Background: an optimization exercise with open tools, aiming at small area. Do not read the settings as production practice.
In this exercise RTL edits were held to simulation tests only and were not proved equivalent to the original.
Not every run is shown, and edits may drop behaviour that the tests do not exercise.
Power figures rest on the tool's default switching activity, not on a simulated workload.

$ cat design/flow/config.mk
export PLATFORM = sky130hd
export DESIGN_NAME = BASYS3
export DESIGN_NICKNAME = BASYS3
export VERILOG_FILES = /design/flow/design.v
export SDC_FILE = /design/flow/constraint.sdc
export NUM_CORES = 4
export LEC_CHECK = 0
export CAP_MARGIN = 20
export CORE_MARGIN = 2
export CORE_UTILIZATION = 40
export SLEW_MARGIN = 20
$ cat design/flow/constraint.sdc
create_clock -name core_clock -period 10.0 [get_ports {CLK}]
set_input_delay 2.0000 -clock core_clock [delete_from_list [all_inputs] [get_ports {CLK}]]
set_output_delay 2.0000 -clock core_clock [all_outputs]
set_load 0.01 [all_outputs]
$ cat design/flow/design.v
module BASYS3(CLK,rst,OCP,IPS,IR,COLOR,SQUARE, RESET, ENCOL,ENPWM, CTRLF, CTRLR, CLICK_LEFT, CLICK_RIGHT,
    RED,GRN,BLU,S0,S1,S2,S3, LED, PWMA,PWMB,PWMSERVO, DIR1,DIR2,DIR3,DIR4, RELAY, ENABLE,seg,
    REG_LEDS);
input CLK, rst, OCP, IPS, IR, COLOR,SQUARE, RESET, ENCOL, ENPWM, CTRLF, CTRLR, CLICK_LEFT, CLICK_RIGHT;
output RED,GRN,BLU,S0,S1,S2,S3, PWMA,PWMB,PWMSERVO, RELAY, DIR1,DIR2,DIR3,DIR4;
output [3:0] ENABLE;
output [6:0] seg;
output wire [6:0] LED;
output wire [8:0] REG_LEDS;
wire OCSIG,IPSSIG,IRSIG, OUTA,OUTB, REDDIG,GRNDIG,BLUDIG,REDTCS,GRNTCS,BLUTCS,REDin,GRNin,BLUin, FOUND,FINISH, kHzTICK;
wire ENABLECOL;
PULLDOWN_INVERTER MASTER_BOARD(OCP, OCSIG, IPS, IPSSIG, IR, IRSIG);    
OCRES RES(CLK, rst, OCSIG, RELAY);                 
PWM_GENERATOR MOTORA(CLK, rst, OUTA,FOUND,FINISH);  
PWM_GENERATOR MOTORB(CLK, rst, OUTB,FOUND,FINISH);  
DIRECTION_CONTROLLER CONTROLLER(CLK, rst, IPSSIG,IRSIG, CTRLF, CTRLR,DIR1,DIR2,DIR3,DIR4, CLICK_LEFT, CLICK_RIGHT);     
assign ENABLECOL = ENCOL;
HZ_COUNTER TCS3200(ENABLECOL,CLK, rst, SQUARE, S0,S1,S2,S3, REDTCS,GRNTCS,BLUTCS);
COLORSEN DIGICOL(ENABLECOL, CLK, rst, COLOR, RED,GRN,BLU, REDDIG,GRNDIG,BLUDIG);
assign REDin = REDTCS & REDDIG;
assign GRNin = GRNTCS & GRNDIG;
assign BLUin = BLUTCS & BLUDIG;
SHIFT_REG FLIP_CHAIN(CLK, rst, REDin,GRNin,BLUin,FOUND,FINISH, REG_LEDS, RESET);  
SERVO CLOCK_TOW(FOUND,CLK, rst, REDin,GRNin,BLUin,PWMSERVO);     
CLK_WIZ100K kCLK(CLK, rst, kHzTICK);
SEVENSEG DISPLAY(CLK, rst, kHzTICK, REDin, GRNin, BLUin, ENABLE, seg, FOUND);    
assign PWMA = ((OUTA & ENPWM) | ((CTRLF | CTRLR) & OUTA)) & ~OCSIG;    
assign PWMB = ((OUTB & ENPWM) | ((CTRLF | CTRLR) & OUTB)) & ~OCSIG;    
assign LED = {FOUND,FINISH,SQUARE,IRSIG,IPSSIG,OCSIG,COLOR};
endmodule
module PULLDOWN_INVERTER(OCIN, OCOUT, IPSIN,IPSOUT, IRIN,IROUT);
    input OCIN, IPSIN, IRIN;
    output OCOUT, IPSOUT,IROUT;
    assign OCOUT = ~OCIN;
    assign IPSOUT= ~IPSIN;
    assign IROUT = IRIN;
endmodule
module OCRES(CLK, rst, OCsig, RES);
input OCsig, CLK, rst;
output reg RES;
reg [15:0] DELAY;
reg [15:0] d;
always @(posedge CLK) begin
    if (rst) begin
        DELAY <= 0;
        RES <= 0;
    end else begin
        d = DELAY;
        if (OCsig) begin
            d = d +1;    
        end
        if (d >= 18311)  begin 
           RES <= 1;  
           d = d +1;  
        end
        else begin
           RES <= 0;  
        end
        DELAY <= d;
    end
end
endmodule
module PWM_GENERATOR(CLK, rst, PWM, FOUND, FINISH);
    input CLK, rst, FOUND, FINISH;
    output reg PWM;
    reg [11:0] COUNTER;
    reg [11:0] c;
    localparam WIDTH = 2000;
    always @(posedge CLK) begin
        if (rst)
            COUNTER <= 0;
        else begin
            c = COUNTER +1;
            if (c >= 4000)
                c = 0;
            COUNTER <= c;
        end
    end
    always @(posedge CLK) begin
        if (rst)
            PWM <= 0;
        else if (FOUND || FINISH)
            PWM <= 0;
        else if (COUNTER <= WIDTH)
            PWM <= 1;
        else
            PWM <= 0;
    end
endmodule
module COLORSEN(EN, CLK, rst, EXT,RED,GRN,BLU,R_out,G_out,B_out);
    input CLK, rst, EXT, EN;
    output reg RED,GRN,BLU, R_out,G_out,B_out;
    reg [2:0] COLOROUT;  
    reg [11:0] DELAY;    
    reg [11:0] d;
    always @(posedge CLK) begin
        if (rst) begin
            COLOROUT <= 0;
            DELAY <= 0;
        end
        else if (EN) begin
            d = DELAY +1;
            if (d >= 1831) begin
                COLOROUT <= COLOROUT +1;
                d = 0;
            end
            DELAY <= d;
        end
        else begin
            COLOROUT <= 0;
            DELAY <= 0;
        end
    end
    always @(posedge CLK) begin
        if (rst) begin
            {RED, GRN, BLU} <= 3'B000;
            {R_out, G_out, B_out} <= 3'B000;
        end
        else case (COLOROUT)
            3'B000: begin
            {RED, GRN, BLU} <= 3'B000;
            {R_out, G_out, B_out} <= 3'B000;
            end
            3'B001: begin
            {RED, GRN, BLU} <= 3'B100;
            if (EXT)
               R_out <= 1;
            end
            3'B011: begin
            {RED, GRN, BLU} <= 3'B010;
            if (EXT)
               G_out <= 1;
            end
            3'B101: begin
            {RED, GRN, BLU} <= 3'B001;
            if (EXT)
               B_out <= 1;
            end
            3'B111: begin
            {RED, GRN, BLU} <= 3'B000;
            end
            default:{RED, GRN, BLU} <= 3'B000;
        endcase
    end
endmodule
module CLK_WIZ100K(CLKin, rst, TICK);
    input CLKin, rst;
    output reg TICK;
    reg CLKOUT;
    reg [4:0] oscillator;
    reg [4:0] o;
    always @(posedge CLKin) begin
        if (rst) begin
            oscillator <= 0;
            CLKOUT <= 0;
            TICK <= 0;
        end else begin
            o = oscillator +1;
            TICK <= 0;
            if (o >= 16) begin
                CLKOUT <= ~CLKOUT;
                TICK <= ~CLKOUT;
                o = 0;
            end
            oscillator <= o;
        end
    end
endmodule
module SEVENSEG(CLK, rst, TICK, RED, GRN, BLU, ENABLE, seg, FOUND);
    input CLK, rst, TICK, FOUND;
    input RED, BLU, GRN;
    output reg[3:0] ENABLE;
    output reg [6:0] seg;
 reg [7:0] dig_delay;
 reg [7:0] dd;
 localparam dash = 7'b0111111;
 localparam H=  7'b0001001;
 localparam R = 7'b1001110;
 localparam E = 7'b0000110;
 localparam D = 7'b0100001;
 localparam B = 7'b0000011;
 localparam L = 7'b1000111;
 localparam U = 7'b1000001;
 localparam G = 7'b0010000;
 localparam N = 7'b1001000;
 localparam first = 4'B1110;
 localparam second =4'B1101;
 localparam third = 4'B1011;
 localparam fourth =4'B0111;
 always @(posedge CLK) begin
    if (rst)
        dig_delay <= 0;
    else if (TICK) begin
        dd = dig_delay +1;
        if (dd >=196)
            dd =0;
        dig_delay <= dd;
    end
 end
 always @(posedge CLK) begin
    if (rst) begin
        ENABLE <= 4'B1111;    
        seg <= dash;
    end
    else if (TICK) begin
        case({FOUND, RED, GRN, BLU})
            4'b0100: begin
             if (dig_delay <=49) begin
                 ENABLE <= fourth;
                 seg <= R;
             end
             else if (dig_delay <=98) begin
                 ENABLE <= third;
                 seg <= E;
             end
             else if (dig_delay <=147) begin
                 ENABLE <= second;
                 seg <= D;
             end
             else begin
                 ENABLE <= first;
                 seg <= dash;
             end
            end
            4'b0010:  begin
             if (dig_delay <=49) begin
                 ENABLE <= fourth;
                 seg <= G;
             end
             else if (dig_delay <= 98) begin
                 ENABLE <= third;
                 seg <= R;
             end
             else if (dig_delay <= 147) begin
                 ENABLE <= second;
                 seg <= N;
             end
             else begin
                 ENABLE <= first;
                 seg <= dash;
             end
            end
            4'b0001:   begin
             if (dig_delay <=49) begin
                 ENABLE <= fourth;
                 seg <= B;
             end
             else if (dig_delay <= 98) begin
                 ENABLE <= third;
                 seg <= L;
             end
             else if (dig_delay <= 147) begin
                 ENABLE <= second;
                 seg <= U;
             end
             else begin
                 ENABLE <= first;
                 seg <= E;
             end
            end
            4'b1100, 4'b1010, 4'b1001:   begin
             if (dig_delay <=49) begin
                 ENABLE <= fourth;
                 seg <= H;
             end
             else if (dig_delay <= 98) begin
                 ENABLE <= third;
                 seg <= E;
             end
             else if (dig_delay <= 147) begin
                 ENABLE <= second;
                 seg <= R;
             end
             else begin
                 ENABLE <= first;
                 seg <= E;
             end
            end
            default: begin
             ENABLE <= 4'B0000;   
             seg <= dash;     
            end
        endcase
    end
 end
endmodule
module SERVO(EN, CLK, rst, RED,GRN,BLU, PWMSERVO);
    input EN, CLK, rst, RED,GRN,BLU;
    output reg PWMSERVO;
    reg [14:0] COUNT;
    reg [14:0] c;
    reg [12:0] WIDTH;
    always @(*) begin
        case ({EN, RED, GRN, BLU})
            4'B1100: WIDTH = 3906; 
            4'B1010: WIDTH = 1484; 
            4'B1001: WIDTH = 703;  
            default: WIDTH = 0; 
        endcase
    end
    always @(posedge CLK) begin
        if (rst) begin
            COUNT <= 0;
            PWMSERVO <= 0;
        end else begin
            c = COUNT +1;
            if (c < {2'b00, WIDTH}) begin
                PWMSERVO <= 1;
            end
            else begin
                PWMSERVO <= 0;
                if (c >= 31250)
                    c = 0;   
            end
            COUNT <= c;
        end
    end
endmodule
module SHIFT_REG(CLK, rst, RED,GRN,BLU,FOUND,FINISH, FF_OUT, RESET);
    input CLK, rst, RED, GRN, BLU, RESET;  
    output reg FOUND, FINISH;  
    output reg [8:0] FF_OUT;  
    reg [2:0] FF2;
    reg [2:0] FF3;
    reg [2:0] FF4;   
    reg [2:0] FILL;  
    reg [15:0] WAIT;
    reg [15:0] w;
    reg [2:0] f1, f2, f3, f4, fl;
    reg fo, fi;
    always @(posedge CLK) begin
        if (rst)
            WAIT <= 0;
        else begin
            if (FOUND)
                w = WAIT +1;
            else
                w = 0;
            if (w >= 61035)
                w = 0;
            WAIT <= w;
        end
    end
    always @(posedge CLK) begin
        if (rst) begin
            FF2 <= 0; FF3 <= 0; FF4 <= 0; FILL <= 0;
            FOUND <= 0; FINISH <= 0; FF_OUT <= 0;
        end else begin
        f2 = FF2; f3 = FF3; f4 = FF4; fl = FILL; fo = FOUND; fi = FINISH;
        case({RED, GRN, BLU})
            3'b100: f1 = 3'b100;
            3'b010: f1 = 3'b010;
            3'b001: f1 = 3'b001;
            default:f1 = 3'b000;
        endcase
        if (RESET) begin
            f4 = 0;
            f3 = 0;
            f2 = 0;
            f1 = 0;
            fl = 0;
            fi = 0;
            fo = 0;
            end
        if (fl<3 && f1 != f2 && f1 != f3 && f1 !=f4) begin
            fl = fl +1;
            f4 = f3;
            f3 = f2;
            f2 = f1;
        end
        else if (fl>=3) begin
            if(f1 == f4 && f1 !=0) begin
                fo=1;
                fl = fl+1;
                f4 = f3;
                f3 = f2;
                f2 = 0;
            end
            if (WAIT >= 54932)
                fo = 0;
            if (fl >=6) begin
                fl = 6;    
                fi = 1;  
            end
        end
        FF2 <= f2; FF3 <= f3; FF4 <= f4; FILL <= fl; FOUND <= fo; FINISH <= fi;
        FF_OUT <= {f2, f3, f4};
        end
    end
endmodule
module DIRECTION_CONTROLLER(CLK, rst, IPS,IR, btnu, btnd, DIR1,DIR2,DIR3,DIR4, LEFTBUMP, RIGHTBUMP);
    input CLK, rst, IPS, IR, btnu,btnd, LEFTBUMP, RIGHTBUMP;
    output reg DIR1, DIR2, DIR3, DIR4;
    reg STARTA, STARTB;
    reg [15:0] DELAY;
    reg sa, sb;
    reg [15:0] d;
    always @(posedge CLK) begin
        if (rst) begin
            DELAY <= 0;
            STARTA <= 0;
            STARTB <= 0;
        end else begin
            sa = STARTA; sb = STARTB; d = DELAY;
            if (IPS | ~LEFTBUMP)
                sa = 1;
            if (IR | ~RIGHTBUMP)
                sb = 1;
            if (sa || sb)
                d = d+1;
            if (d >= 61035) begin
                d =0;
                sa = 0;
                sb = 0;
            end
            STARTA <= sa; STARTB <= sb; DELAY <= d;
        end
    end
    always @(posedge CLK) begin
        if (rst)
            {DIR1,DIR2,DIR3,DIR4} <= 4'B1001;     
        else case ({STARTA, STARTB, btnu, btnd})
            4'B1000: begin
                if (DELAY<=24414)
                {DIR1,DIR2,DIR3,DIR4} <= 4'B0110;         
                else if (DELAY <= 51880)
                {DIR1,DIR2,DIR3,DIR4} <= 4'B1010;         
                else
                {DIR1,DIR2,DIR3,DIR4} <= 4'B1001;         
            end
            4'B1100: begin
                if (DELAY<=24414)
                {DIR1,DIR2,DIR3,DIR4} <= 4'B0110;         
                else if (DELAY <= 51880)
                {DIR1,DIR2,DIR3,DIR4} <= 4'B0101;         
                else
                {DIR1,DIR2,DIR3,DIR4} <= 4'B1001;         
            end
            4'B1001: {DIR1,DIR2,DIR3,DIR4} <= 4'B0110;     
            4'B0010: {DIR1,DIR2,DIR3,DIR4} <= 4'B1001;     
            4'B0001: {DIR1,DIR2,DIR3,DIR4} <= 4'B0110;     
            4'B0100: begin
                if (DELAY<=18311)
                {DIR1,DIR2,DIR3,DIR4} <= 4'B0110;         
                else if (DELAY <= 54932)
                {DIR1,DIR2,DIR3,DIR4} <= 4'B0101;         
                else
                {DIR1,DIR2,DIR3,DIR4} <= 4'B1001;         
            end
            default: {DIR1,DIR2,DIR3,DIR4} <= 4'B1001;     
        endcase
    end
endmodule
module HZ_COUNTER(EN, CLK, rst, TOGGLE, S0,S1,S2,S3, RED,GRN,BLU);
    input CLK, rst, TOGGLE, EN;
    output reg S0,S1,S2,S3;  
    output reg RED, GRN, BLU;   
    reg old_sig;         
    reg [11:0] DELAY;    
    reg [11:0] d;
    reg [2:0] COLOROUT;  
    reg [15:0] red;      
    reg [15:0] grn;      
    reg [15:0] blu;      
    always @(posedge CLK) begin
        if (rst) begin
            DELAY <= 0;
            old_sig <= 0;
            COLOROUT <= 0;
        end
        else if (EN) begin
            d = DELAY +1;
            if (d >=1831) begin
                COLOROUT <= COLOROUT +1;
                d = 0;
            end
            DELAY <= d;
            old_sig <= TOGGLE;
        end
        else begin
            DELAY <= 0;
            old_sig <= 0;
            COLOROUT <= 0;
        end
    end
    always @(posedge CLK) begin
        if (rst) begin
            red <= 0;
            grn <= 0;
            blu <= 0;
            {S0, S1} <= 2'B00;    
            {S2, S3} <= 2'B00;    
            {RED, GRN, BLU} <= 3'B000;
        end
        else case (COLOROUT)
            3'B000: begin
                red <= 0;
                grn <= 0;
                blu <= 0;
                {S0, S1} <= 2'B00;  
                {RED, GRN, BLU} <= 3'B000;
            end
            3'B001: begin
                {S2, S3} <= 2'B00;    
                {S0, S1} <= 2'B10;    
                if (TOGGLE != old_sig)
                    red <= red +1;
            end
            3'B011: begin
                {S2, S3} <= 2'B11;    
                {S0, S1} <= 2'B10;    
                if (TOGGLE != old_sig)
                    grn <= grn +1;
            end
            3'B101: begin
                {S2, S3} <= 2'B01;    
                {S0, S1} <= 2'B10;    
                if (TOGGLE != old_sig)
                    blu <= blu +1;
            end
            3'B111: begin
                if(red > grn && red > blu && red >1000 && grn<800) begin
                    {RED, GRN, BLU} <= 3'B100;
                end
                else if(blu > grn && blu > 650) begin
                    {RED, GRN, BLU} <= 3'B001;
                end
                else if(grn> 500 && grn>blu && red <1000) begin
                    {RED, GRN, BLU} <= 3'B010;
                end
                else
                    {RED, GRN, BLU} <= 3'B000;
            end
            default: {S0, S1} <= 2'B00;   
            endcase
    end
endmodule
$ cat design/flow/run.sh
#!/bin/bash
# synth_recipe.tcl (not shown) runs the flow's synth.tcl, then flattens the netlist and writes it again
# the make line also repeats each setting of config.mk as NAME=value (left out here)
make -C /OpenROAD-flow-scripts/flow DESIGN_CONFIG=/design/flow/config.mk WORK_HOME=/design/flow/orfs CLKGATE_MAP_FILE= SYNTH_SCRIPT=/design/flow/synth_recipe.tcl finish
==> impl_metrics.json, run 1 <==
{
  "final_common_cell": "dfxtp_1",
  "grt_pass1_wl_um": 56200,
  "ant_nets": 0,
  "synthArstFlopShare": 0,
  "cts_tree": "built",
  "cap_violations": 0,
  "crit_fanout": 14,
  "finalSetupViolCount": 0,
  "rsz0062_at_grt": "no",
  "numCtsBuffers": 28,
  "finalCriticalPeriod_ns": 5.62,
  "io-pin-count": 56,
  "firstDrtPassIters": 6,
  "final_cell_mix": "dfxtp_1, nor2_1, nand2_1",
  "clk_latency_ns": 0.54,
  "ys_ff_latch": 228,
  "cpMostUsedCell": "clkdlybuf4s50_1",
  "dpl-instance-area_mm2": 0.0148,
  "crit_chain": "clkdlybuf4s50_1 -> o311a_1 -> clkdlybuf4s50_1",
  "synth_top_cell_area_share": 0.326,
  "cpPeakStageDelay_ns": 0.75,
  "run_status": "complete, no violations",
  "grt_max_degree": 69,
  "fmax_mhz": 178,
  "min_period_over_period": 0.562,
  "worst_clock_skew_ns": 0.0146,
  "syn_inst": 1754,
  "setup_tns_ns": 0,
  "rows": 68,
  "synth_edf_count": 0,
  "start_util": 0.405,
  "finalInstanceArea_mm2": 0.0158,
  "globalplace.congestion": 0.847,
  "yosys.area_share.adder": 0.0863,
  "synth_cell_types": 93,
  "path_buf_inv": 2,
  "synth_top_area_cell": "dfxtp_1",
  "grt-ovfl-total": 0,
  "synth.area.mux_share": 0.0164,
  "ctsResizeCount": 0,
  "ys_seq_area_frac": 0.326
}
## run 1: path summary, 6_finish.rpt
path,cells past startpoint,start,slack (ns),end
max,3,OCP,4.38,PWMB
min,1,kCLK.CLKOUT$_SDFFE_PP0P_,0.44,kCLK.TICK$_SDFF_PP0_
max reg2reg,9,RES.DELAY[0]$_SDFF_PP0_,6.86,RES.DELAY[4]$_SDFF_PP0_
min reg2reg,1,kCLK.CLKOUT$_SDFFE_PP0P_,0.44,kCLK.TICK$_SDFF_PP0_
## run 1: power by group
part	switching, mW	internal (mW)	total (mW)	leakage, nW
Sequential	0.0154	0.922	0.938	1.85
Clock	0.398	0.673	1.07	0.478
Combinational	0.0576	0.0412	0.0989	3.40
## run 1: cells in the mapped netlist (all sizes together) (19+ instances only)
cell    number
nor3        48
o21ai       80
buf         30
nand3      104
ha          95
dfxtp      228
a21o        22
nor2       217
and3        30
nand2      142
a21oi       94
xor2        49
xnor2       81
or3         22
clkbuf      55
nand4       38
o211ai      20
and2        19
inv         94
a31oi       19
nor2b       20
## run 1: through the flow
step                hold WS, ns  total power [mW]
floorplan                 0.418              1.02
global placement          0.430              1.05
detailed placement        0.437              1.06
CTS                       0.445              2.14
global route              0.482              2.19
finish                    0.444              2.11
## run 1: state kept, by name (all words and copies together) (netlist names), 2 cells and up
register and flops:
CLOCK_TOW.COUNT 15, CONTROLLER.DELAY 16, DIGICOL.COLOROUT 3, DIGICOL.DELAY 12
DISPLAY.ENABLE 4, DISPLAY.dig_delay 8, DISPLAY.seg 7, FLIP_CHAIN.FF2 3
FLIP_CHAIN.FF3 2, FLIP_CHAIN.FF4 2, FLIP_CHAIN.FF_OUT 2, FLIP_CHAIN.FILL 3
FLIP_CHAIN.WAIT 16, MOTORA.COUNTER 12, MOTORB.COUNTER 12, RES.DELAY 16
TCS3200.COLOROUT 3, TCS3200.DELAY 12, TCS3200.blu 16, TCS3200.grn 16
TCS3200.red 16, kCLK.oscillator 5
## run 1: kinds of logic (layout without fill, tap and decap cells)
family | after synthesis | after routing
buffers and inverters | 179 | 203
AOI/OAI and AO/OA | 369 | 369
adders and majority gates | 97 | 97
and+or+nand+nor | 728 | 728
other | 1 | 5
xor gates and xnor gates | 130 | 130
DFF | 228 | 228
muxes | 22 | 22
## run 1: cell type report
type,instances,share of cell area
inverter,94,0.0224
multi-input combinational,1350,0.553
clock buffer,39,0.0522
antenna,1,0.000159
clock inverter,11,0.0103
timing repair buffer,59,0.0365
sequential,228,0.290
tap,455,0.0361
## run 1: metal layers
layer | track usage | vias to the layer above | part of all wire
li1 | - | 6258 | -
met1 | 0.249 | 5693 | 0.48
met2 | 0.301 | 234 | 0.45
met3 | 0.0259 | 50 | 0.047
met4 | 0.0482 | 0 | 0.025
met5 | 0 | - | 0
run_1/flops_by_reg.png
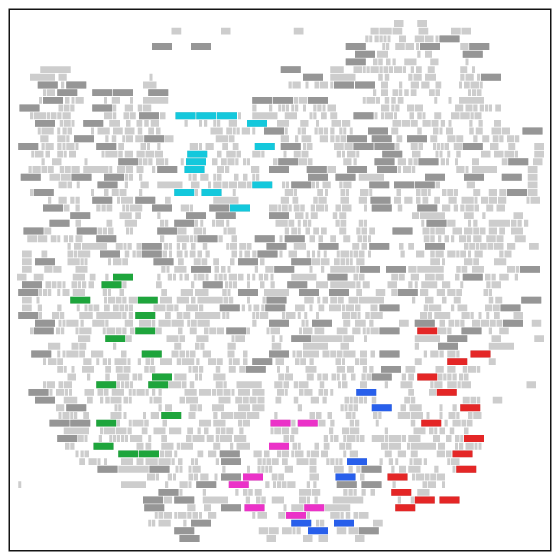
- red: CLOCK_TOW.COUNT (sequential cells 15; where lower right)
- blue: DISPLAY.seg (sequential cells 7)
- green: TCS3200.red (sequential cells 16)
- magenta: DISPLAY.dig_delay (sequential cells 8; where bottom center)
- cyan: MOTORB.COUNTER (sequential cells 12)
- not colored: 170
P_seq: 0.938 mW
register area: 0.00456 mm²
Final Util: 0.456
sequential share of cell area: 0.290

run_1/wires.png
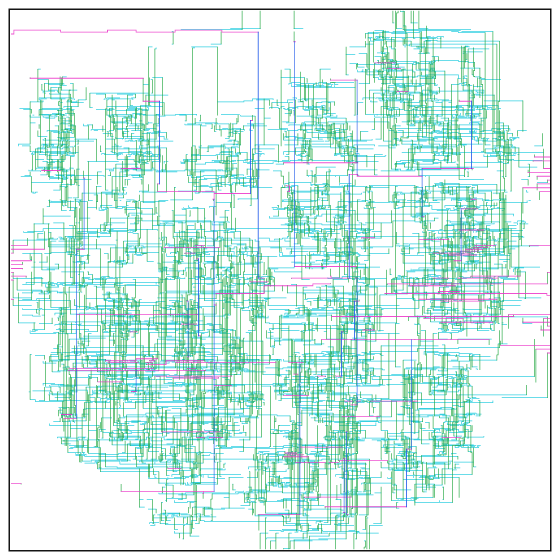
- magenta: metal 3 (wire length 1,580 µm)
- blue: metal 4 (wire length 829 µm)
- cyan: metal 1 (wire length 16,100 µm)
- green: metal 2 (wire length 15,100 µm)

run_1/congestion.png
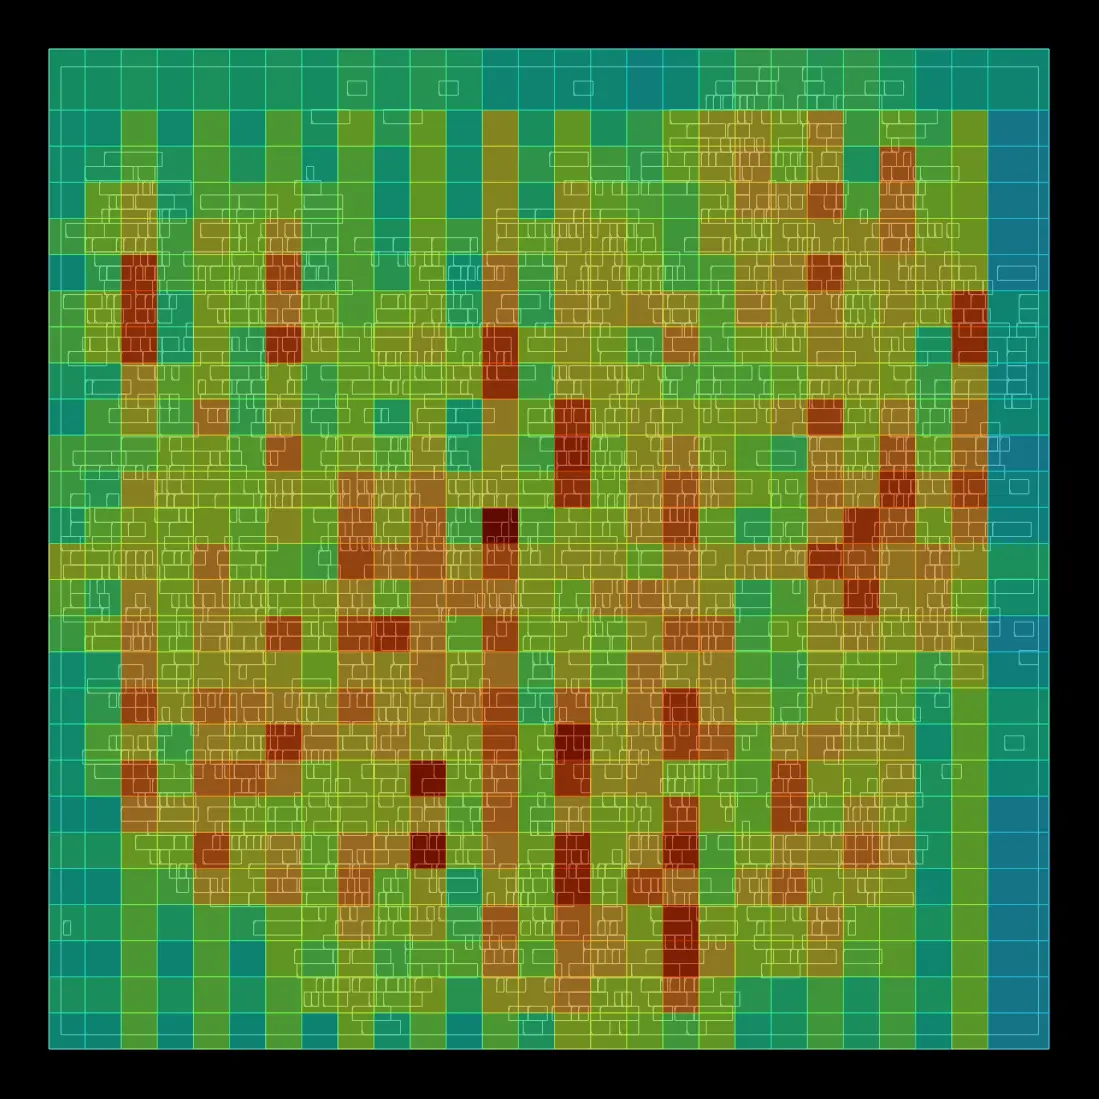
WL/cell: 15.0 µm
global-route usage over all layers: 0.183

run_1/logic_types.png
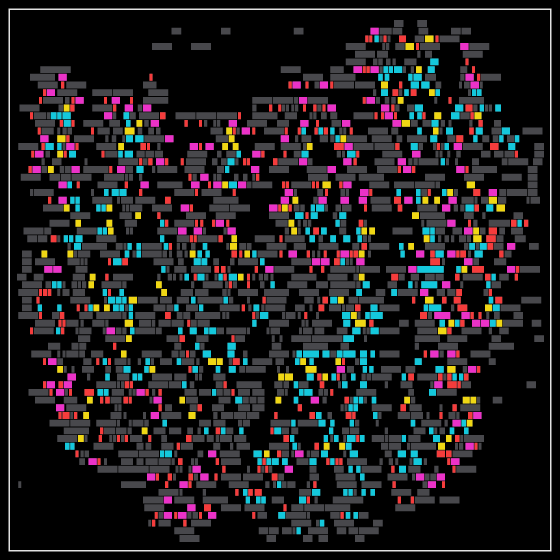
- cyan: inverting AOI/OAI gates (cells 294; most used a21oi_1; where spread over the die)
- yellow: AND and OR gates (cells 103; most used and3_1)
- red: NOR gates (cells 315; most used nor2_1; where spread over the die)
- magenta: XOR/XNOR gates (cells 130; most used xnor2_1; where spread over the die)

--- run 2 (changed files replaced; the others as in run 1) ---
==> design/flow/design.v <==
module BASYS3(CLK,rst,OCP,IPS,IR,COLOR,SQUARE, RESET, ENCOL,ENPWM, CTRLF, CTRLR, CLICK_LEFT, CLICK_RIGHT,
    RED,GRN,BLU,S0,S1,S2,S3, LED, PWMA,PWMB,PWMSERVO, DIR1,DIR2,DIR3,DIR4, RELAY, ENABLE,seg,
    REG_LEDS);
input CLK, rst, OCP, IPS, IR, COLOR,SQUARE, RESET, ENCOL, ENPWM, CTRLF, CTRLR, CLICK_LEFT, CLICK_RIGHT;
output RED,GRN,BLU,S0,S1,S2,S3, PWMA,PWMB,PWMSERVO, RELAY, DIR1,DIR2,DIR3,DIR4;
output [3:0] ENABLE;
output [6:0] seg;
output [6:0] LED;
output [8:0] REG_LEDS;
wire OCSIG = ~OCP;
wire IPSSIG = ~IPS;
reg FOUND, FINISH;
reg [7:0] tb_r;
reg [3:0] tb_h;
reg [6:0] tb_s;
wire tb_rw = (tb_r == 8'd249);
always @(posedge CLK) begin
    if (rst) begin
        tb_r <= 0; tb_h <= 0; tb_s <= 0;
    end else begin
        tb_r <= tb_rw ? 8'd0 : tb_r + 8'd1;
        if (tb_rw) begin
            tb_h <= tb_h + 4'd1;
            tb_s <= (tb_s == 7'd124) ? 7'd0 : tb_s + 7'd1;
        end
    end
end
wire [4:0] tb_m32 = tb_r[4:0] - {tb_h, 1'b0} - {tb_h[2:0], 2'b00};
wire TICK = (tb_m32 == 5'd16);
reg PWM;
always @(posedge CLK) begin
    if (rst | FOUND | FINISH)
        PWM <= 0;
    else
        PWM <= ~tb_h[3] | (tb_h == 4'd8 && tb_r == 8'd0);
end
wire pwm_out = PWM & (ENPWM | CTRLF | CTRLR) & ~OCSIG;
assign PWMA = pwm_out;
assign PWMB = pwm_out;
reg [15:0] oc_d;
reg RELAY;
wire [15:0] oc_d1 = oc_d + {15'd0, OCSIG};
wire oc_above = (oc_d1 >= 16'd18311);
always @(posedge CLK) begin
    if (rst) begin
        oc_d <= 0; RELAY <= 0;
    end else begin
        oc_d <= oc_d1 + {15'd0, oc_above};
        RELAY <= oc_above;
    end
end
reg [11:0] c_del;
reg [2:0] c_out;
reg [2:0] c_prev;    
wire c_wrap = (c_del == 12'd1830);
always @(posedge CLK) begin
    if (rst | ~ENCOL) begin
        c_del <= 0; c_out <= 0;
    end else begin
        c_del <= c_wrap ? 12'd0 : c_del + 12'd1;
        if (c_wrap) c_out <= c_out + 3'd1;
    end
end
always @(posedge CLK) begin
    if (rst) c_prev <= 0;
    else c_prev <= c_out;
end
wire ph1 = (c_prev == 3'd1), ph3 = (c_prev == 3'd3), ph5 = (c_prev == 3'd5);
assign RED = ph1;
assign GRN = ph3;
assign BLU = ph5;
assign S0 = ph1 | ph3 | ph5;
assign S1 = 1'b0;
reg S2, S3;
always @(posedge CLK) begin
    if (rst) begin
        S2 <= 0; S3 <= 0;
    end else if (c_out == 3'd1) begin
        S2 <= 0; S3 <= 0;
    end else if (c_out == 3'd3) begin
        S2 <= 1; S3 <= 1;
    end else if (c_out == 3'd5) begin
        S2 <= 0; S3 <= 1;
    end
end
reg R_dig, G_dig, B_dig;
always @(posedge CLK) begin
    if (rst | (c_out == 3'd0)) begin
        R_dig <= 0; G_dig <= 0; B_dig <= 0;
    end else begin
        if (c_out == 3'd1 && COLOR) R_dig <= 1;
        if (c_out == 3'd3 && COLOR) G_dig <= 1;
        if (c_out == 3'd5 && COLOR) B_dig <= 1;
    end
end
reg old_sig;
reg [10:0] cnt_r, cnt_g, cnt_b;
wire edge_sq = SQUARE ^ old_sig;
always @(posedge CLK) old_sig <= SQUARE;
always @(posedge CLK) begin
    if (rst | (c_out == 3'd0)) begin
        cnt_r <= 0; cnt_g <= 0; cnt_b <= 0;
    end else if (edge_sq) begin
        if (c_out == 3'd1) cnt_r <= cnt_r + 11'd1;
        if (c_out == 3'd3) cnt_g <= cnt_g + 11'd1;
        if (c_out == 3'd5) cnt_b <= cnt_b + 11'd1;
    end
end
wire dec_r = (cnt_r > cnt_g) && (cnt_r > cnt_b) && (cnt_r > 11'd1000) && (cnt_g < 11'd800);
wire dec_b = (cnt_b > cnt_g) && (cnt_b > 11'd650);
wire dec_g = (cnt_g > 11'd500) && (cnt_g > cnt_b) && (cnt_r < 11'd1000);
wire ph7 = (c_prev == 3'd7);
wire REDin = ph7 & dec_r & R_dig;
wire BLUin = ph7 & ~dec_r & dec_b & B_dig;
wire GRNin = ph7 & ~dec_r & ~dec_b & dec_g & G_dig;
reg [1:0] FF2, FF3, FF4;
reg [2:0] FILL;
reg [15:0] WAIT;
always @(posedge CLK) begin
    if (rst | ~FOUND) WAIT <= 0;
    else WAIT <= WAIT + 16'd1;
end
reg [1:0] f1, f2, f3, f4;
reg [2:0] fl;
reg fo, fi;
always @(*) begin
    f1 = {GRNin | BLUin, REDin | BLUin};
    f2 = FF2; f3 = FF3; f4 = FF4; fl = FILL; fo = FOUND; fi = FINISH;
    if (RESET) begin
        f1 = 0; f2 = 0; f3 = 0; f4 = 0; fl = 0; fo = 0; fi = 0;
    end
    if (fl < 3 && f1 != f2 && f1 != f3 && f1 != f4) begin
        fl = fl + 3'd1;
        f4 = f3; f3 = f2; f2 = f1;
    end else if (fl >= 3) begin
        if (f1 == f4 && f1 != 0) begin
            fo = 1;
            fl = fl + 3'd1;
            f4 = f3; f3 = f2; f2 = 0;
        end
        if (WAIT >= 16'd54932)
            fo = 0;
        if (fl >= 6) begin
            fl = 6;
            fi = 1;
        end
    end
end
always @(posedge CLK) begin
    if (rst) begin
        FF2 <= 0; FF3 <= 0; FF4 <= 0; FILL <= 0; FOUND <= 0; FINISH <= 0;
    end else begin
        FF2 <= f2; FF3 <= f3; FF4 <= f4; FILL <= fl; FOUND <= fo; FINISH <= fi;
    end
end
function [2:0] onehot;
    input [1:0] c;
    onehot = {c == 2'd1, c == 2'd2, c == 2'd3};
endfunction
assign REG_LEDS = {onehot(FF2), onehot(FF3), onehot(FF4)};
assign LED = {FOUND, FINISH, SQUARE, IR, IPSSIG, OCSIG, COLOR};
reg PWMSERVO;
wire sv_r = FOUND & REDin, sv_g = FOUND & GRNin, sv_b = FOUND & BLUin;
always @(posedge CLK) begin
    if (rst)
        PWMSERVO <= 0;
    else
        PWMSERVO <= (sv_r && (tb_s < 7'd15 || (tb_s == 7'd15 && tb_r < 8'd155)))
                  | (sv_g && (tb_s < 7'd5  || (tb_s == 7'd5  && tb_r < 8'd233)))
                  | (sv_b && (tb_s < 7'd2  || (tb_s == 7'd2  && tb_r < 8'd202)));
end
localparam M_OFF = 3'd0, M_DEF = 3'd1, M_RED = 3'd2, M_GRN = 3'd3, M_BLU = 3'd4, M_HERE = 3'd5;
reg [2:0] mode;
reg [7:0] dg;
always @(posedge CLK) begin
    if (rst) begin
        mode <= M_OFF; dg <= 8'd195;
    end else if (TICK) begin
        dg <= (dg == 8'd195) ? 8'd0 : dg + 8'd1;
        if (FOUND)
            mode <= (REDin | GRNin | BLUin) ? M_HERE : M_DEF;
        else
            mode <= REDin ? M_RED : GRNin ? M_GRN : BLUin ? M_BLU : M_DEF;
    end
end
localparam dash = 7'b0111111;
localparam H=  7'b0001001;
localparam R = 7'b1001110;
localparam E = 7'b0000110;
localparam D = 7'b0100001;
localparam B = 7'b0000011;
localparam L = 7'b1000111;
localparam U = 7'b1000001;
localparam G = 7'b0010000;
localparam N = 7'b1001000;
wire [1:0] quad = (dg <= 8'd49) ? 2'd0 : (dg <= 8'd98) ? 2'd1 : (dg <= 8'd147) ? 2'd2 : 2'd3;
reg [3:0] ENABLE;
reg [6:0] seg;
always @(*) begin
    case (quad)
        2'd0: ENABLE = 4'b0111;
        2'd1: ENABLE = 4'b1011;
        2'd2: ENABLE = 4'b1101;
        default: ENABLE = 4'b1110;
    endcase
    seg = dash;
    case (mode)
        M_OFF: ENABLE = 4'b1111;
        M_RED: case (quad) 2'd0: seg = R; 2'd1: seg = E; 2'd2: seg = D; default: seg = dash; endcase
        M_GRN: case (quad) 2'd0: seg = G; 2'd1: seg = R; 2'd2: seg = N; default: seg = dash; endcase
        M_BLU: case (quad) 2'd0: seg = B; 2'd1: seg = L; 2'd2: seg = U; default: seg = E; endcase
        M_HERE: case (quad) 2'd0: seg = H; 2'd1: seg = E; 2'd2: seg = R; default: seg = E; endcase
        default: ENABLE = 4'b0000;
    endcase
end
reg STARTA, STARTB;
reg [15:0] DDEL;
reg sa, sb;
reg [15:0] dd;
always @(*) begin
    sa = STARTA | IPSSIG | ~CLICK_LEFT;
    sb = STARTB | IR | ~CLICK_RIGHT;
    dd = DDEL + {15'd0, sa | sb};
    if (dd >= 16'd61035) begin
        dd = 0; sa = 0; sb = 0;
    end
end
always @(posedge CLK) begin
    if (rst) begin
        DDEL <= 0; STARTA <= 0; STARTB <= 0;
    end else begin
        DDEL <= dd; STARTA <= sa; STARTB <= sb;
    end
end
reg d1r, d4r;
always @(posedge CLK) begin
    if (rst)
        {d1r, d4r} <= 2'b11;
    else case ({STARTA, STARTB, CTRLF, CTRLR})
        4'b1000: {d1r, d4r} <= (DDEL <= 16'd24414) ? 2'b00 : (DDEL <= 16'd51880) ? 2'b10 : 2'b11;
        4'b1100: {d1r, d4r} <= (DDEL <= 16'd24414) ? 2'b00 : (DDEL <= 16'd51880) ? 2'b01 : 2'b11;
        4'b1001: {d1r, d4r} <= 2'b00;
        4'b0001: {d1r, d4r} <= 2'b00;
        4'b0100: {d1r, d4r} <= (DDEL <= 16'd18311) ? 2'b00 : (DDEL <= 16'd54932) ? 2'b01 : 2'b11;
        default: {d1r, d4r} <= 2'b11;
    endcase
end
assign DIR1 = d1r;
assign DIR2 = ~d1r;
assign DIR3 = ~d4r;
assign DIR4 = d4r;
endmodule
==> design/flow/config.mk <==
export PLATFORM = sky130hd
export DESIGN_NAME = BASYS3
export DESIGN_NICKNAME = BASYS3
export VERILOG_FILES = /design/flow/design.v
export SDC_FILE = /design/flow/constraint.sdc
export NUM_CORES = 4
export LEC_CHECK = 0
export ABC_AREA = 1
export CAP_MARGIN = 20
export CORE_MARGIN = 2
export CORE_UTILIZATION = 40
export SLEW_MARGIN = 20
run_2/flops_by_reg.png
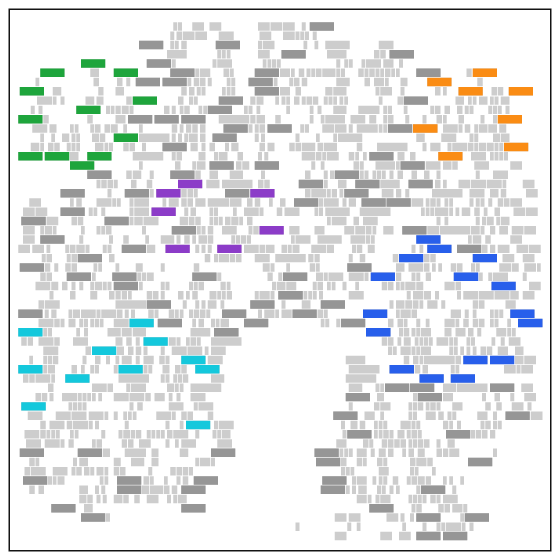
- green: c_del (sequential cells 12; where upper left)
- orange: dg (sequential cells 8; where upper right)
- blue: oc_d (sequential cells 16; where middle right)
- purple: tb_s (sequential cells 7)
- cyan: cnt_g (sequential cells 11)
- not colored: 99

run_2/wires.png
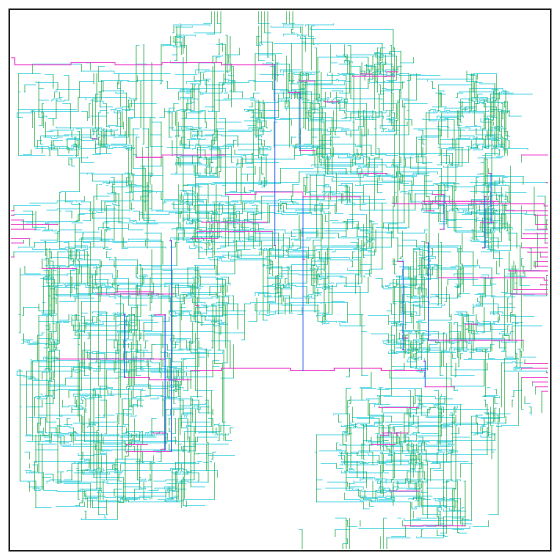
- blue: metal 4 (wire length 342 µm)
- magenta: metal 3 (wire length 823 µm)
- green: metal 2 (wire length 9,380 µm)
- cyan: metal 1 (wire length 10,500 µm)
WL/cell: 12.2 µm
routed via count: 8,446

==> run 2 against run 1 <==
Effect of this change: critical path type is now input port to flop; clock power down 39%; sequential power down 34%; setup slack worse by 0.0083 ns; still clean; register-to-register slack worse by 0.71 ns; clock skew up 0.0020 ns; hold slack better by 0.00056 ns; die area down 31%; highest routed layer unchanged; via count down 31%; largest power group unchanged; sequential share of layout area down 1.1 points; first-iteration DRC count down 44%.
==> impl_metrics.json, run 2 <==
{
  "run_status": "complete, no violations",
  "synth_top_cell_area_share": 0.321,
  "ys_top_cells_by_count": "inv_1, nand2_1, nor2_1, dfxtp_1, a21oi_1",
  "numCtsBuffers": 17,
  "ctsResizeCount": 0,
  "diodes": 0,
  "regToRegSetupSlack_ns": 6.15,
  "synth_most_common_cell": "inv_1",
  "cpMostUsedCell": "nand2_1",
  "rsz0062_at_grt": "no",
  "clk_latency_ns": 0.44,
  "final_common_cell": "inv_1",
  "ys_seq_area_frac": 0.321,
  "grtUsageMet1": 0.237,
  "finalInstanceArea_mm2": 0.0110,
  "ant_nets": 0,
  "io-pin-count": 56,
  "synth_cell_types": 60,
  "firstDrtPassIters": 5,
  "cts_tree": "built",
  "grt-busiest-layer": "met2",
  "hold_ws_ns": 0.445,
  "synthArstFlopShare": 0,
  "use_met3": 0.0376,
  "synth_top_area_cell": "dfxtp_1",
  "min_period_over_period": 0.563
}
-- run 2: routing by layer --
| layer | vias up | share of wire |
|---|---|---|
| li1 | 4513 | - |
| met1 | 3782 | 0.50 |
| met2 | 125 | 0.45 |
| met3 | 26 | 0.039 |
| met4 | 0 | 0.016 |
| met5 | - | 0 |
-- run 2: through the flow --
stage	setup slack (ns)	utilization
2_1_floorplan	4.85	-
3_3_place_gp	3.93	0.442
3_5_place_dp	3.89	0.442
4_1_cts	4.35	0.468
5_1_grt	3.74	0.468
6_report	4.37	0.468
-- run 2: final cells by class --
type | instances | share of cell area
Multi-Input combinational cell | 945 | 0.503
Sequential cell | 153 | 0.279
Inverter | 223 | 0.0762
Timing Repair Buffer | 57 | 0.0513
Clock buffer | 17 | 0.0387
Tap cell | 319 | 0.0364
Clock inverter | 15 | 0.0158
-- run 2: cells by family after synthesis --
family,share of synthesized area
AND/OR/NAND/NOR,0.289
buffers and inverters,0.102
AO/OA/AOI/OAI,0.147
flip-flops,0.321
adder cells (fa/ha/maj),0.108
XOR/XNOR,0.0330
other,0.000393
-- run 2: worst paths after layout --
kind | start | endpoint | cells after the start
max | OCP | oc_d[14]$_SDFF_PP0_ | 30
min | WAIT[0]$_SDFF_PP0_ | WAIT[0]$_SDFF_PP0_ | 1
max reg2reg | oc_d[0]$_SDFF_PP0_ | oc_d[14]$_SDFF_PP0_ | 28
min reg2reg | WAIT[0]$_SDFF_PP0_ | WAIT[0]$_SDFF_PP0_ | 1
-- run 2: where the power goes --
part / internal, mW / switching, mW
Clock: 0.338 / 0.310
Combinational: 0.0207 / 0.0290
Sequential: 0.614 / 0.00413
==> run 3: changes to the inputs <==
--- a/design/flow/config.mk
+++ b/design/flow/config.mk
@@ -5,7 +5,6 @@
 export SDC_FILE = /design/flow/constraint.sdc
 export NUM_CORES = 4
 export LEC_CHECK = 0
-export ABC_AREA = 1
 export CAP_MARGIN = 20
 export CORE_MARGIN = 2
 export CORE_UTILIZATION = 40
run_3/wires.png
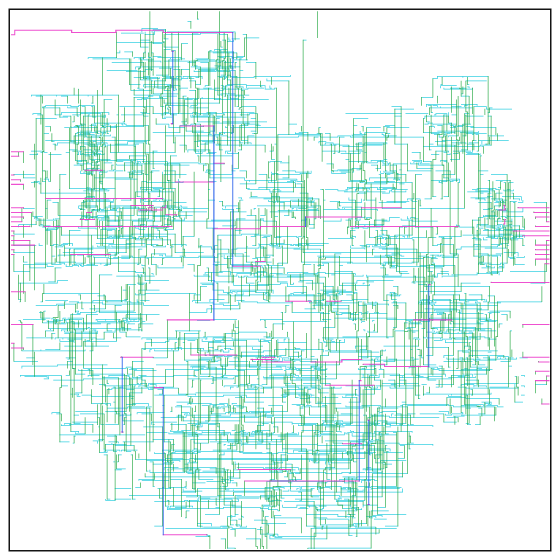
- green: metal 2 (wire length 8,740 µm)
- magenta: metal 3 (wire length 670 µm)
- cyan: metal 1 (wire length 10,400 µm)
- blue: metal 4 (wire length 290 µm)

run_3/clk_routes.png
Scale bar: 50 µm.
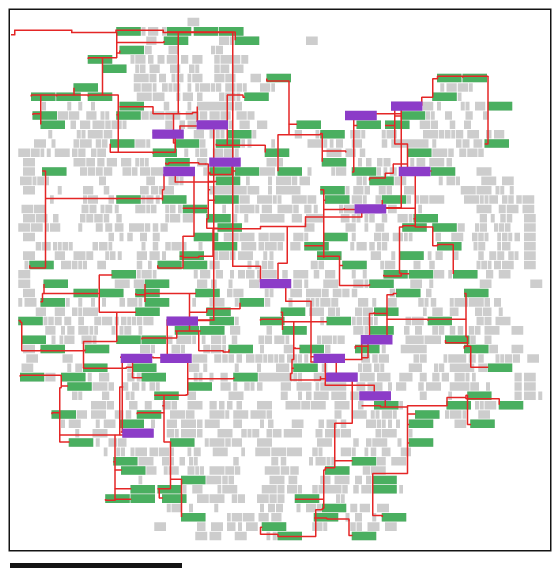
- purple: clock drivers (count 17)
- green: flip-flops (count 153)
- red: clock wires (length 2,120 µm)
- flops lie: spread over the die

==> run 3 against run 2 <==
Effect of this change: utilization decreased by 0.48 points; sequential power increased by 0.6%; clock power increased by 2%; power increased by 1.0%; setup slack improved by 0.33 ns; largest cell class unchanged; highest routed layer unchanged.
==> impl_metrics.json, run 3 <==
{
  "hold_end": "WAIT[0]$_SDFF_PP0_",
  "globalplace.congestion": 0.816,
  "clk_latency_ns": 0.42,
  "r2r_end": "DDEL[9]$_SDFF_PP0_",
  "grt_pass1_vias": 7140,
  "synth_top_area_cell": "dfxtp_1",
  "finalCriticalPeriod_ns": 5.30,
  "intPower_mw": 1.03,
  "synthTopCellsByArea": "dfxtp_1, ha_1, nor2_1, xnor2_1, xor2_1",
  "reg2reg_depth": 14,
  "run_status": "complete, no violations",
  "power.switching_mw": 0.299,
  "min_period_over_period": 0.530,
  "ant_nets": 0,
  "dieArea_mm2": 0.0247,
  "seq_power_share": 0.468,
  "synth_edf_count": 0,
  "switching_share": 0.225,
  "numCtsBuffers": 17,
  "regToRegSetupSlack_ns": 6.44,
  "final_common_cell": "nor2_1",
  "ys_seq_area_frac": 0.326,
  "ctsResizeCount": 0,
  "vias": 7692,
  "drtIter0Drc": 400,
  "cts_tree": "built",
  "ys.warnings.count": 1,
  "clk_pin_slew_ns": 0.06,
  "synth_most_common_cell": "nor2_1",
  "hold_ws_ns": 0.455,
  "wire_per_inst_um": 13.3,
  "synthArstFlopShare": 0,
  "worstReg2RegStart": "STARTB$_SDFF_PP0_",
  "min-delay-start": "WAIT[0]$_SDFF_PP0_",
  "synth_top_cell_area_share": 0.326,
  "firstDrtPassIters": 5,
  "hold_depth": 1,
  "pwr-share-comb": 0.037,
  "io-pin-count": 56,
  "rsz0062_at_grt": "no",
  "synth_cell_types": 86,
  "clockPowerShare": 0.495,
  "ys_top_cells_by_count": "nor2_1, dfxtp_1, nand2_1, ha_1, inv_1"
}
run 3: cell count changes after synthesis, sizes merged, moves of 17 or more:
cell,delta
nor2b,+17
and3,+20
nor2,-23
nand3,-19
o21ai,-53
xnor2,+50
nor3,-21
inv,-151
nand2,-127
a21oi,-47
clkbuf,+20
xor2,+32
run 3: worst max-delay path by stage:
stage               cells after the start                   to               start  slack, ns
global placement                       15   DDEL[9]$_SDFF_PP0_         CLICK_RIGHT       4.51
finish                                  3                 PWMA               CTRLR       4.70
CTS                                     3                 PWMA               CTRLR       4.70
floorplan                              18  oc_d[15]$_SDFF_PP0_                 OCP       5.20
global route                           10               seg[2]  dg[2]$_SDFFE_PP0N_       4.40
detailed placement                     18  oc_d[15]$_SDFF_PP0_                 OCP       4.41
run 3: logic make-up after synthesis:
family                   synth area share
other                            0.000400
adder cells (fa/ha/maj)             0.110
buffers and inverters              0.0491
AND/OR/NAND/NOR                     0.251
XOR/XNOR                            0.111
multiplexers                       0.0149
AO/OA/AOI/OAI                       0.138
flip-flops                          0.326
run 3: metal layers:
metal / vias to the layer above / wire length [µm] / global-route usage
met2: 119 / 8740 / 0.265
met4: 0 / 290 / 0.0558
met5: - / 0 / 0
met1: 3554 / 10400 / 0.236
li1: 3998 / - / -
met3: 21 / 670 / 0.0295
run 3: cell type report:
cell class / instances / area, µm²
Clock buffer: 17 / 425
Clock inverter: 14 / 171
Timing Repair Buffer: 61 / 588
Tap cell: 319 / 399
Multi-Input combinational cell: 872 / 5870
Antenna cell: 1 / 2.50
Sequential cell: 153 / 3060
Inverter: 67 / 251
Fill cell: 2303 / 12500
run 3: power by group through the flow:
stage               combinational [mW]  sequential, mW  clock (mW)
finish                          0.0495           0.622       0.658
global route                    0.0549           0.622       0.704
CTS                             0.0502           0.622       0.679
detailed placement              0.0498           0.635           0
global placement                0.0496           0.635           0
floorplan                       0.0344           0.631           0
run 3: critical path: stages:
cell,delay (ns)
clkdlybuf4s50_1,0.45
o311a_1,0.36
clkdlybuf4s50_1,0.48
run 3: metrics by stage:
stage	worst slack (ns)	utilization
final	4.70	0.463
after global routing	4.40	0.463
after CTS	4.70	0.463
after detailed placement	4.41	0.437
after global placement	4.51	0.437
after floorplan	5.20	-
==> run 4: changes to the inputs <==
--- a/design/flow/design.v
+++ b/design/flow/design.v
@@ -39,25 +39,26 @@
 assign PWMB = pwm_out;
 reg [15:0] oc_d;
 reg RELAY;
-wire [15:0] oc_d1 = oc_d + {15'd0, OCSIG};
-wire oc_above = (oc_d1 >= 16'd18311);
+wire oc_above = (OCSIG & (oc_d == 16'd18310)) | ((oc_d >= 16'd18311) & ~(OCSIG & (&oc_d)));
+wire oc_c1 = (oc_d[0] & OCSIG) | (oc_d[0] & oc_above) | (OCSIG & oc_above);
+wire [14:0] oc_up = oc_d[15:1] + {14'd0, oc_c1};
 always @(posedge CLK) begin
     if (rst) begin
         oc_d <= 0; RELAY <= 0;
     end else begin
-        oc_d <= oc_d1 + {15'd0, oc_above};
+        oc_d <= {oc_up, oc_d[0] ^ OCSIG ^ oc_above};
         RELAY <= oc_above;
     end
 end
 reg [11:0] c_del;
 reg [2:0] c_out;
 reg [2:0] c_prev;    
-wire c_wrap = (c_del == 12'd1830);
+wire c_wrap = (c_del == 12'h3d0);    
 always @(posedge CLK) begin
     if (rst | ~ENCOL) begin
         c_del <= 0; c_out <= 0;
     end else begin
-        c_del <= c_wrap ? 12'd0 : c_del + 12'd1;
+        c_del <= c_wrap ? 12'd0 : {c_del[10:0], ~(c_del[11] ^ c_del[5] ^ c_del[3] ^ c_del[0])};
         if (c_wrap) c_out <= c_out + 3'd1;
     end
 end
@@ -118,7 +119,7 @@
 reg [15:0] WAIT;
 always @(posedge CLK) begin
     if (rst | ~FOUND) WAIT <= 0;
-    else WAIT <= WAIT + 16'd1;
+    else WAIT <= {WAIT[14:0], ~(WAIT[15] ^ WAIT[14] ^ WAIT[12] ^ WAIT[3])};
 end
 reg [1:0] f1, f2, f3, f4;
 reg [2:0] fl;
@@ -138,7 +139,7 @@
             fl = fl + 3'd1;
             f4 = f3; f3 = f2; f2 = 0;
         end
-        if (WAIT >= 16'd54932)
+        if (FOUND ? (WAIT == 16'hf75f) : WAIT[1])
             fo = 0;
         if (fl >= 6) begin
             fl = 6;
@@ -214,34 +215,41 @@
     endcase
 end
 reg STARTA, STARTB;
-reg [15:0] DDEL;
-reg sa, sb;
-reg [15:0] dd;
-always @(*) begin
-    sa = STARTA | IPSSIG | ~CLICK_LEFT;
-    sb = STARTB | IR | ~CLICK_RIGHT;
-    dd = DDEL + {15'd0, sa | sb};
-    if (dd >= 16'd61035) begin
-        dd = 0; sa = 0; sb = 0;
-    end
-end
-always @(posedge CLK) begin
-    if (rst) begin
+reg [15:0] DDEL;     
+reg gt18311, gt24414, gt51880, gt54932;
+wire sa0 = STARTA | IPSSIG | ~CLICK_LEFT;
+wire sb0 = STARTB | IR | ~CLICK_RIGHT;
+wire d_inc = sa0 | sb0;
+wire d_end = d_inc && (DDEL == 16'h6812);    
+always @(posedge CLK) begin
+    if (rst | d_end) begin
         DDEL <= 0; STARTA <= 0; STARTB <= 0;
-    end else begin
-        DDEL <= dd; STARTA <= sa; STARTB <= sb;
-    end
-end
+        gt18311 <= 0; gt24414 <= 0; gt51880 <= 0; gt54932 <= 0;
+    end else begin
+        if (d_inc) begin
+            DDEL <= {DDEL[14:0], ~(DDEL[15] ^ DDEL[14] ^ DDEL[12] ^ DDEL[3])};
+            if (DDEL == 16'hf630) gt18311 <= 1;
+            if (DDEL == 16'h2e32) gt24414 <= 1;
+            if (DDEL == 16'hb0bc) gt51880 <= 1;
+            if (DDEL == 16'hf75f) gt54932 <= 1;
+        end
+        STARTA <= sa0; STARTB <= sb0;
+    end
+end
+wire le24414 = ~gt24414;
+wire le51880 = ~gt51880;
+wire le18311 = ~gt18311;
+wire le54932 = ~gt54932;
 reg d1r, d4r;
 always @(posedge CLK) begin
     if (rst)
         {d1r, d4r} <= 2'b11;
     else case ({STARTA, STARTB, CTRLF, CTRLR})
-        4'b1000: {d1r, d4r} <= (DDEL <= 16'd24414) ? 2'b00 : (DDEL <= 16'd51880) ? 2'b10 : 2'b11;
-        4'b1100: {d1r, d4r} <= (DDEL <= 16'd24414) ? 2'b00 : (DDEL <= 16'd51880) ? 2'b01 : 2'b11;
+        4'b1000: {d1r, d4r} <= le24414 ? 2'b00 : le51880 ? 2'b10 : 2'b11;
+        4'b1100: {d1r, d4r} <= le24414 ? 2'b00 : le51880 ? 2'b01 : 2'b11;
         4'b1001: {d1r, d4r} <= 2'b00;
         4'b0001: {d1r, d4r} <= 2'b00;
-        4'b0100: {d1r, d4r} <= (DDEL <= 16'd18311) ? 2'b00 : (DDEL <= 16'd54932) ? 2'b01 : 2'b11;
+        4'b0100: {d1r, d4r} <= le18311 ? 2'b00 : le54932 ? 2'b01 : 2'b11;
         default: {d1r, d4r} <= 2'b11;
     endcase
 end
==> design/flow/flow/run.sh (new file) <==
#!/bin/bash
# The standard ORFS layout with area-saving changes:
#  - synthesis mapped for area (flow/synth_area.tcl, flow/area.abc),
#  - minimum-size port buffers,
#  - CTS with small clock buffers and no dummy loads,
#  - power recovery (downsizing of gates with slack) after global routing.
# Each step's full output goes to its own log file here and under orfs/logs.
set -euo pipefail
cd "$(dirname "$0")/.."
W=$PWD
export AREA_ABC_SCRIPT=$W/flow/area.abc
bash standard.sh synth SYNTH_SCRIPT=$W/flow/synth_area.tcl > $W/flow_synth.log 2>&1
bash standard.sh finish \
  BUFFER_PORTS_ARGS="-buffer_cell sky130_fd_sc_hd__buf_1" \
  CTS_ARGS="-sink_clustering_enable -repair_clock_nets -dont_use_dummy_load -buf_list sky130_fd_sc_hd__clkbuf_4 -sink_clustering_size 20" \
  RECOVER_POWER=100 > $W/flow_finish.log 2>&1
==> design/flow/flow/area.abc (new file) <==
strash; &get -n; &fraig -x; &put; scorr; dc2; strash; &get -n; &synch2; &nf -R 1000; &put; strash; &get -n; &dch -f; &nf -R 1000; &put
==> design/flow/flow/synth_area.tcl (new file) <==
# The standard synthesis (synth_recipe.tcl), mapped for area: full adders are
# not extracted into ha/fa cells and ABC maps with flow/area.abc instead of the
# delay-driven speed script. Registers are mapped exactly as in the standard run.
proc synth {args} { yosys synth -nofsm -noshare {*}$args }
proc extract_fa {args} { puts "extract_fa skipped" }
proc abc {args} {
  set keep {}
  set skip 0
  foreach a $args {
    if {$skip} { set skip 0; continue }
    if {$a eq "-script" || $a eq "-constr" || $a eq "-D"} { set skip 1; continue }
    lappend keep $a
  }
  yosys abc -script $::env(AREA_ABC_SCRIPT) {*}$keep
}
source $::env(SCRIPTS_DIR)/synth.tcl
# left out here: clear keep_hierarchy, flatten, clean up, hide names made inside functions, write 1_2_yosys.v
==> design/flow/standard.sh (new file) <==
#!/bin/bash
# synth_recipe.tcl (not shown) runs the flow's synth.tcl, then flattens the netlist and writes it again
# the make line also repeats each setting of config.mk as NAME=value (left out here)
make -C /OpenROAD-flow-scripts/flow DESIGN_CONFIG=/design/flow/config.mk WORK_HOME=/design/flow/orfs CLKGATE_MAP_FILE= SYNTH_SCRIPT=/design/flow/synth_recipe.tcl "${@:-finish}"
removed: design/flow/run.sh
run_4/clk_routes.png
Scale bar: 50 µm.
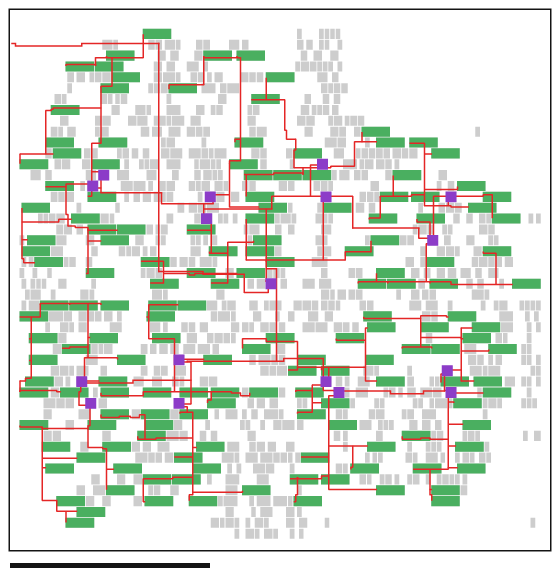
- red: clock wires (length 1,790 µm)
- green: flip-flops (count 157)
- purple: clock drivers (count 17)
- flops lie: spread over the die
clk_skew: 0.0371 ns
Skew-Pair Late Insertion Delay: 0.53 ns
clk pwr: 0.261 mW
clock share of power: 0.283

run_4/flops_by_reg.png
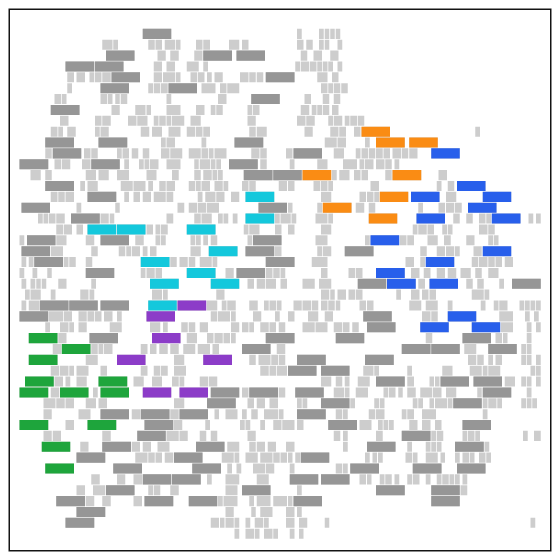
- cyan: cnt_g (sequential cells 11)
- purple: tb_s (sequential cells 7)
- orange: dg (sequential cells 8)
- green: c_del (sequential cells 12)
- blue: oc_d (sequential cells 16; where middle right)
- not colored: 103

==> run 4 against run 3 <==
Effect of this change: the layout now fails its checks (capacitance limit, slew limit); sequential power is 2% higher; first-iteration DRC count is 27% lower; clock-buffer cell count stayed put; power is 31% lower; via count is 24% lower; hold slack worse by 0.00097 ns; non-clock buffer count is 3 lower; maximum frequency is 10% higher; largest cell class unchanged.
==> impl_metrics.json, run 4 <==
{
  "power.density_mw_per_mm2": 124,
  "min_period_over_period": 0.480,
  "synth_cell_types": 50,
  "dieArea_mm2": 0.0183,
  "synth_compound_area_frac": 0.166,
  "synth_top_area_cell": "dfxtp_1",
  "hold_ws_ns": 0.454,
  "maxSlewViolCount": 73,
  "drtIter0Drc": 292,
  "io-pin-count": 56,
  "ys_top_cells_by_count": "dfxtp_1, nor2_1, a21oi_1, nand2_1, nor3_1",
  "crit_chain": "clkbuf_2 -> clkbuf_1 -> nor2b_1 -> nor3_2 -> clkbuf_1 -> o21bai_1 -> a21oi_1",
  "grt_pass1_vias": 5389,
  "cts-root-buf": "clkbuf_4",
  "synth_simple_gate_area_frac": 0.307,
  "synth.area.mux_share": 0.00582,
  "synth_top_cell_area_share": 0.457,
  "ctsResizeCount": 0,
  "ys.warnings.count": 1,
  "run_status": "finished with violations",
  "check.faults": "capacitance limit, slew limit",
  "wire_per_inst_um": 12.8,
  "yosys.area_share.adder": 0.00291,
  "synth_most_common_cell": "dfxtp_1",
  "synth_top_family_by_area": "simple AND/OR/NAND/NOR gates",
  "cts_max_level": 4,
  "final_common_cell": "dfxtp_1",
  "fin_util": 0.446,
  "path_buf_inv": 3,
  "min_path_type": "flop to flop",
  "synth_top_flop_cell": "dfxtp_1",
  "numCtsBuffers": 17,
  "fill_cells": 1729,
  "cts_tree": "built",
  "vias": 5842,
  "cpMostUsedCell": "clkbuf_1",
  "clk_pin_slew_ns": 0.12,
  "synthArstFlopShare": 0,
  "cpPeakStageDelay_ns": 1.20,
  "rsz0062_at_grt": "no",
  "synth_edf_count": 0,
  "worst-setup-path-type": "input port to flop",
  "cap_violations": 2,
  "firstDrtPassIters": 4,
  "cp_slowest_cell": "clkbuf_1",
  "critical_path.top_delay_family": "buffers and inverters",
  "ys_seq_area_frac": 0.457,
  "ant_nets": 0,
  "power.leakage_nw": 2.57,
  "synthTopCellsByArea": "dfxtp_1, nor2_1, a21oi_1, nor3_1, and2_0",
  "grt_max_degree": 37,
  "synthXorXnorAreaFrac": 0.0382
}
==> run 4: changes by cell type after synthesis, moves of 14 or more <==
cell and change:
ha_1 -79, nand4_1 -17, nor2_1 -59, nand2_1 -14, nor3_1 +38, clkbuf_1 -31
o21ai_0 +17, clkinv_1 +24, and2_0 +47, xnor2_1 -38, nand3_1 -38, xor2_1 -49
inv_1 -64, a21oi_1 +21
==> run 4: cells by family (layout without fill, tap and decap cells) <==
logic type	Yosys count	after routing
multiplexers	4	4
other	1	2
XOR/XNOR	30	30
buffers and inverters	33	99
adder cells (fa/ha/maj)	2	2
AND/OR/NAND/NOR	420	420
AO/OA/AOI/OAI	190	190
flip-flops	157	157
==> run 4: power breakdown <==
part	leakage [nW]	internal, mW	switching, mW
combinational	1.22	0.00866	0.0177
sequential	1.27	0.629	0.00484
clock	0.0782	0.0779	0.183
total	2.57	0.716	0.205
==> run 4: area by class of cell <==
cell class	count	area, µm²	share of cell area
Multi-Input combinational cell	647	3590	0.481
Sequential cell	157	3140	0.422
Clock buffer	17	128	0.0171
Inverter	24	90.1	0.0121
Timing Repair Buffer	58	226	0.0304
Antenna cell	1	2.50	0.000336
Tap cell	220	275	0.0369
==> run 4: path summary, 6_finish.rpt <==
kind	start	slack (ns)	depth (start not counted)	endpoint
min reg2reg	WAIT[4]$_SDFF_PP0_	0.45	1	WAIT[5]$_SDFF_PP0_
max	rst	5.20	7	cnt_b[9]$_SDFFE_PP0P_
min	WAIT[4]$_SDFF_PP0_	0.45	1	WAIT[5]$_SDFF_PP0_
max reg2reg	cnt_b[2]$_SDFFE_PP0P_	5.46	18	FF2[1]$_SDFF_PP0_
==> run 4: routing by layer <==
metal  share of wire  track usage  up-vias
met1            0.51        0.228     2622
met2            0.45        0.261       92
li1                -            -     3122
met3           0.036       0.0423        6
met4          0.0088       0.0417        0
met5               0            0        -
==> run 4: stage by stage <==
stage	cells	setup WS, ns	total power [mW]
global route	1124	4.84	0.970
finish	1124	5.20	0.921
global placement	1106	5.18	0.675
detailed placement	1106	5.10	0.675
floorplan	837	5.46	0.665
CTS	1123	5.39	0.937
==> run 5: changes to the inputs <==
--- a/design/flow/design.v
+++ b/design/flow/design.v
@@ -50,21 +50,23 @@
         RELAY <= oc_above;
     end
 end
-reg [11:0] c_del;
-reg [2:0] c_out;
-reg [2:0] c_prev;    
+reg [11:0] c_del;     
+reg [2:0] c_prev;     
+reg c_en;             
+wire [2:0] c_out = ~c_en ? 3'd0 : (c_del == 12'd0) ? c_prev + 3'd1 : c_prev;
 wire c_wrap = (c_del == 12'h3d0);    
 always @(posedge CLK) begin
-    if (rst | ~ENCOL) begin
-        c_del <= 0; c_out <= 0;
-    end else begin
+    if (rst | ~ENCOL)
+        c_del <= 0;
+    else
         c_del <= c_wrap ? 12'd0 : {c_del[10:0], ~(c_del[11] ^ c_del[5] ^ c_del[3] ^ c_del[0])};
-        if (c_wrap) c_out <= c_out + 3'd1;
-    end
-end
-always @(posedge CLK) begin
-    if (rst) c_prev <= 0;
-    else c_prev <= c_out;
+end
+always @(posedge CLK) begin
+    if (rst) begin
+        c_prev <= 0; c_en <= 0;
+    end else begin
+        c_prev <= c_out; c_en <= ENCOL;
+    end
 end
 wire ph1 = (c_prev == 3'd1), ph3 = (c_prev == 3'd3), ph5 = (c_prev == 3'd5);
 assign RED = ph1;
@@ -115,43 +117,39 @@
 wire BLUin = ph7 & ~dec_r & dec_b & B_dig;
 wire GRNin = ph7 & ~dec_r & ~dec_b & dec_g & G_dig;
 reg [1:0] FF2, FF3, FF4;
-reg [2:0] FILL;
 reg [15:0] WAIT;
 always @(posedge CLK) begin
     if (rst | ~FOUND) WAIT <= 0;
     else WAIT <= {WAIT[14:0], ~(WAIT[15] ^ WAIT[14] ^ WAIT[12] ^ WAIT[3])};
 end
 reg [1:0] f1, f2, f3, f4;
-reg [2:0] fl;
-reg fo, fi;
+reg fo, fi, early;
 always @(*) begin
     f1 = {GRNin | BLUin, REDin | BLUin};
-    f2 = FF2; f3 = FF3; f4 = FF4; fl = FILL; fo = FOUND; fi = FINISH;
+    f2 = FF2; f3 = FF3; f4 = FF4; fo = FOUND; fi = FINISH;
+    early = (FF4 == 2'd0) & ~FINISH;
     if (RESET) begin
-        f1 = 0; f2 = 0; f3 = 0; f4 = 0; fl = 0; fo = 0; fi = 0;
-    end
-    if (fl < 3 && f1 != f2 && f1 != f3 && f1 != f4) begin
-        fl = fl + 3'd1;
-        f4 = f3; f3 = f2; f2 = f1;
-    end else if (fl >= 3) begin
+        f1 = 0; f2 = 0; f3 = 0; f4 = 0; fo = 0; fi = 0; early = 1;
+    end
+    if (early) begin
+        if (f1 != f2 && f1 != f3 && f1 != 2'd0) begin
+            f4 = f3; f3 = f2; f2 = f1;
+        end
+    end else begin
         if (f1 == f4 && f1 != 0) begin
             fo = 1;
-            fl = fl + 3'd1;
+            if (f2 == 2'd0 && f3 == 2'd0) fi = 1;
             f4 = f3; f3 = f2; f2 = 0;
         end
         if (FOUND ? (WAIT == 16'hf75f) : WAIT[1])
             fo = 0;
-        if (fl >= 6) begin
-            fl = 6;
-            fi = 1;
-        end
-    end
-end
-always @(posedge CLK) begin
-    if (rst) begin
-        FF2 <= 0; FF3 <= 0; FF4 <= 0; FILL <= 0; FOUND <= 0; FINISH <= 0;
-    end else begin
-        FF2 <= f2; FF3 <= f3; FF4 <= f4; FILL <= fl; FOUND <= fo; FINISH <= fi;
+    end
+end
+always @(posedge CLK) begin
+    if (rst) begin
+        FF2 <= 0; FF3 <= 0; FF4 <= 0; FOUND <= 0; FINISH <= 0;
+    end else begin
+        FF2 <= f2; FF3 <= f3; FF4 <= f4; FOUND <= fo; FINISH <= fi;
     end
 end
 function [2:0] onehot;
==> design/flow/flow/run.sh (replaced) <==
#!/bin/bash
# The standard ORFS layout with area-saving changes:
#  - synthesis mapped for area (flow/synth_area.tcl, flow/area.abc),
#  - minimum-size port buffers,
#  - CTS with clkbuf_4/clkbuf_8 buffers and no dummy loads.
# Each step's full output goes to its own log file here and under orfs/logs.
set -euo pipefail
cd "$(dirname "$0")/.."
W=$PWD
export AREA_ABC_SCRIPT=$W/flow/area.abc
bash standard.sh synth SYNTH_SCRIPT=$W/flow/synth_area.tcl > $W/flow_synth.log 2>&1
bash standard.sh finish \
  BUFFER_PORTS_ARGS="-buffer_cell sky130_fd_sc_hd__buf_1" \
  CTS_ARGS="-sink_clustering_enable -repair_clock_nets -dont_use_dummy_load -buf_list {sky130_fd_sc_hd__clkbuf_4 sky130_fd_sc_hd__clkbuf_8} -sink_clustering_size 20"
==> design/flow/flow/area.abc (replaced) <==
strash; &get -n; &fraig -x; &put; scorr; dc2; strash; &get -n; &deepsyn -T 60; &synch2; &nf -R 1000; &put; strash; &get -n; &dch -f; &nf -R 1000; &put; strash; &get -n; &dch -f; &nf -R 1000; &put; strash; &get -n; &dch -f; &nf -R 1000; &put; strash; &get -n; &dch -f; &nf -R 1000; &put;
run_5/congestion.png
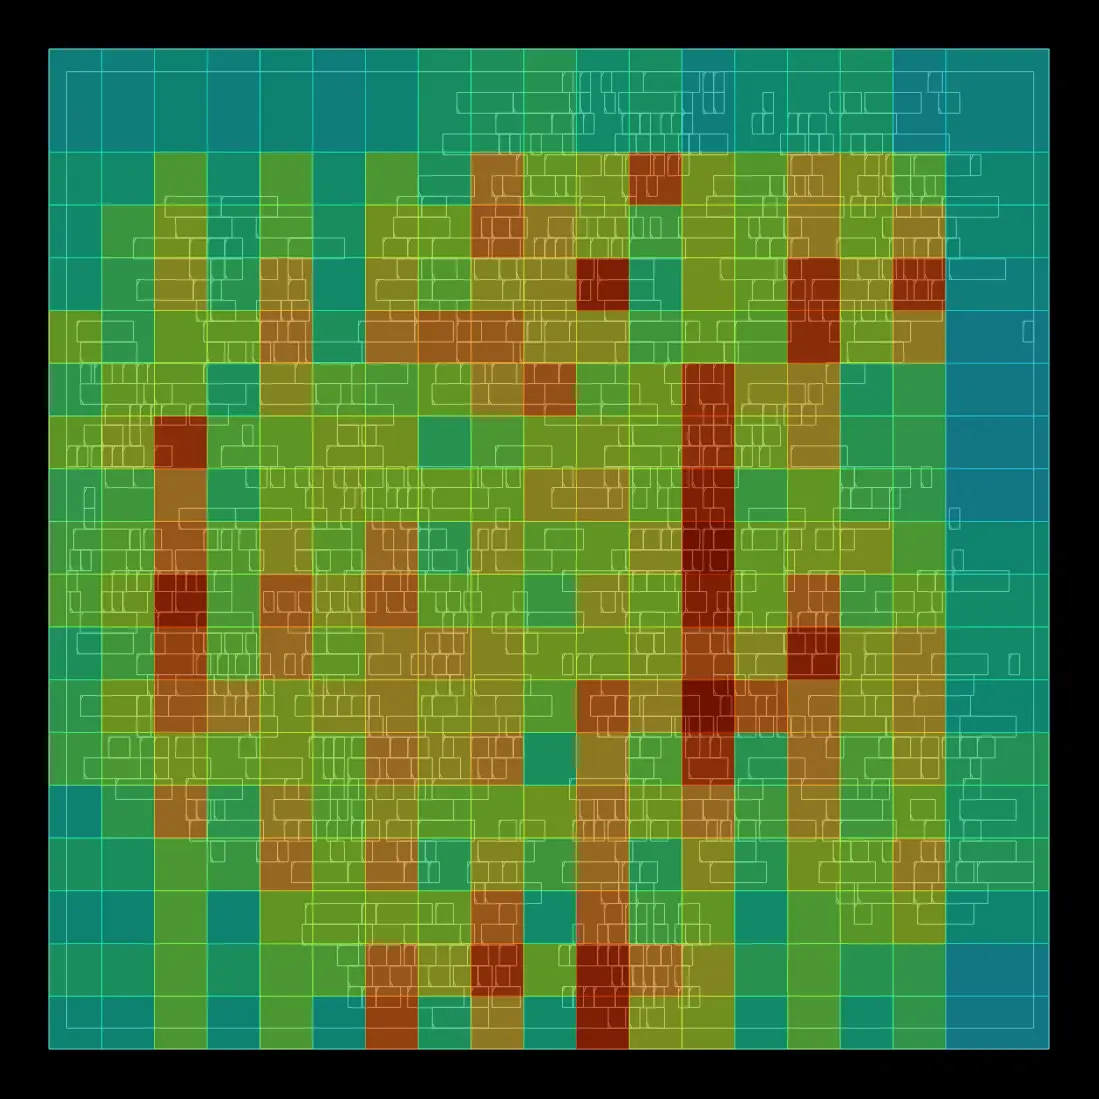
M3 GR Usage: 0.0440
GR peak layer: met2

run_5/logic_types.png
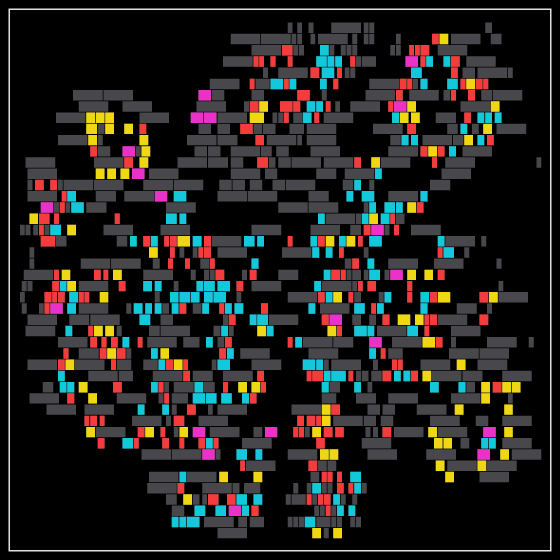
- cyan: inverting AOI/OAI gates (cells 146; most used a21oi_1)
- red: NOR gates (cells 185; most used nor2_1; where spread over the die)
- magenta: XOR/XNOR gates (cells 20; most used xnor2_1)
- yellow: AND and OR gates (cells 86; most used and2_0; where spread over the die)
final non-filler cell total: 1,023
multi-input combinational area share: 0.452
commonest non-fill, non-tap cell in the layout: dfxtp_1

==> run 5 against run 4 <==
Effect of this change: critical endpoint is now oc_d[0]$_SDFF_PP0_; clock-buffer cell count unchanged; die area decreased by 6.4%; critical path depth rose by 13; sequential share of layout area grew 0.66 points; cell area decreased by 4.7%; combinational power grew 34%; the run now finishes clean; hold slack worse by 0.0024 ns; critical path type unchanged.
==> impl_metrics.json, run 5 <==
{
  "power.switching_mw": 0.218,
  "run_status": "complete, no violations",
  "synth_edf_count": 0,
  "vias": 5468,
  "clk_latency_ns": 0.44,
  "place_inst": 1006,
  "ctsResizeCount": 0,
  "numCtsBuffers": 17,
  "pre_cts_ws_ns": 4.37,
  "cpPeakStageDelay_ns": 0.25,
  "diodes": 0,
  "rsz0062_at_grt": "no",
  "met1_length_um": 6520,
  "intPower_mw": 0.773,
  "pwr-share-comb": 0.036,
  "power.density_mw_per_mm2": 140,
  "cp_slowest_cell": "and3_1",
  "wire_per_inst_um": 13.3,
  "cpMostUsedCell": "and3_1",
  "clockPowerShare": 0.343,
  "io-pin-count": 56,
  "hold_ws_ns": 0.451,
  "cts_max_level": 4,
  "wl_met2_um": 6350,
  "ant_nets": 0
}
-- run 5: kinds of logic after synthesis --
family / Yosys count / share of synthesized area
AO/OA/AOI/OAI: 188 / 0.191
XOR/XNOR: 20 / 0.0272
adder cells (fa/ha/maj): 3 / 0.00467
buffers and inverters: 40 / 0.0286
flip-flops: 152 / 0.473
multiplexers: 3 / 0.00467
other: 1 / 0.000583
AND/OR/NAND/NOR: 335 / 0.270
-- run 5: power groups by stage --
| stage | Clock (mW) | Sequential [mW] | Combinational (mW) |
|---|---|---|---|
| floorplan | 0 | 0.629 | 0.0237 |
| global placement | 0 | 0.630 | 0.0348 |
| detailed placement | 0 | 0.630 | 0.0356 |
| CTS | 0.353 | 0.616 | 0.0358 |
| global route | 0.374 | 0.617 | 0.0405 |
| finish | 0.340 | 0.616 | 0.0354 |
-- run 5: worst paths after layout --
path	from	end	slack [ns]	depth (start not counted)
worst max-delay path	OCP	oc_d[0]$_SDFF_PP0_	4.83	20
worst min-delay path	WAIT[1]$_SDFF_PP0_	FOUND$_SDFF_PP0_	0.45	1
worst max register to register	cnt_b[1]$_SDFFE_PP0P_	FF3[1]$_SDFF_PP0_	5.46	18
worst min register to register	WAIT[1]$_SDFF_PP0_	FOUND$_SDFF_PP0_	0.45	1
-- run 5: final cells by class --
cell class | instances | share of cell area
Clock buffer | 17 | 0.0329
Inverter | 31 | 0.0164
Multi-Input combinational cell | 550 | 0.452
Sequential cell | 152 | 0.428
Tap cell | 216 | 0.0380
Timing Repair Buffer | 57 | 0.0319
-- run 5: metal layers --
layer | track usage | vias up
met2 | 0.265 | 100
li1 | - | 2824
met3 | 0.0440 | 16
met1 | 0.215 | 2528
met4 | 0.0676 | 0
met5 | 0 | -
==> run 6: changes to the inputs <==
--- a/design/flow/design.v
+++ b/design/flow/design.v
@@ -50,16 +50,16 @@
         RELAY <= oc_above;
     end
 end
-reg [11:0] c_del;     
+reg [10:0] c_del;     
 reg [2:0] c_prev;     
 reg c_en;             
-wire [2:0] c_out = ~c_en ? 3'd0 : (c_del == 12'd0) ? c_prev + 3'd1 : c_prev;
-wire c_wrap = (c_del == 12'h3d0);    
+wire [2:0] c_out = ~c_en ? 3'd0 : (c_del == 11'd0) ? c_prev + 3'd1 : c_prev;
+wire c_wrap = (c_del == 11'h213);    
 always @(posedge CLK) begin
     if (rst | ~ENCOL)
         c_del <= 0;
     else
-        c_del <= c_wrap ? 12'd0 : {c_del[10:0], ~(c_del[11] ^ c_del[5] ^ c_del[3] ^ c_del[0])};
+        c_del <= c_wrap ? 11'd0 : {c_del[9:0], ~(c_del[10] ^ c_del[8])};
 end
 always @(posedge CLK) begin
     if (rst) begin
==> design/flow/flow/area.abc (replaced) <==
strash; &get -n; &fraig -x; &put; scorr; dc2; strash; &get -n; &deepsyn -J 100 -T 200; &synch2; &nf -R 1000; &put; strash; &get -n; &dch -f; &nf -R 1000; &put; strash; &get -n; &dch -f; &nf -R 1000; &put; strash; &get -n; &dch -f; &nf -R 1000; &put; strash; &get -n; &dch -f; &nf -R 1000; &put;
run_6/flops_by_reg.png
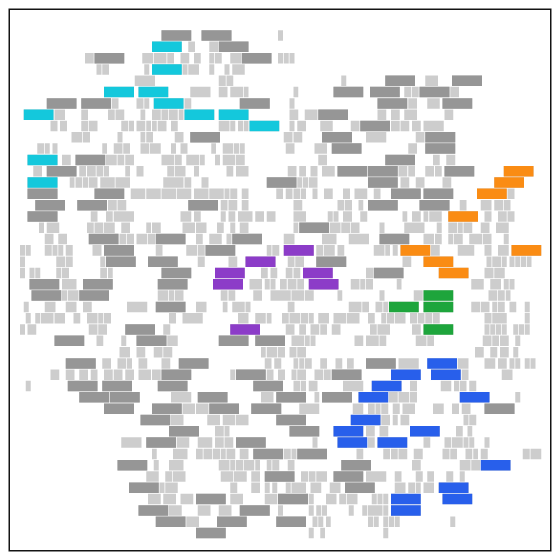
- orange: dg (sequential cells 8; where middle right)
- green: tb_h (sequential cells 4; where middle right)
- purple: tb_s (sequential cells 7; where center)
- blue: oc_d (sequential cells 16; where lower right)
- cyan: cnt_g (sequential cells 11)
- not colored: 105

run_6/logic_types.png
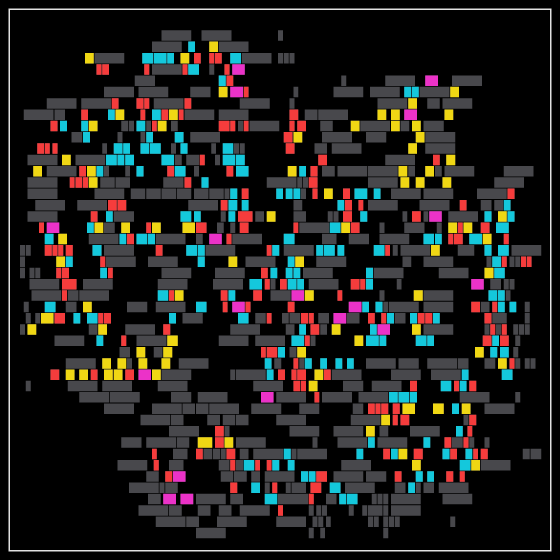
- cyan: inverting AOI/OAI gates (cells 152; most used a21oi_1)
- yellow: AND and OR gates (cells 84; most used and2_0)
- red: NOR gates (cells 170; most used nor2_1; where spread over the die)
- magenta: XOR/XNOR gates (cells 18; most used xnor2_1)

==> run 6 against run 5 <==
Effect of this change: final cell count fell by 2.2%; clock-buffer cell count did not move; register-to-register slack got worse by 1.3 ns; die area decreased by 1.4%; sequential cell count shrank 1; largest cell class unchanged.
==> impl_metrics.json, run 6 <==
{
  "final_common_cell": "dfxtp_1",
  "maxSlewViolCount": 0,
  "dpl-instance-area_mm2": 0.00678,
  "die_h_um": 130,
  "post-route-drc-count": 0,
  "synth_top_cell_area_share": 0.477,
  "synth_area_per_cell_um2": 8.81,
  "critPathArrivalTime_ns": 6.18,
  "drt_wl_total_um": 13200,
  "viasPerCell": 5.30,
  "ant_nets": 0,
  "fin_util": 0.446,
  "start_kind": "flop",
  "numCtsBuffers": 17,
  "min_period_over_period": 0.579,
  "vias": 5308,
  "finalSetupViolCount": 0,
  "worst-setup-path-type": "flop to flop",
  "ctsResizeCount": 0,
  "start_util": 0.404,
  "hold_violations": 0,
  "rsz0062_at_grt": "no",
  "layoutNonFillerInstCount": 1001,
  "cts-root-buf": "clkbuf_8",
  "grt_max_degree": 56,
  "run_status": "complete, no violations",
  "wire_per_inst_um": 13.2,
  "finalCriticalPeriod_ns": 5.79,
  "post_cts_buffers": 0,
  "antenna_found_initial": 0,
  "syn-cell-area_mm2": 0.00634,
  "diodes": 0,
  "io-pin-count": 56,
  "synth_edf_count": 0,
  "crit_path_end_kind": "flop",
  "synthTopCellsByArea": "dfxtp_1, a21oi_1, nor3_1, nor2_1, and2_0",
  "synthArstFlopShare": 0,
  "top_regs": "DDEL: 16 flops, WAIT: 16 flops, oc_d: 16 flops",
  "hold_ws_ns": 0.455,
  "grt_usage": 0.164,
  "crit_fanout": 7,
  "power.leakage_nw": 2.47,
  "cts_max_level": 4,
  "firstDrtPassIters": 5,
  "ys.warnings.count": 1,
  "cts_tree": "built",
  "place_inst": 984,
  "synth_top_area_cell": "dfxtp_1",
  "worstMarginPinSlew_ns": 0.943,
  "clk_latency_ns": 0.44,
  "cap_violations": 0,
  "power.density_mw_per_mm2": 140,
  "layout.nets": 801
}
## run 6: power breakdown
group          switching (mW)  internal (mW)  leakage (nW)
Sequential            0.00560          0.607          1.22
Clock                   0.186          0.150         0.122
Combinational          0.0218         0.0120          1.13
Total                   0.214          0.768          2.47
## run 6: final cells by class
class,instances,area (µm²),area share
well taps,216,270,0.0385
inverters,26,97.6,0.0139
multi-input cells,534,3160,0.451
repair buffers,57,226,0.0323
clock buffers,17,234,0.0334
flip-flops and latches,151,3020,0.431
## run 6: layer usage
metal / up-vias / share of wire / GRT usage
met4: 0 / 0.016 / 0.0715
met2: 89 / 0.45 / 0.253
met3: 19 / 0.034 / 0.0369
met5: - / 0 / 0
li1: 2776 / - / -
met1: 2424 / 0.50 / 0.222
## run 6: cells by family after synthesis
logic type | count (synthesis) | synth area share
buf+inv | 35 | 0.0260
flops | 151 | 0.477
other cells | 1 | 0.000591
compound gates | 192 | 0.194
xor+xnor | 18 | 0.0249
mux | 4 | 0.00631
fa+ha+maj | 8 | 0.0126
simple gates | 311 | 0.259
## run 6: path summary, 6_finish.rpt
check / start / to / slack [ns] / cells past startpoint
worst max-delay path: cnt_b[0]$_SDFFE_PP0P_ / FF3[1]$_SDFF_PP0_ / 4.21 / 19
worst min-delay path: gt18311$_SDFFE_PP0P_ / gt18311$_SDFFE_PP0P_ / 0.46 / 2
worst max register to register: cnt_b[0]$_SDFFE_PP0P_ / FF3[1]$_SDFF_PP0_ / 4.21 / 19
worst min register to register: gt18311$_SDFFE_PP0P_ / gt18311$_SDFFE_PP0P_ / 0.46 / 2
## run 6: critical path, stage by stage (launching register included)
cell and delay, ns:
dfxtp_1 0.41, nor2b_1 0.08, maj3_1 0.35, maj3_1 0.36, maj3_1 0.36, maj3_1 0.36
maj3_1 0.36, maj3_1 0.36, maj3_1 0.36, maj3_1 0.35, a21oi_1 0.15, nor3_1 0.09
nand2b_1 0.16, nor4bb_1 0.77, nor2_1 0.19, o21ai_0 0.13, nand4_1 0.13, nor2b_1 0.23
nor3_1 0.36, a22o_1 0.19
## run 6: through the flow
| stage | worst slack [ns] | power, mW |
|---|---|---|
| after floorplan | 4.77 | 0.647 |
| after global placement | 4.45 | 0.659 |
| after detailed placement | 4.25 | 0.660 |
| after CTS | 4.24 | 0.998 |
| after global routing | 3.69 | 1.03 |
| final | 4.21 | 0.982 |
==> run 7: changes to the inputs <==
--- a/design/flow/design.v
+++ b/design/flow/design.v
@@ -50,23 +50,21 @@
         RELAY <= oc_above;
     end
 end
-reg [10:0] c_del;     
-reg [2:0] c_prev;     
-reg c_en;             
-wire [2:0] c_out = ~c_en ? 3'd0 : (c_del == 11'd0) ? c_prev + 3'd1 : c_prev;
-wire c_wrap = (c_del == 11'h213);    
-always @(posedge CLK) begin
-    if (rst | ~ENCOL)
-        c_del <= 0;
-    else
-        c_del <= c_wrap ? 11'd0 : {c_del[9:0], ~(c_del[10] ^ c_del[8])};
-end
-always @(posedge CLK) begin
-    if (rst) begin
-        c_prev <= 0; c_en <= 0;
-    end else begin
-        c_prev <= c_out; c_en <= ENCOL;
-    end
+reg [11:0] c_del;
+reg [2:0] c_out;
+reg [2:0] c_prev;    
+wire c_wrap = (c_del == 12'h3d0);    
+always @(posedge CLK) begin
+    if (rst | ~ENCOL) begin
+        c_del <= 0; c_out <= 0;
+    end else begin
+        c_del <= c_wrap ? 12'd0 : {c_del[10:0], ~(c_del[11] ^ c_del[5] ^ c_del[3] ^ c_del[0])};
+        if (c_wrap) c_out <= c_out + 3'd1;
+    end
+end
+always @(posedge CLK) begin
+    if (rst) c_prev <= 0;
+    else c_prev <= c_out;
 end
 wire ph1 = (c_prev == 3'd1), ph3 = (c_prev == 3'd3), ph5 = (c_prev == 3'd5);
 assign RED = ph1;
@@ -213,41 +211,34 @@
     endcase
 end
 reg STARTA, STARTB;
-reg [15:0] DDEL;     
-reg gt18311, gt24414, gt51880, gt54932;
-wire sa0 = STARTA | IPSSIG | ~CLICK_LEFT;
-wire sb0 = STARTB | IR | ~CLICK_RIGHT;
-wire d_inc = sa0 | sb0;
-wire d_end = d_inc && (DDEL == 16'h6812);    
-always @(posedge CLK) begin
-    if (rst | d_end) begin
+reg [15:0] DDEL;
+reg sa, sb;
+reg [15:0] dd;
+always @(*) begin
+    sa = STARTA | IPSSIG | ~CLICK_LEFT;
+    sb = STARTB | IR | ~CLICK_RIGHT;
+    dd = DDEL + {15'd0, sa | sb};
+    if (dd >= 16'd61035) begin
+        dd = 0; sa = 0; sb = 0;
+    end
+end
+always @(posedge CLK) begin
+    if (rst) begin
         DDEL <= 0; STARTA <= 0; STARTB <= 0;
-        gt18311 <= 0; gt24414 <= 0; gt51880 <= 0; gt54932 <= 0;
-    end else begin
-        if (d_inc) begin
-            DDEL <= {DDEL[14:0], ~(DDEL[15] ^ DDEL[14] ^ DDEL[12] ^ DDEL[3])};
-            if (DDEL == 16'hf630) gt18311 <= 1;
-            if (DDEL == 16'h2e32) gt24414 <= 1;
-            if (DDEL == 16'hb0bc) gt51880 <= 1;
-            if (DDEL == 16'hf75f) gt54932 <= 1;
-        end
-        STARTA <= sa0; STARTB <= sb0;
-    end
-end
-wire le24414 = ~gt24414;
-wire le51880 = ~gt51880;
-wire le18311 = ~gt18311;
-wire le54932 = ~gt54932;
+    end else begin
+        DDEL <= dd; STARTA <= sa; STARTB <= sb;
+    end
+end
 reg d1r, d4r;
 always @(posedge CLK) begin
     if (rst)
         {d1r, d4r} <= 2'b11;
     else case ({STARTA, STARTB, CTRLF, CTRLR})
-        4'b1000: {d1r, d4r} <= le24414 ? 2'b00 : le51880 ? 2'b10 : 2'b11;
-        4'b1100: {d1r, d4r} <= le24414 ? 2'b00 : le51880 ? 2'b01 : 2'b11;
+        4'b1000: {d1r, d4r} <= (DDEL <= 16'd24414) ? 2'b00 : (DDEL <= 16'd51880) ? 2'b10 : 2'b11;
+        4'b1100: {d1r, d4r} <= (DDEL <= 16'd24414) ? 2'b00 : (DDEL <= 16'd51880) ? 2'b01 : 2'b11;
         4'b1001: {d1r, d4r} <= 2'b00;
         4'b0001: {d1r, d4r} <= 2'b00;
-        4'b0100: {d1r, d4r} <= le18311 ? 2'b00 : le54932 ? 2'b01 : 2'b11;
+        4'b0100: {d1r, d4r} <= (DDEL <= 16'd18311) ? 2'b00 : (DDEL <= 16'd54932) ? 2'b01 : 2'b11;
         default: {d1r, d4r} <= 2'b11;
     endcase
 end
==> design/flow/flow/area.abc (replaced) <==
strash; &get -n; &fraig -x; &put; scorr; dc2; strash; &get -n; &synch2; &nf -R 1000; &put; strash; &get -n; &dch -f; &nf -R 1000; &put; strash; &get -n; &dch -f; &nf -R 1000; &put; strash; &get -n; &dch -f; &nf -R 1000; &put; strash; &get -n; &dch -f; &nf -R 1000; &put;
run_7/congestion.png
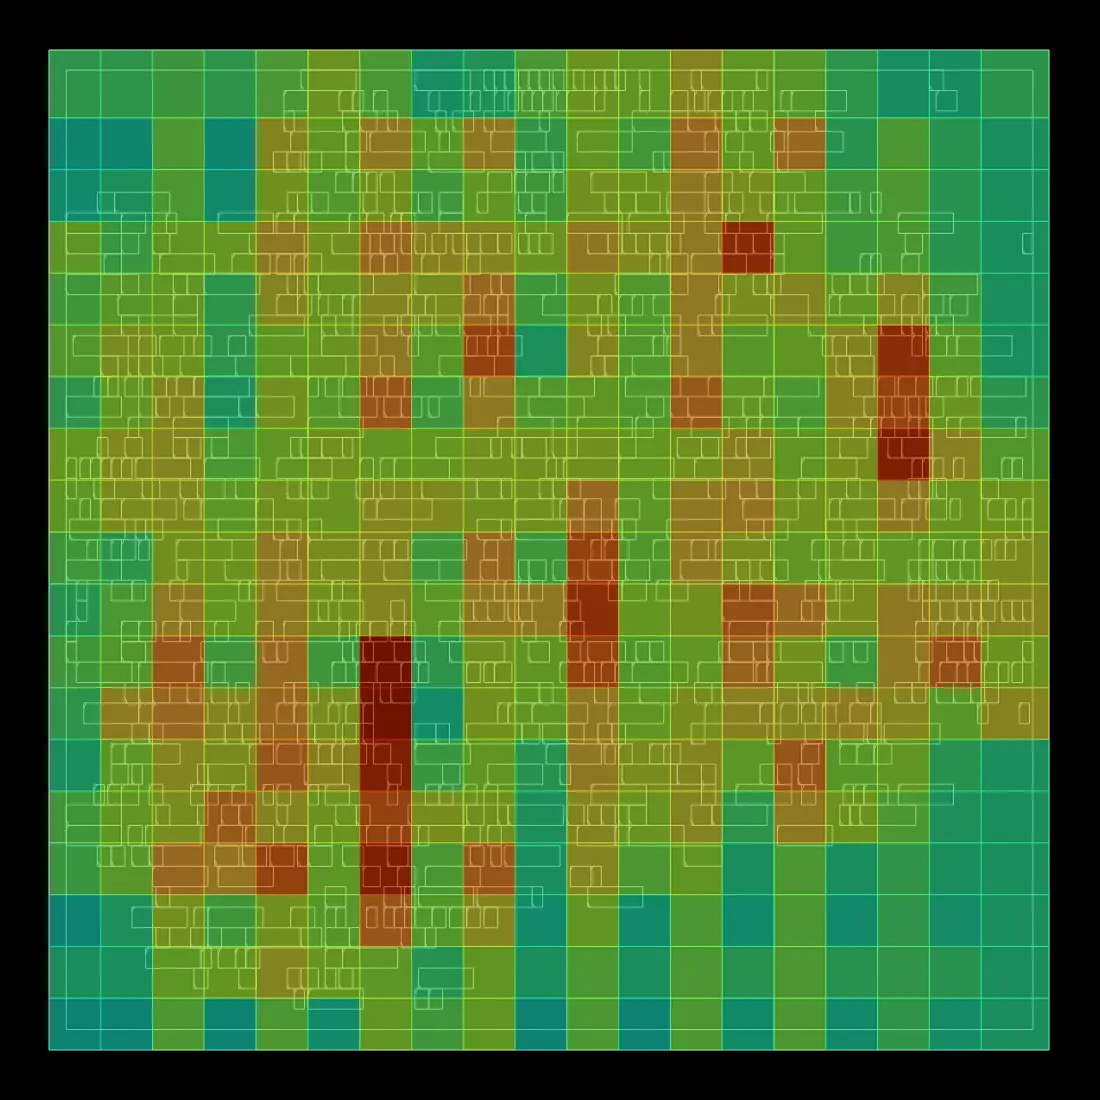
met1 Use GR: 0.230
grt met2 use: 0.264
global-route usage over all layers: 0.168

run_7/wires.png
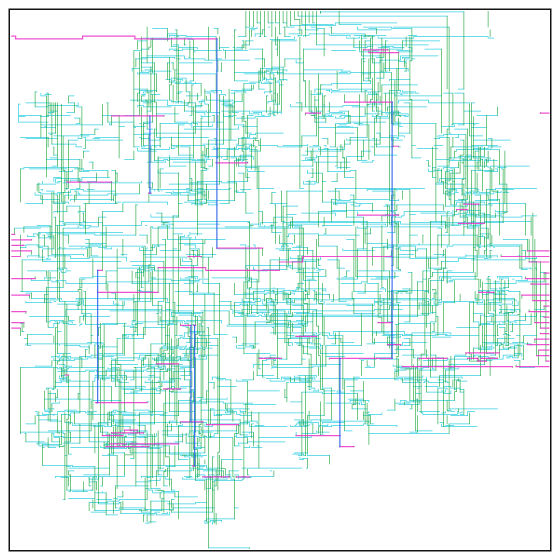
- cyan: metal 1 (wire length 7,490 µm)
- green: metal 2 (wire length 6,390 µm)
- magenta: metal 3 (wire length 540 µm)
- blue: metal 4 (wire length 247 µm)

==> run 7 against run 6 <==
Effect of this change: power decreased by 0.85%; sequential share of layout area decreased by 2.3 points; combinational power decreased by 18%; final cell count increased by 9.7%; via count increased by 11%; first-iteration DRC count increased by 23%; cell area increased by 5.0%; highest routed layer unchanged.
==> impl_metrics.json, run 7 <==
{
  "run_status": "complete, no violations",
  "clockPowerShare": 0.348,
  "worst-setup-path-type": "input port to output port",
  "syn-cell-area_mm2": 0.00668,
  "viasPerCell": 5.36,
  "layout.nets": 894,
  "min-delay-start": "c_del[10]$_SDFF_PP0_",
  "finalCriticalPeriod_ns": 4.62,
  "hold_depth": 1,
  "die_h_um": 133,
  "io-pin-count": 56,
  "start_kind": "input port",
  "synth_top_area_cell": "dfxtp_1",
  "finalSetupViolCount": 0,
  "synth_top_cell_area_share": 0.449,
  "ctsResizeCount": 0,
  "cpPeakStageDelay_ns": 0.37,
  "dpl-instance-area_mm2": 0.00713,
  "cts_tree": "built",
  "diodes": 0,
  "regToRegSetupSlack_ns": 5.99,
  "r2r_end": "FF3[0]$_SDFF_PP0_",
  "power_mw": 0.974,
  "clk_latency_ns": 0.44,
  "seq_power_share": 0.624,
  "critPathArrivalTime_ns": 2.62,
  "start_util": 0.406,
  "crit_chain": "buf_1 -> o311a_1 -> buf_1",
  "power.switching_mw": 0.213,
  "min_period_over_period": 0.462,
  "synthArstFlopShare": 0,
  "power.density_mw_per_mm2": 132,
  "antenna_found_initial": 0,
  "cap_violations": 0,
  "post-route-drc-count": 0,
  "crit_path_end_kind": "output port",
  "post_cts_buffers": 0,
  "rsz0062_at_grt": "no"
}
run 7: cell types whose count changed in the layout (fill, tap and decap cells not counted), sizes merged, moves of 10 or more:
cell	previous run	this run
o21ai	31	61
a21oi	65	81
nor2	74	105
nand2	25	35
a22o	19	2
and2	41	31
nor2b	14	25
and3	31	53
run 7: cells by family after synthesis:
| group | Yosys count | synth area share |
|---|---|---|
| other | 1 | 0.000561 |
| DFF | 150 | 0.449 |
| xor gates and xnor gates | 26 | 0.0341 |
| AOI/OAI and AO/OA | 227 | 0.206 |
| buffers and inverters | 39 | 0.0270 |
| muxes | 1 | 0.00169 |
| and+or+nand+nor | 368 | 0.281 |
run 7: worst max-delay path, delay by kind of cell:
kind	cells	cell delay [ns]
compound gates	1	0.37
buf+inv	2	0.25
run 7: layer usage:
layer	vias up	part of all wire	track usage	routed length (µm)
met3	20	0.037	0.0346	539
met2	119	0.44	0.264	6390
met1	2642	0.51	0.230	7490
met4	0	0.017	0.0609	246
li1	3107	-	-	-
met5	-	0	0	0
run 7: metrics by stage:
stage	setup WS, ns	cells	hold slack, ns	utilization
after floorplan	5.46	812	0.431	-
after global placement	5.18	1081	0.436	0.433
after detailed placement	5.08	1081	0.449	0.433
after CTS	5.39	1098	0.464	0.447
after global routing	5.24	1098	0.483	0.447
final	5.38	1098	0.462	0.447
run 7: worst max-delay path by stage:
stage / startpoint / endpoint / slack, ns / cells after the start
3_5_place_dp: OCP / oc_d[15]$_SDFF_PP0_ / 5.08 / 14
5_1_grt: OCP / oc_d[15]$_SDFF_PP0_ / 5.24 / 14
4_1_cts: CTRLF / PWMB / 5.39 / 3
2_1_floorplan: CTRLF / PWMB / 5.46 / 2
6_report: CTRLF / PWMB / 5.38 / 3
3_3_place_gp: OCP / oc_d[15]$_SDFF_PP0_ / 5.18 / 14
run 7: layout make-up:
cell class                      instances  area, µm²  area share
Timing Repair Buffer                   58        234      0.0318
Tap cell                              220        275      0.0374
Sequential cell                       150       3000       0.408
Clock buffer                           17        234      0.0318
Multi-Input combinational cell        623       3500       0.476
Inverter                               30        113      0.0153
run 7: power groups by stage:
| stage | sequential, mW | clock (mW) | combinational, mW |
|---|---|---|---|
| after floorplan | 0.620 | 0 | 0.0181 |
| after global placement | 0.621 | 0 | 0.0279 |
| after detailed placement | 0.621 | 0 | 0.0279 |
| after CTS | 0.607 | 0.354 | 0.0281 |
| after global routing | 0.608 | 0.375 | 0.0314 |
| final | 0.607 | 0.339 | 0.0275 |
==> run 8: changes to the inputs <==
--- a/design/flow/design.v
+++ b/design/flow/design.v
@@ -50,21 +50,23 @@
         RELAY <= oc_above;
     end
 end
-reg [11:0] c_del;
-reg [2:0] c_out;
-reg [2:0] c_prev;    
+reg [11:0] c_del;     
+reg [2:0] c_prev;     
+reg c_en;             
+wire [2:0] c_out = ~c_en ? 3'd0 : (c_del == 12'd0) ? c_prev + 3'd1 : c_prev;
 wire c_wrap = (c_del == 12'h3d0);    
 always @(posedge CLK) begin
-    if (rst | ~ENCOL) begin
-        c_del <= 0; c_out <= 0;
-    end else begin
+    if (rst | ~ENCOL)
+        c_del <= 0;
+    else
         c_del <= c_wrap ? 12'd0 : {c_del[10:0], ~(c_del[11] ^ c_del[5] ^ c_del[3] ^ c_del[0])};
-        if (c_wrap) c_out <= c_out + 3'd1;
-    end
-end
-always @(posedge CLK) begin
-    if (rst) c_prev <= 0;
-    else c_prev <= c_out;
+end
+always @(posedge CLK) begin
+    if (rst) begin
+        c_prev <= 0; c_en <= 0;
+    end else begin
+        c_prev <= c_out; c_en <= ENCOL;
+    end
 end
 wire ph1 = (c_prev == 3'd1), ph3 = (c_prev == 3'd3), ph5 = (c_prev == 3'd5);
 assign RED = ph1;
==> design/flow/flow/area.abc (replaced) <==
strash; &get -n; &fraig -x; &put; scorr; dc2; strash; &get -n; &deepsyn -T 20; &synch2; &nf -R 1000; &put; strash; &get -n; &dch -f; &nf -R 1000; &put; strash; &get -n; &dch -f; &nf -R 1000; &put; strash; &get -n; &dch -f; &nf -R 1000; &put; strash; &get -n; &dch -f; &nf -R 1000; &put;
run_8/wires.png
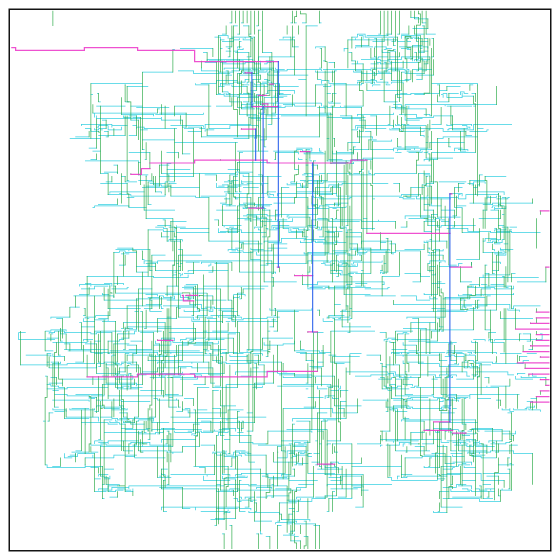
- blue: metal 4 (wire length 186 µm)
- magenta: metal 3 (wire length 340 µm)
- cyan: metal 1 (wire length 6,640 µm)
- green: metal 2 (wire length 5,760 µm)

run_8/clk_routes.png
Scale bar: 50 µm.
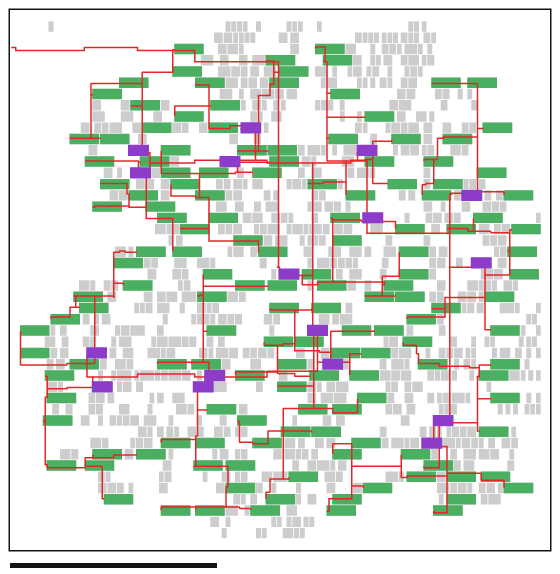
- purple: clock drivers (count 17)
- green: flip-flops (count 148)
- red: clock wires (length 1,750 µm)
- flops lie: spread over the die
- routed clock nets: 18
clk_skew: 0.0207 ns
clk pwr: 0.337 mW
clock share of power: 0.346
Skew-Pair Late Insertion Delay: 0.44 ns

==> run 8 against run 7 <==
Effect of this change: still clean on timing, DRC and antenna; global-route usage decreased by 0.66 points; final cell count fell by 4.9%; wire length down 12%; hold slack lost 0.034 ns; sequential power is 0.8% lower; non-clock buffer count unchanged; largest cell class unchanged.
==> impl_metrics.json, run 8 <==
{
  "synthTopCellsByArea": "dfxtp_1, a21oi_1, nor3_1, nor2_1, and2_0",
  "pre_cts_ws_ns": 4.76,
  "synth_top_cell_area_share": 0.463,
  "start_util": 0.406,
  "numCtsBuffers": 17,
  "die_h_um": 130,
  "synthArstFlopShare": 0,
  "finalSetupViolCount": 0,
  "top_regs": "DDEL: 16 flops, WAIT: 16 flops, oc_d: 16 flops",
  "clk_pin_slew_ns": 0.07,
  "max-clock-path-buffers": 2,
  "cpPeakStageDelay_ns": 0.39,
  "min_path_type": "flop to flop",
  "run_status": "complete, no violations",
  "syn-cell-area_mm2": 0.00640,
  "viasPerCell": 5.20,
  "synth_top_area_cell": "dfxtp_1",
  "multiInputGateArea_mm2": 0.00327,
  "start_kind": "input port",
  "layout.nets": 844,
  "diodes": 0,
  "io_buffers": 54,
  "layoutNonFillerInstCount": 1044,
  "rsz0062_at_grt": "no",
  "io-pin-count": 56,
  "setup_slack_ns": 5.21,
  "critPathArrivalTime_ns": 5.17,
  "finalCriticalPeriod_ns": 4.79,
  "post-route-drc-count": 0,
  "place_inst": 1027,
  "crit_path_end_kind": "flop",
  "worst-setup-path-type": "input port to flop",
  "cts_tree": "built",
  "grt_usage": 0.162,
  "cap_violations": 0,
  "crit_chain": "buf_1 -> clkinv_1 -> o211ai_1 -> a21oi_1 -> or4_1 -> a21oi_1 -> nand2b_1 -> o21ai_0 -> and3_1 -> and3_1 -> and3_1 -> nor2b_1 -> and2_0 -> and3_1 -> a31oi_1 -> and3_1",
  "numClockSinks": 148,
  "die_w_um": 130,
  "regArea_mm2": 0.00296,
  "antenna_found_initial": 0,
  "ctsResizeCount": 0,
  "crit_required_ns": 10.38,
  "regToRegSetupSlack_ns": 5.40,
  "power.density_mw_per_mm2": 137,
  "ys.warnings.count": 1,
  "min_period_over_period": 0.479,
  "post_cts_buffers": 0,
  "worstMarginPinSlew_ns": 0.932,
  "ant_nets": 0
}
==> run 8: logic make-up after synthesis <==
group,Yosys count,share of synthesized area
xor+xnor,23,0.0315
buf+inv,37,0.0270
fa+ha+maj,2,0.00313
compound gates,198,0.194
simple gates,353,0.280
flops,148,0.463
other cells,1,0.000586
==> run 8: final cells by class <==
type,count,area share
clock buffers,17,0.0331
inverters,28,0.0149
multi-input cells,577,0.462
flip-flops and latches,148,0.419
well taps,216,0.0382
repair buffers,58,0.0331
==> run 8: worst paths after layout <==
path,start,to,cells past startpoint
max,OCP,oc_d[0]$_SDFF_PP0_,16
min,WAIT[1]$_SDFF_PP0_,FOUND$_SDFF_PP0_,1
max reg2reg,cnt_b[0]$_SDFFE_PP0P_,FF3[0]$_SDFF_PP0_,20
min reg2reg,WAIT[1]$_SDFF_PP0_,FOUND$_SDFF_PP0_,1
==> run 8: power by group <==
| part | internal (mW) | switching (mW) | total [mW] |
|---|---|---|---|
| sequential | 0.595 | 0.00651 | 0.602 |
| combinational | 0.0124 | 0.0217 | 0.0342 |
| clock | 0.150 | 0.187 | 0.337 |
| total | 0.757 | 0.215 | 0.972 |
==> run 8: critical path, delay by kind of cell <==
kind	cells	cell delay, ns
and+or+nand+nor	9	2.03
AOI/OAI and AO/OA	5	0.85
buffers and inverters	2	0.29
==> run 8: stage by stage <==
step / util / cell area (µm²) / total power, mW / hold slack (ns)
after floorplan: - / 6400 / 0.637 / 0.407
after global placement: 0.434 / 6840 / 0.649 / 0.425
after global routing: 0.449 / 7070 / 1.02 / 0.455
after detailed placement: 0.434 / 6840 / 0.649 / 0.425
final: 0.449 / 7070 / 0.972 / 0.428
after CTS: 0.449 / 7070 / 0.987 / 0.431
==> run 8: metal layers <==
metal  vias to the layer above  routed length, µm  global-route usage
li1                       2906                  -                   -
met1                      2446               6640               0.214
met2                        62               5760               0.257
met3                        15                340              0.0423
met4                         0                185              0.0569
met5                         -                  0                   0
==> run 9: changes to the inputs <==
--- a/design/flow/design.v
+++ b/design/flow/design.v
@@ -50,16 +50,16 @@
         RELAY <= oc_above;
     end
 end
-reg [11:0] c_del;     
+reg [10:0] c_del;     
 reg [2:0] c_prev;     
 reg c_en;             
-wire [2:0] c_out = ~c_en ? 3'd0 : (c_del == 12'd0) ? c_prev + 3'd1 : c_prev;
-wire c_wrap = (c_del == 12'h3d0);    
+wire [2:0] c_out = ~c_en ? 3'd0 : (c_del == 11'd0) ? c_prev + 3'd1 : c_prev;
+wire c_wrap = (c_del == 11'h213);    
 always @(posedge CLK) begin
     if (rst | ~ENCOL)
         c_del <= 0;
     else
-        c_del <= c_wrap ? 12'd0 : {c_del[10:0], ~(c_del[11] ^ c_del[5] ^ c_del[3] ^ c_del[0])};
+        c_del <= c_wrap ? 11'd0 : {c_del[9:0], ~(c_del[10] ^ c_del[8])};
 end
 always @(posedge CLK) begin
     if (rst) begin
==> design/flow/flow/area.abc (replaced) <==
strash; &get -n; &fraig -x; &put; scorr; dc2; strash; &get -n; &deepsyn -J 100 -T 600; &synch2; &nf -R 1000; &put; strash; &get -n; &dch -f; &nf -R 1000; &put; strash; &get -n; &dch -f; &nf -R 1000; &put; strash; &get -n; &dch -f; &nf -R 1000; &put; strash; &get -n; &dch -f; &nf -R 1000; &put;
run_9/logic_types.png
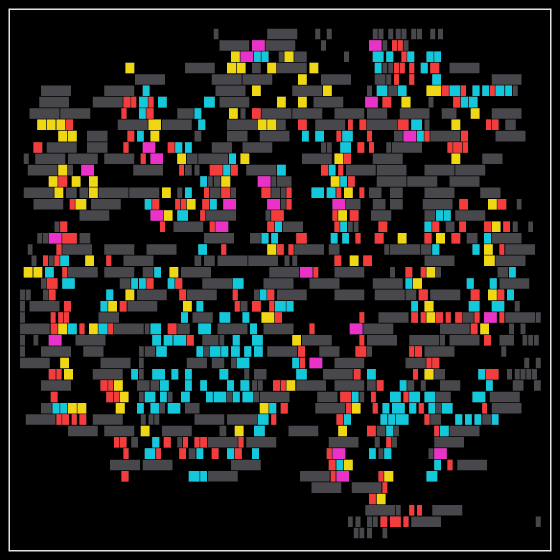
- yellow: AND and OR gates (cells 86; most used and2_0)
- red: NOR gates (cells 196; most used nor2_1)
- cyan: inverting AOI/OAI gates (cells 166; most used a21oi_1; where spread over the die)
- magenta: XOR/XNOR gates (cells 23; most used xnor2_1)
multi-input combinational area share: 0.458
final non-filler cell total: 1,024

run_9/clk_routes.png
Scale bar: 50 µm.
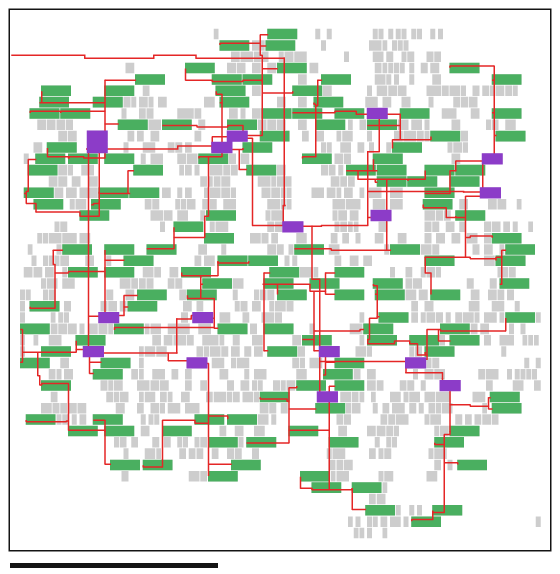
- red: clock wires (length 1,700 µm)
- green: flip-flops (count 147)
- purple: clock drivers (count 17)
- flops lie: spread over the die
clk_skew: 0.0176 ns
clock share of power: 0.345

==> run 9 against run 8 <==
Effect of this change: still clean on timing, DRC and antenna; non-clock buffer count unchanged; sequential power down 0.8%; hold slack better by 0.021 ns; clock power shrank 1%; sequential cell count fell by 1; setup slack got worse by 0.65 ns; largest cell class unchanged.
==> impl_metrics.json, run 9 <==
{
  "diodes": 0,
  "cpPeakStageDelay_ns": 0.40,
  "die_w_um": 130,
  "start_util": 0.412,
  "grt_usage": 0.168,
  "die_h_um": 130,
  "fin_util": 0.455,
  "worst-setup-path-type": "input port to flop",
  "rsz0062_at_grt": "no",
  "io_buffers": 54,
  "ctsResizeCount": 0,
  "critPathArrivalTime_ns": 5.73,
  "ys.warnings.count": 1,
  "synthTopCellsByArea": "dfxtp_1, nor2_1, a21oi_1, nor3_1, and2_0",
  "crit_required_ns": 10.29,
  "min_period_over_period": 0.544,
  "setup_slack_ns": 4.56,
  "numClockSinks": 147,
  "start_kind": "input port",
  "run_status": "complete, no violations",
  "finalSetupViolCount": 0,
  "ant_nets": 0,
  "pre_cts_ws_ns": 4.13,
  "antenna_found_initial": 0,
  "layout.nets": 829,
  "post_cts_buffers": 0,
  "place_inst": 1007,
  "dpl-instance-area_mm2": 0.00674,
  "power_mw": 0.962,
  "clk_latency_ns": 0.43,
  "crit_path_end_kind": "flop"
}
[run 9: cell types whose count changed after synthesis, moves of 4 or more]
| cell | change |
|---|---|
| o21a_1 | +6 |
| and3_1 | -5 |
| nor2_1 | +5 |
| a211oi_1 | -4 |
| and2_0 | -4 |
| nor2b_1 | -4 |
| o21ai_0 | -4 |
[run 9: final timing paths]
path,endpoint,slack [ns],cells after the start,start
max,oc_d[0]$_SDFF_PP0_,4.56,19,OCP
min,FOUND$_SDFF_PP0_,0.45,1,WAIT[1]$_SDFF_PP0_
max reg2reg,oc_d[0]$_SDFF_PP0_,5.92,17,oc_d[5]$_SDFF_PP0_
min reg2reg,FOUND$_SDFF_PP0_,0.45,1,WAIT[1]$_SDFF_PP0_
[run 9: area by class of cell]
class,instances,area [µm²]
fillers,1546,8340
multi-input cells,564,3200
flip-flops and latches,147,2940
well taps,211,264
clock buffers,17,234
repair buffers,58,234
inverters,27,101
[run 9: worst reg2reg max path, delay by kind of cell, from the launching register on]
kind                      cells  cell delay [ns]
DFF                           1             0.32
AOI/OAI and AO/OA             3             0.57
and+or+nand+nor              13             2.87
xor gates and xnor gates      1             0.18
[run 9: logic make-up after synthesis]
kind of cell,count (synthesis),share of synthesized area
AO/OA/AOI/OAI,198,0.198
XOR/XNOR,23,0.0320
buffers and inverters,36,0.0268
flip-flops,147,0.467
multiplexers,1,0.00159
other,1,0.000595
AND/OR/NAND/NOR,341,0.275
[run 9: power by group]
group / switching [mW] / total, mW / internal (mW)
Sequential: 0.00631 / 0.597 / 0.591
Combinational: 0.0213 / 0.0331 / 0.0119
Clock: 0.182 / 0.332 / 0.150
[run 9: metal layers]
| metal | wire, µm | track usage |
|---|---|---|
| met1 | 6770 | 0.219 |
| met2 | 5890 | 0.260 |
| met3 | 501 | 0.0553 |
| met4 | 260 | 0.0620 |
| met5 | 0 | 0 |
==> run 10: changes to the inputs <==
==> design/flow/flow/run.sh (replaced) <==
#!/bin/bash
# The standard ORFS layout with area-saving changes:
#  - synthesis mapped for area (flow/synth_area.tcl, flow/area.abc),
#  - minimum-size port buffers,
#  - CTS with clkbuf_4 buffers in small clusters and no dummy loads.
# Each step's full output goes to its own log file here and under orfs/logs.
set -euo pipefail
cd "$(dirname "$0")/.."
W=$PWD
export AREA_ABC_SCRIPT=$W/flow/area.abc
bash standard.sh synth SYNTH_SCRIPT=$W/flow/synth_area.tcl > $W/flow_synth.log 2>&1
bash standard.sh finish \
  BUFFER_PORTS_ARGS="-buffer_cell sky130_fd_sc_hd__buf_1" \
  CTS_ARGS="-sink_clustering_enable -repair_clock_nets -dont_use_dummy_load -buf_list sky130_fd_sc_hd__clkbuf_4 -sink_clustering_size 8 -sink_clustering_max_diameter 25"
run_10/flops_by_reg.png
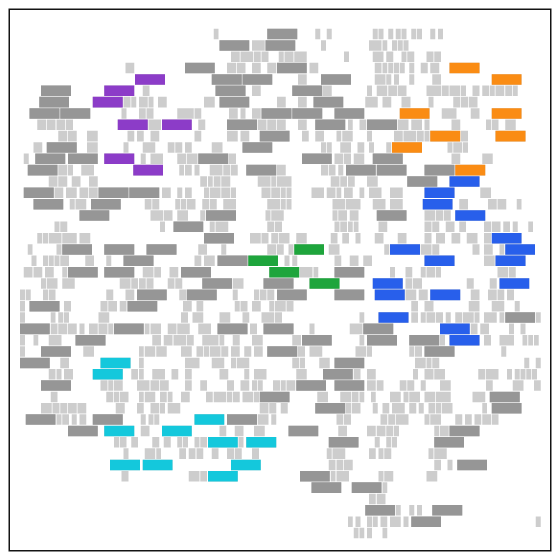
- green: tb_h (sequential cells 4; where center)
- purple: tb_s (sequential cells 7; where upper left)
- orange: dg (sequential cells 8; where upper right)
- blue: oc_d (sequential cells 16; where middle right)
- cyan: cnt_g (sequential cells 11)
- not colored: 101
P_seq: 0.597 mW
register area: 0.00294 mm²

run_10/wires.png
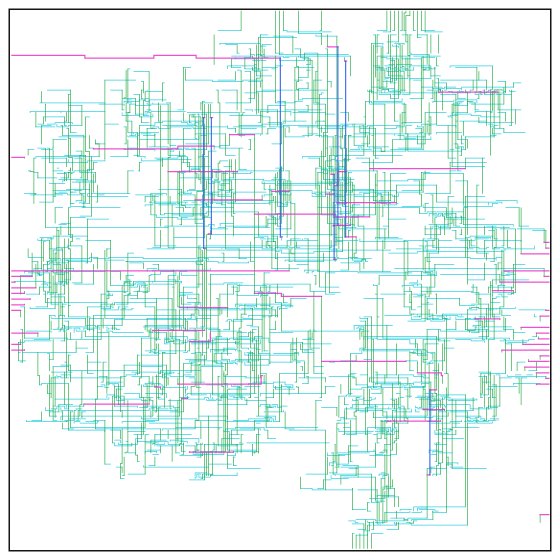
- magenta: metal 3 (wire length 586 µm)
- green: metal 2 (wire length 5,910 µm)
- blue: metal 4 (wire length 228 µm)
- cyan: metal 1 (wire length 6,650 µm)

==> run 10 against run 9 <==
Effect of this change: still clean; maximum frequency rose by 1.6%; global-route usage barely moved; combinational power barely moved; synthesized area did not move; register-to-register slack barely moved; sequential cell count did not move.
==> impl_metrics.json, run 10 <==
{
  "intPower_mw": 0.680,
  "layoutNonFillerInstCount": 1024,
  "crit_path_end_kind": "flop",
  "regToRegSetupSlack_ns": 5.92,
  "pwr-share-comb": 0.038,
  "crit_required_ns": 10.37,
  "cts-hold-fix-buffers": 0,
  "seq_power_share": 0.678,
  "synth_simple_gate_area_frac": 0.275,
  "ant_nets": 0,
  "run_status": "complete, no violations",
  "worst-setup-path-type": "input port to flop",
  "ys_ff_latch": 147,
  "antenna_found_initial": 0,
  "clockPowerShare": 0.284,
  "yosys.area_share.adder": 0,
  "grt_pass1_wl_um": 22800,
  "hold_end": "WAIT[12]$_SDFF_PP0_",
  "post_cts_buffers": 0,
  "finalSetupViolCount": 0,
  "start_kind": "input port",
  "start_util": 0.412,
  "clk_latency_ns": 0.51,
  "synth.area.mux_share": 0.00159,
  "power.switching_mw": 0.200,
  "worstSetupStartpoint": "OCP",
  "ys_top_cells_by_count": "dfxtp_1, nor2_1, a21oi_1, nor3_1, and2_0",
  "synthXorXnorAreaFrac": 0.0320,
  "synth_top_family_by_area": "simple AND/OR/NAND/NOR gates",
  "die_w_um": 130,
  "ys.warnings.count": 1,
  "critPathArrivalTime_ns": 5.72,
  "reg2reg_depth": 17,
  "hold_depth": 1,
  "layout.nets": 829,
  "synth_area_per_cell_um2": 8.44,
  "rsz0062_at_grt": "no",
  "diodes": 0,
  "numClockSinks": 147,
  "place_inst": 1007,
  "switching_share": 0.227,
  "io_buffers": 54,
  "ctsResizeCount": 0,
  "worst_clock_skew_ns": 0.0295,
  "die_h_um": 130,
  "cpPeakStageDelay_ns": 0.40,
  "worstReg2RegStart": "oc_d[5]$_SDFF_PP0_",
  "min-delay-start": "WAIT[11]$_SDFF_PP0_",
  "r2r_end": "oc_d[0]$_SDFF_PP0_",
  "synth_compound_area_frac": 0.198,
  "grt_usage": 0.167
}
## run 10: per-layer routing
metal / vias up / GRT usage / part of all wire
met5: - / 0 / 0
met2: 101 / 0.259 / 0.44
met4: 0 / 0.0639 / 0.017
met3: 14 / 0.0541 / 0.044
met1: 2498 / 0.219 / 0.50
li1: 2838 / - / -
## run 10: through the flow
| step | utilization | setup WS, ns | instance area [µm²] |
|---|---|---|---|
| CTS | 0.448 | 4.68 | 6870 |
| global route | 0.448 | 4.30 | 6870 |
| finish | 0.448 | 4.65 | 6870 |
| detailed placement | 0.440 | 4.13 | 6740 |
| floorplan | - | 4.73 | 6300 |
| global placement | 0.440 | 4.27 | 6740 |
## run 10: kinds of logic after synthesis
| family | after synthesis |
|---|---|
| and+or+nand+nor | 341 |
| xor gates and xnor gates | 23 |
| muxes | 1 |
| buffers and inverters | 36 |
| other | 1 |
| AOI/OAI and AO/OA | 198 |
| DFF | 147 |
## run 10: power by group through the flow
stage	Combinational, mW	Clock (mW)	Sequential [mW]
after CTS	0.0333	0.263	0.597
after global placement	0.0325	0	0.610
after global routing	0.0375	0.291	0.599
after detailed placement	0.0330	0	0.611
after floorplan	0.0219	0	0.609
final	0.0332	0.250	0.597
## run 10: worst max-delay path by stage
stage,slack (ns),endpoint,depth (start not counted)
2_1_floorplan,4.73,oc_d[0]$_SDFF_PP0_,18
3_3_place_gp,4.27,oc_d[0]$_SDFF_PP0_,19
3_5_place_dp,4.13,oc_d[0]$_SDFF_PP0_,19
4_1_cts,4.68,oc_d[0]$_SDFF_PP0_,19
5_1_grt,4.30,oc_d[0]$_SDFF_PP0_,19
6_report,4.65,oc_d[0]$_SDFF_PP0_,19
## run 10: layout make-up
class / instances / area, µm²
multi-input cells: 564 / 3200
flip-flops and latches: 147 / 2940
inverters: 27 / 101
repair buffers: 58 / 234
clock buffers: 17 / 128
fillers: 1564 / 8450
well taps: 211 / 264
## run 10: worst reg2reg max path, cell delays in order (launching register included)
cell and delay, ns:
dfxtp_1 0.33, nor4_1 0.32, a21oi_1 0.11, or4_1 0.40, a21oi_1 0.28, xnor2_1 0.18, and2_0 0.21, o21a_1 0.18
and3_1 0.24, and3_1 0.21, and2_0 0.26, nor2b_1 0.32, and3_1 0.24, and2_0 0.25, and3_1 0.23, nor2_1 0.05
nor2_1 0.09, nor3_1 0.05

==> gallery <==
Routing congestion map.
shot_01.png
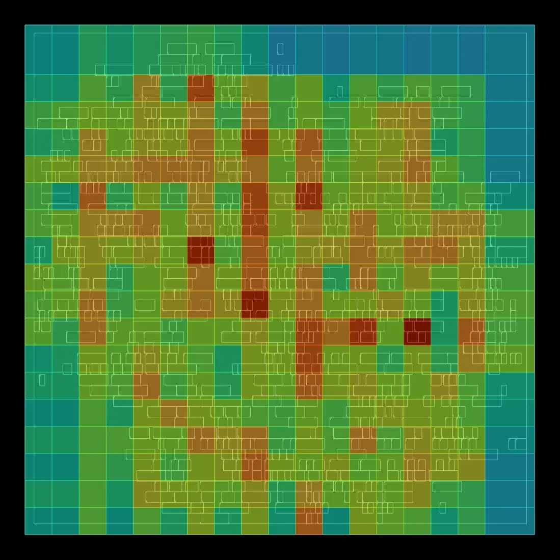
shot_02.png
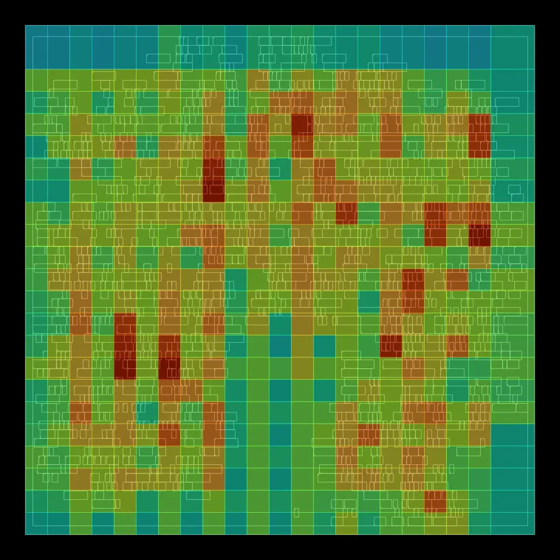
shot_03.png
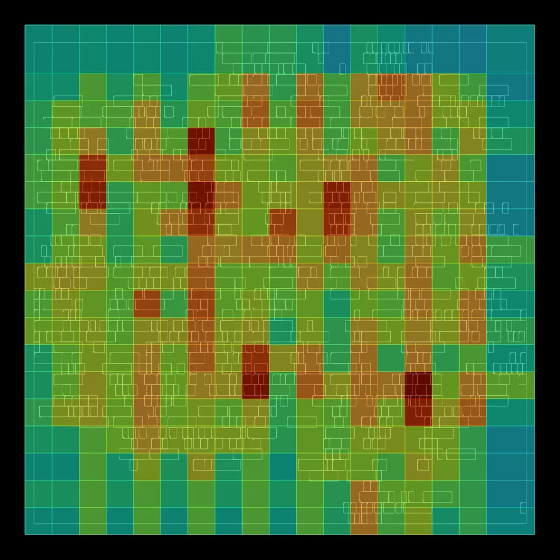
shot_04.png
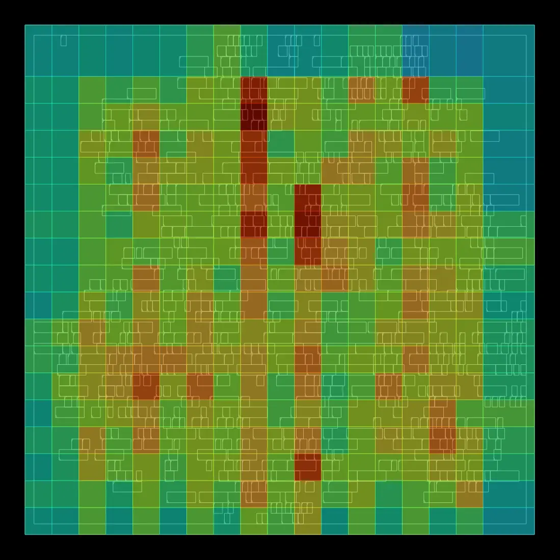
| from | picture |
|---|---|
| run 2 | shot_02.png |
| run 10 | shot_03.png |
| run 6 | shot_01.png |
| run 8 | shot_04.png |


==> notes/layouts.md <==
Pictures saved along the way, in no particular order.

Clock distribution.
Scale bar: 50 µm.
Plate I
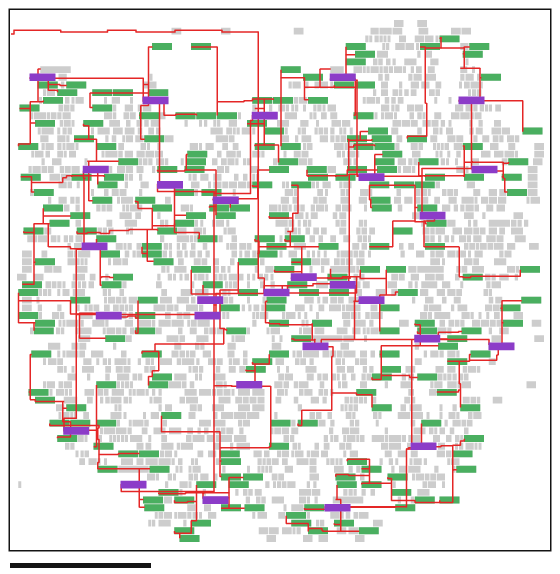
Plate II
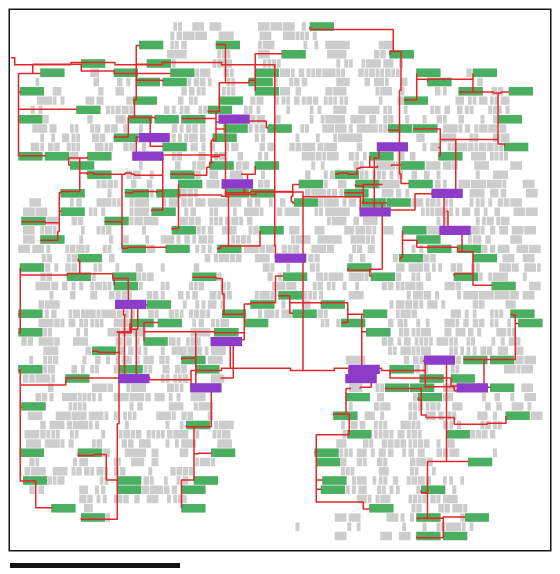
Plate III
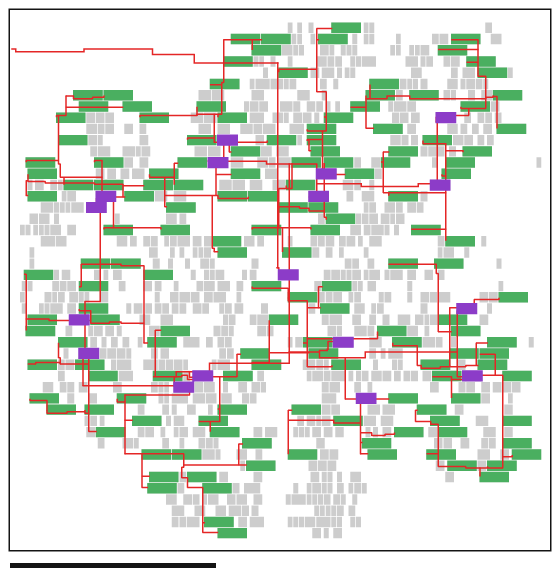
Plate IV
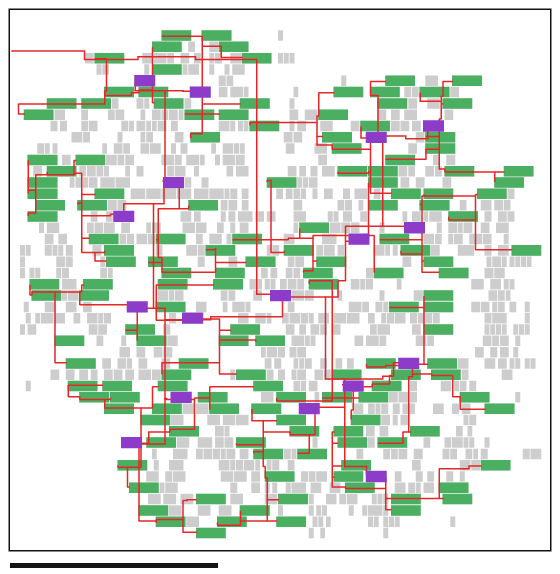
Plate V
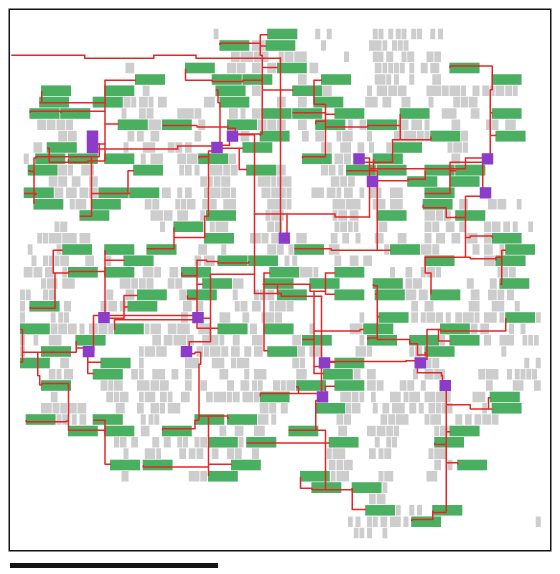
Plate VI
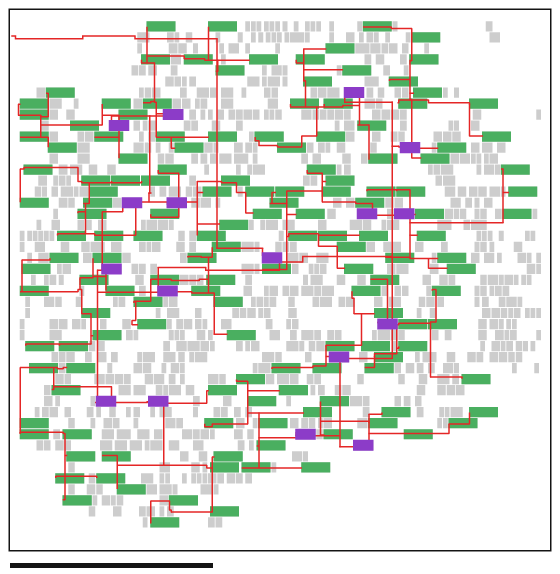
- most sequential cells: Plate I
- largest die: Plate I
Plate I -> run 1
Plate II -> run 2
Plate VI -> run 7
Plate IV -> run 6
Plate V -> run 10
Plate III -> run 5

what the ideal ports hide:
The results above use ideal ports. As a check the final layouts listed here were re-extracted and re-timed, cells and wires unchanged. Step 1 (the two cells are an assumption about what drives the block):
set clk [get_ports {CLK}]
set_driving_cell -lib_cell sky130_fd_sc_hd__clkbuf_16 $clk
set_driving_cell -lib_cell sky130_fd_sc_hd__buf_2 [delete_from_list [all_inputs] $clk]
Step 2 also shifts input and output timing later by t, the mid clock arrival at the registers, as if the neighbouring blocks saw the same clock. Slacks: no drivers / after step 1 / after step 2; pairs: no drivers / after step 1.
run | shift t [ns] | slack for setup (ns) | slew at the worst register clock pin (ns)
run 1 | 0.583 | 4.379 / 4.354 / 4.354 | 0.06 / 0.06
run 2 | 0.471 | 4.370 / 4.390 / 3.919 | 0.08 / 0.08
run 3 | 0.466 | 4.703 / 4.671 / 4.371 | 0.06 / 0.07
run 4 | 0.552 | 5.205 / 5.223 / 4.671 | 0.13 / 0.13
run 5 | 0.466 | 4.828 / 4.840 / 4.374 | 0.08 / 0.08
run 6 | 0.469 | 4.206 / 4.206 / 4.206 | 0.08 / 0.08
run 7 | 0.467 | 5.384 / 5.363 / 5.082 | 0.08 / 0.08
run 8 | 0.465 | 5.210 / 5.224 / 4.759 | 0.08 / 0.08
run 9 | 0.458 | 4.564 / 4.572 / 4.114 | 0.08 / 0.08
run 10 | 0.534 | 4.652 / 4.659 / 4.125 | 0.12 / 0.12
The setup slack of run 4, which loses most, moves by +0.018 ns with the drivers and by -0.534 ns with both steps.
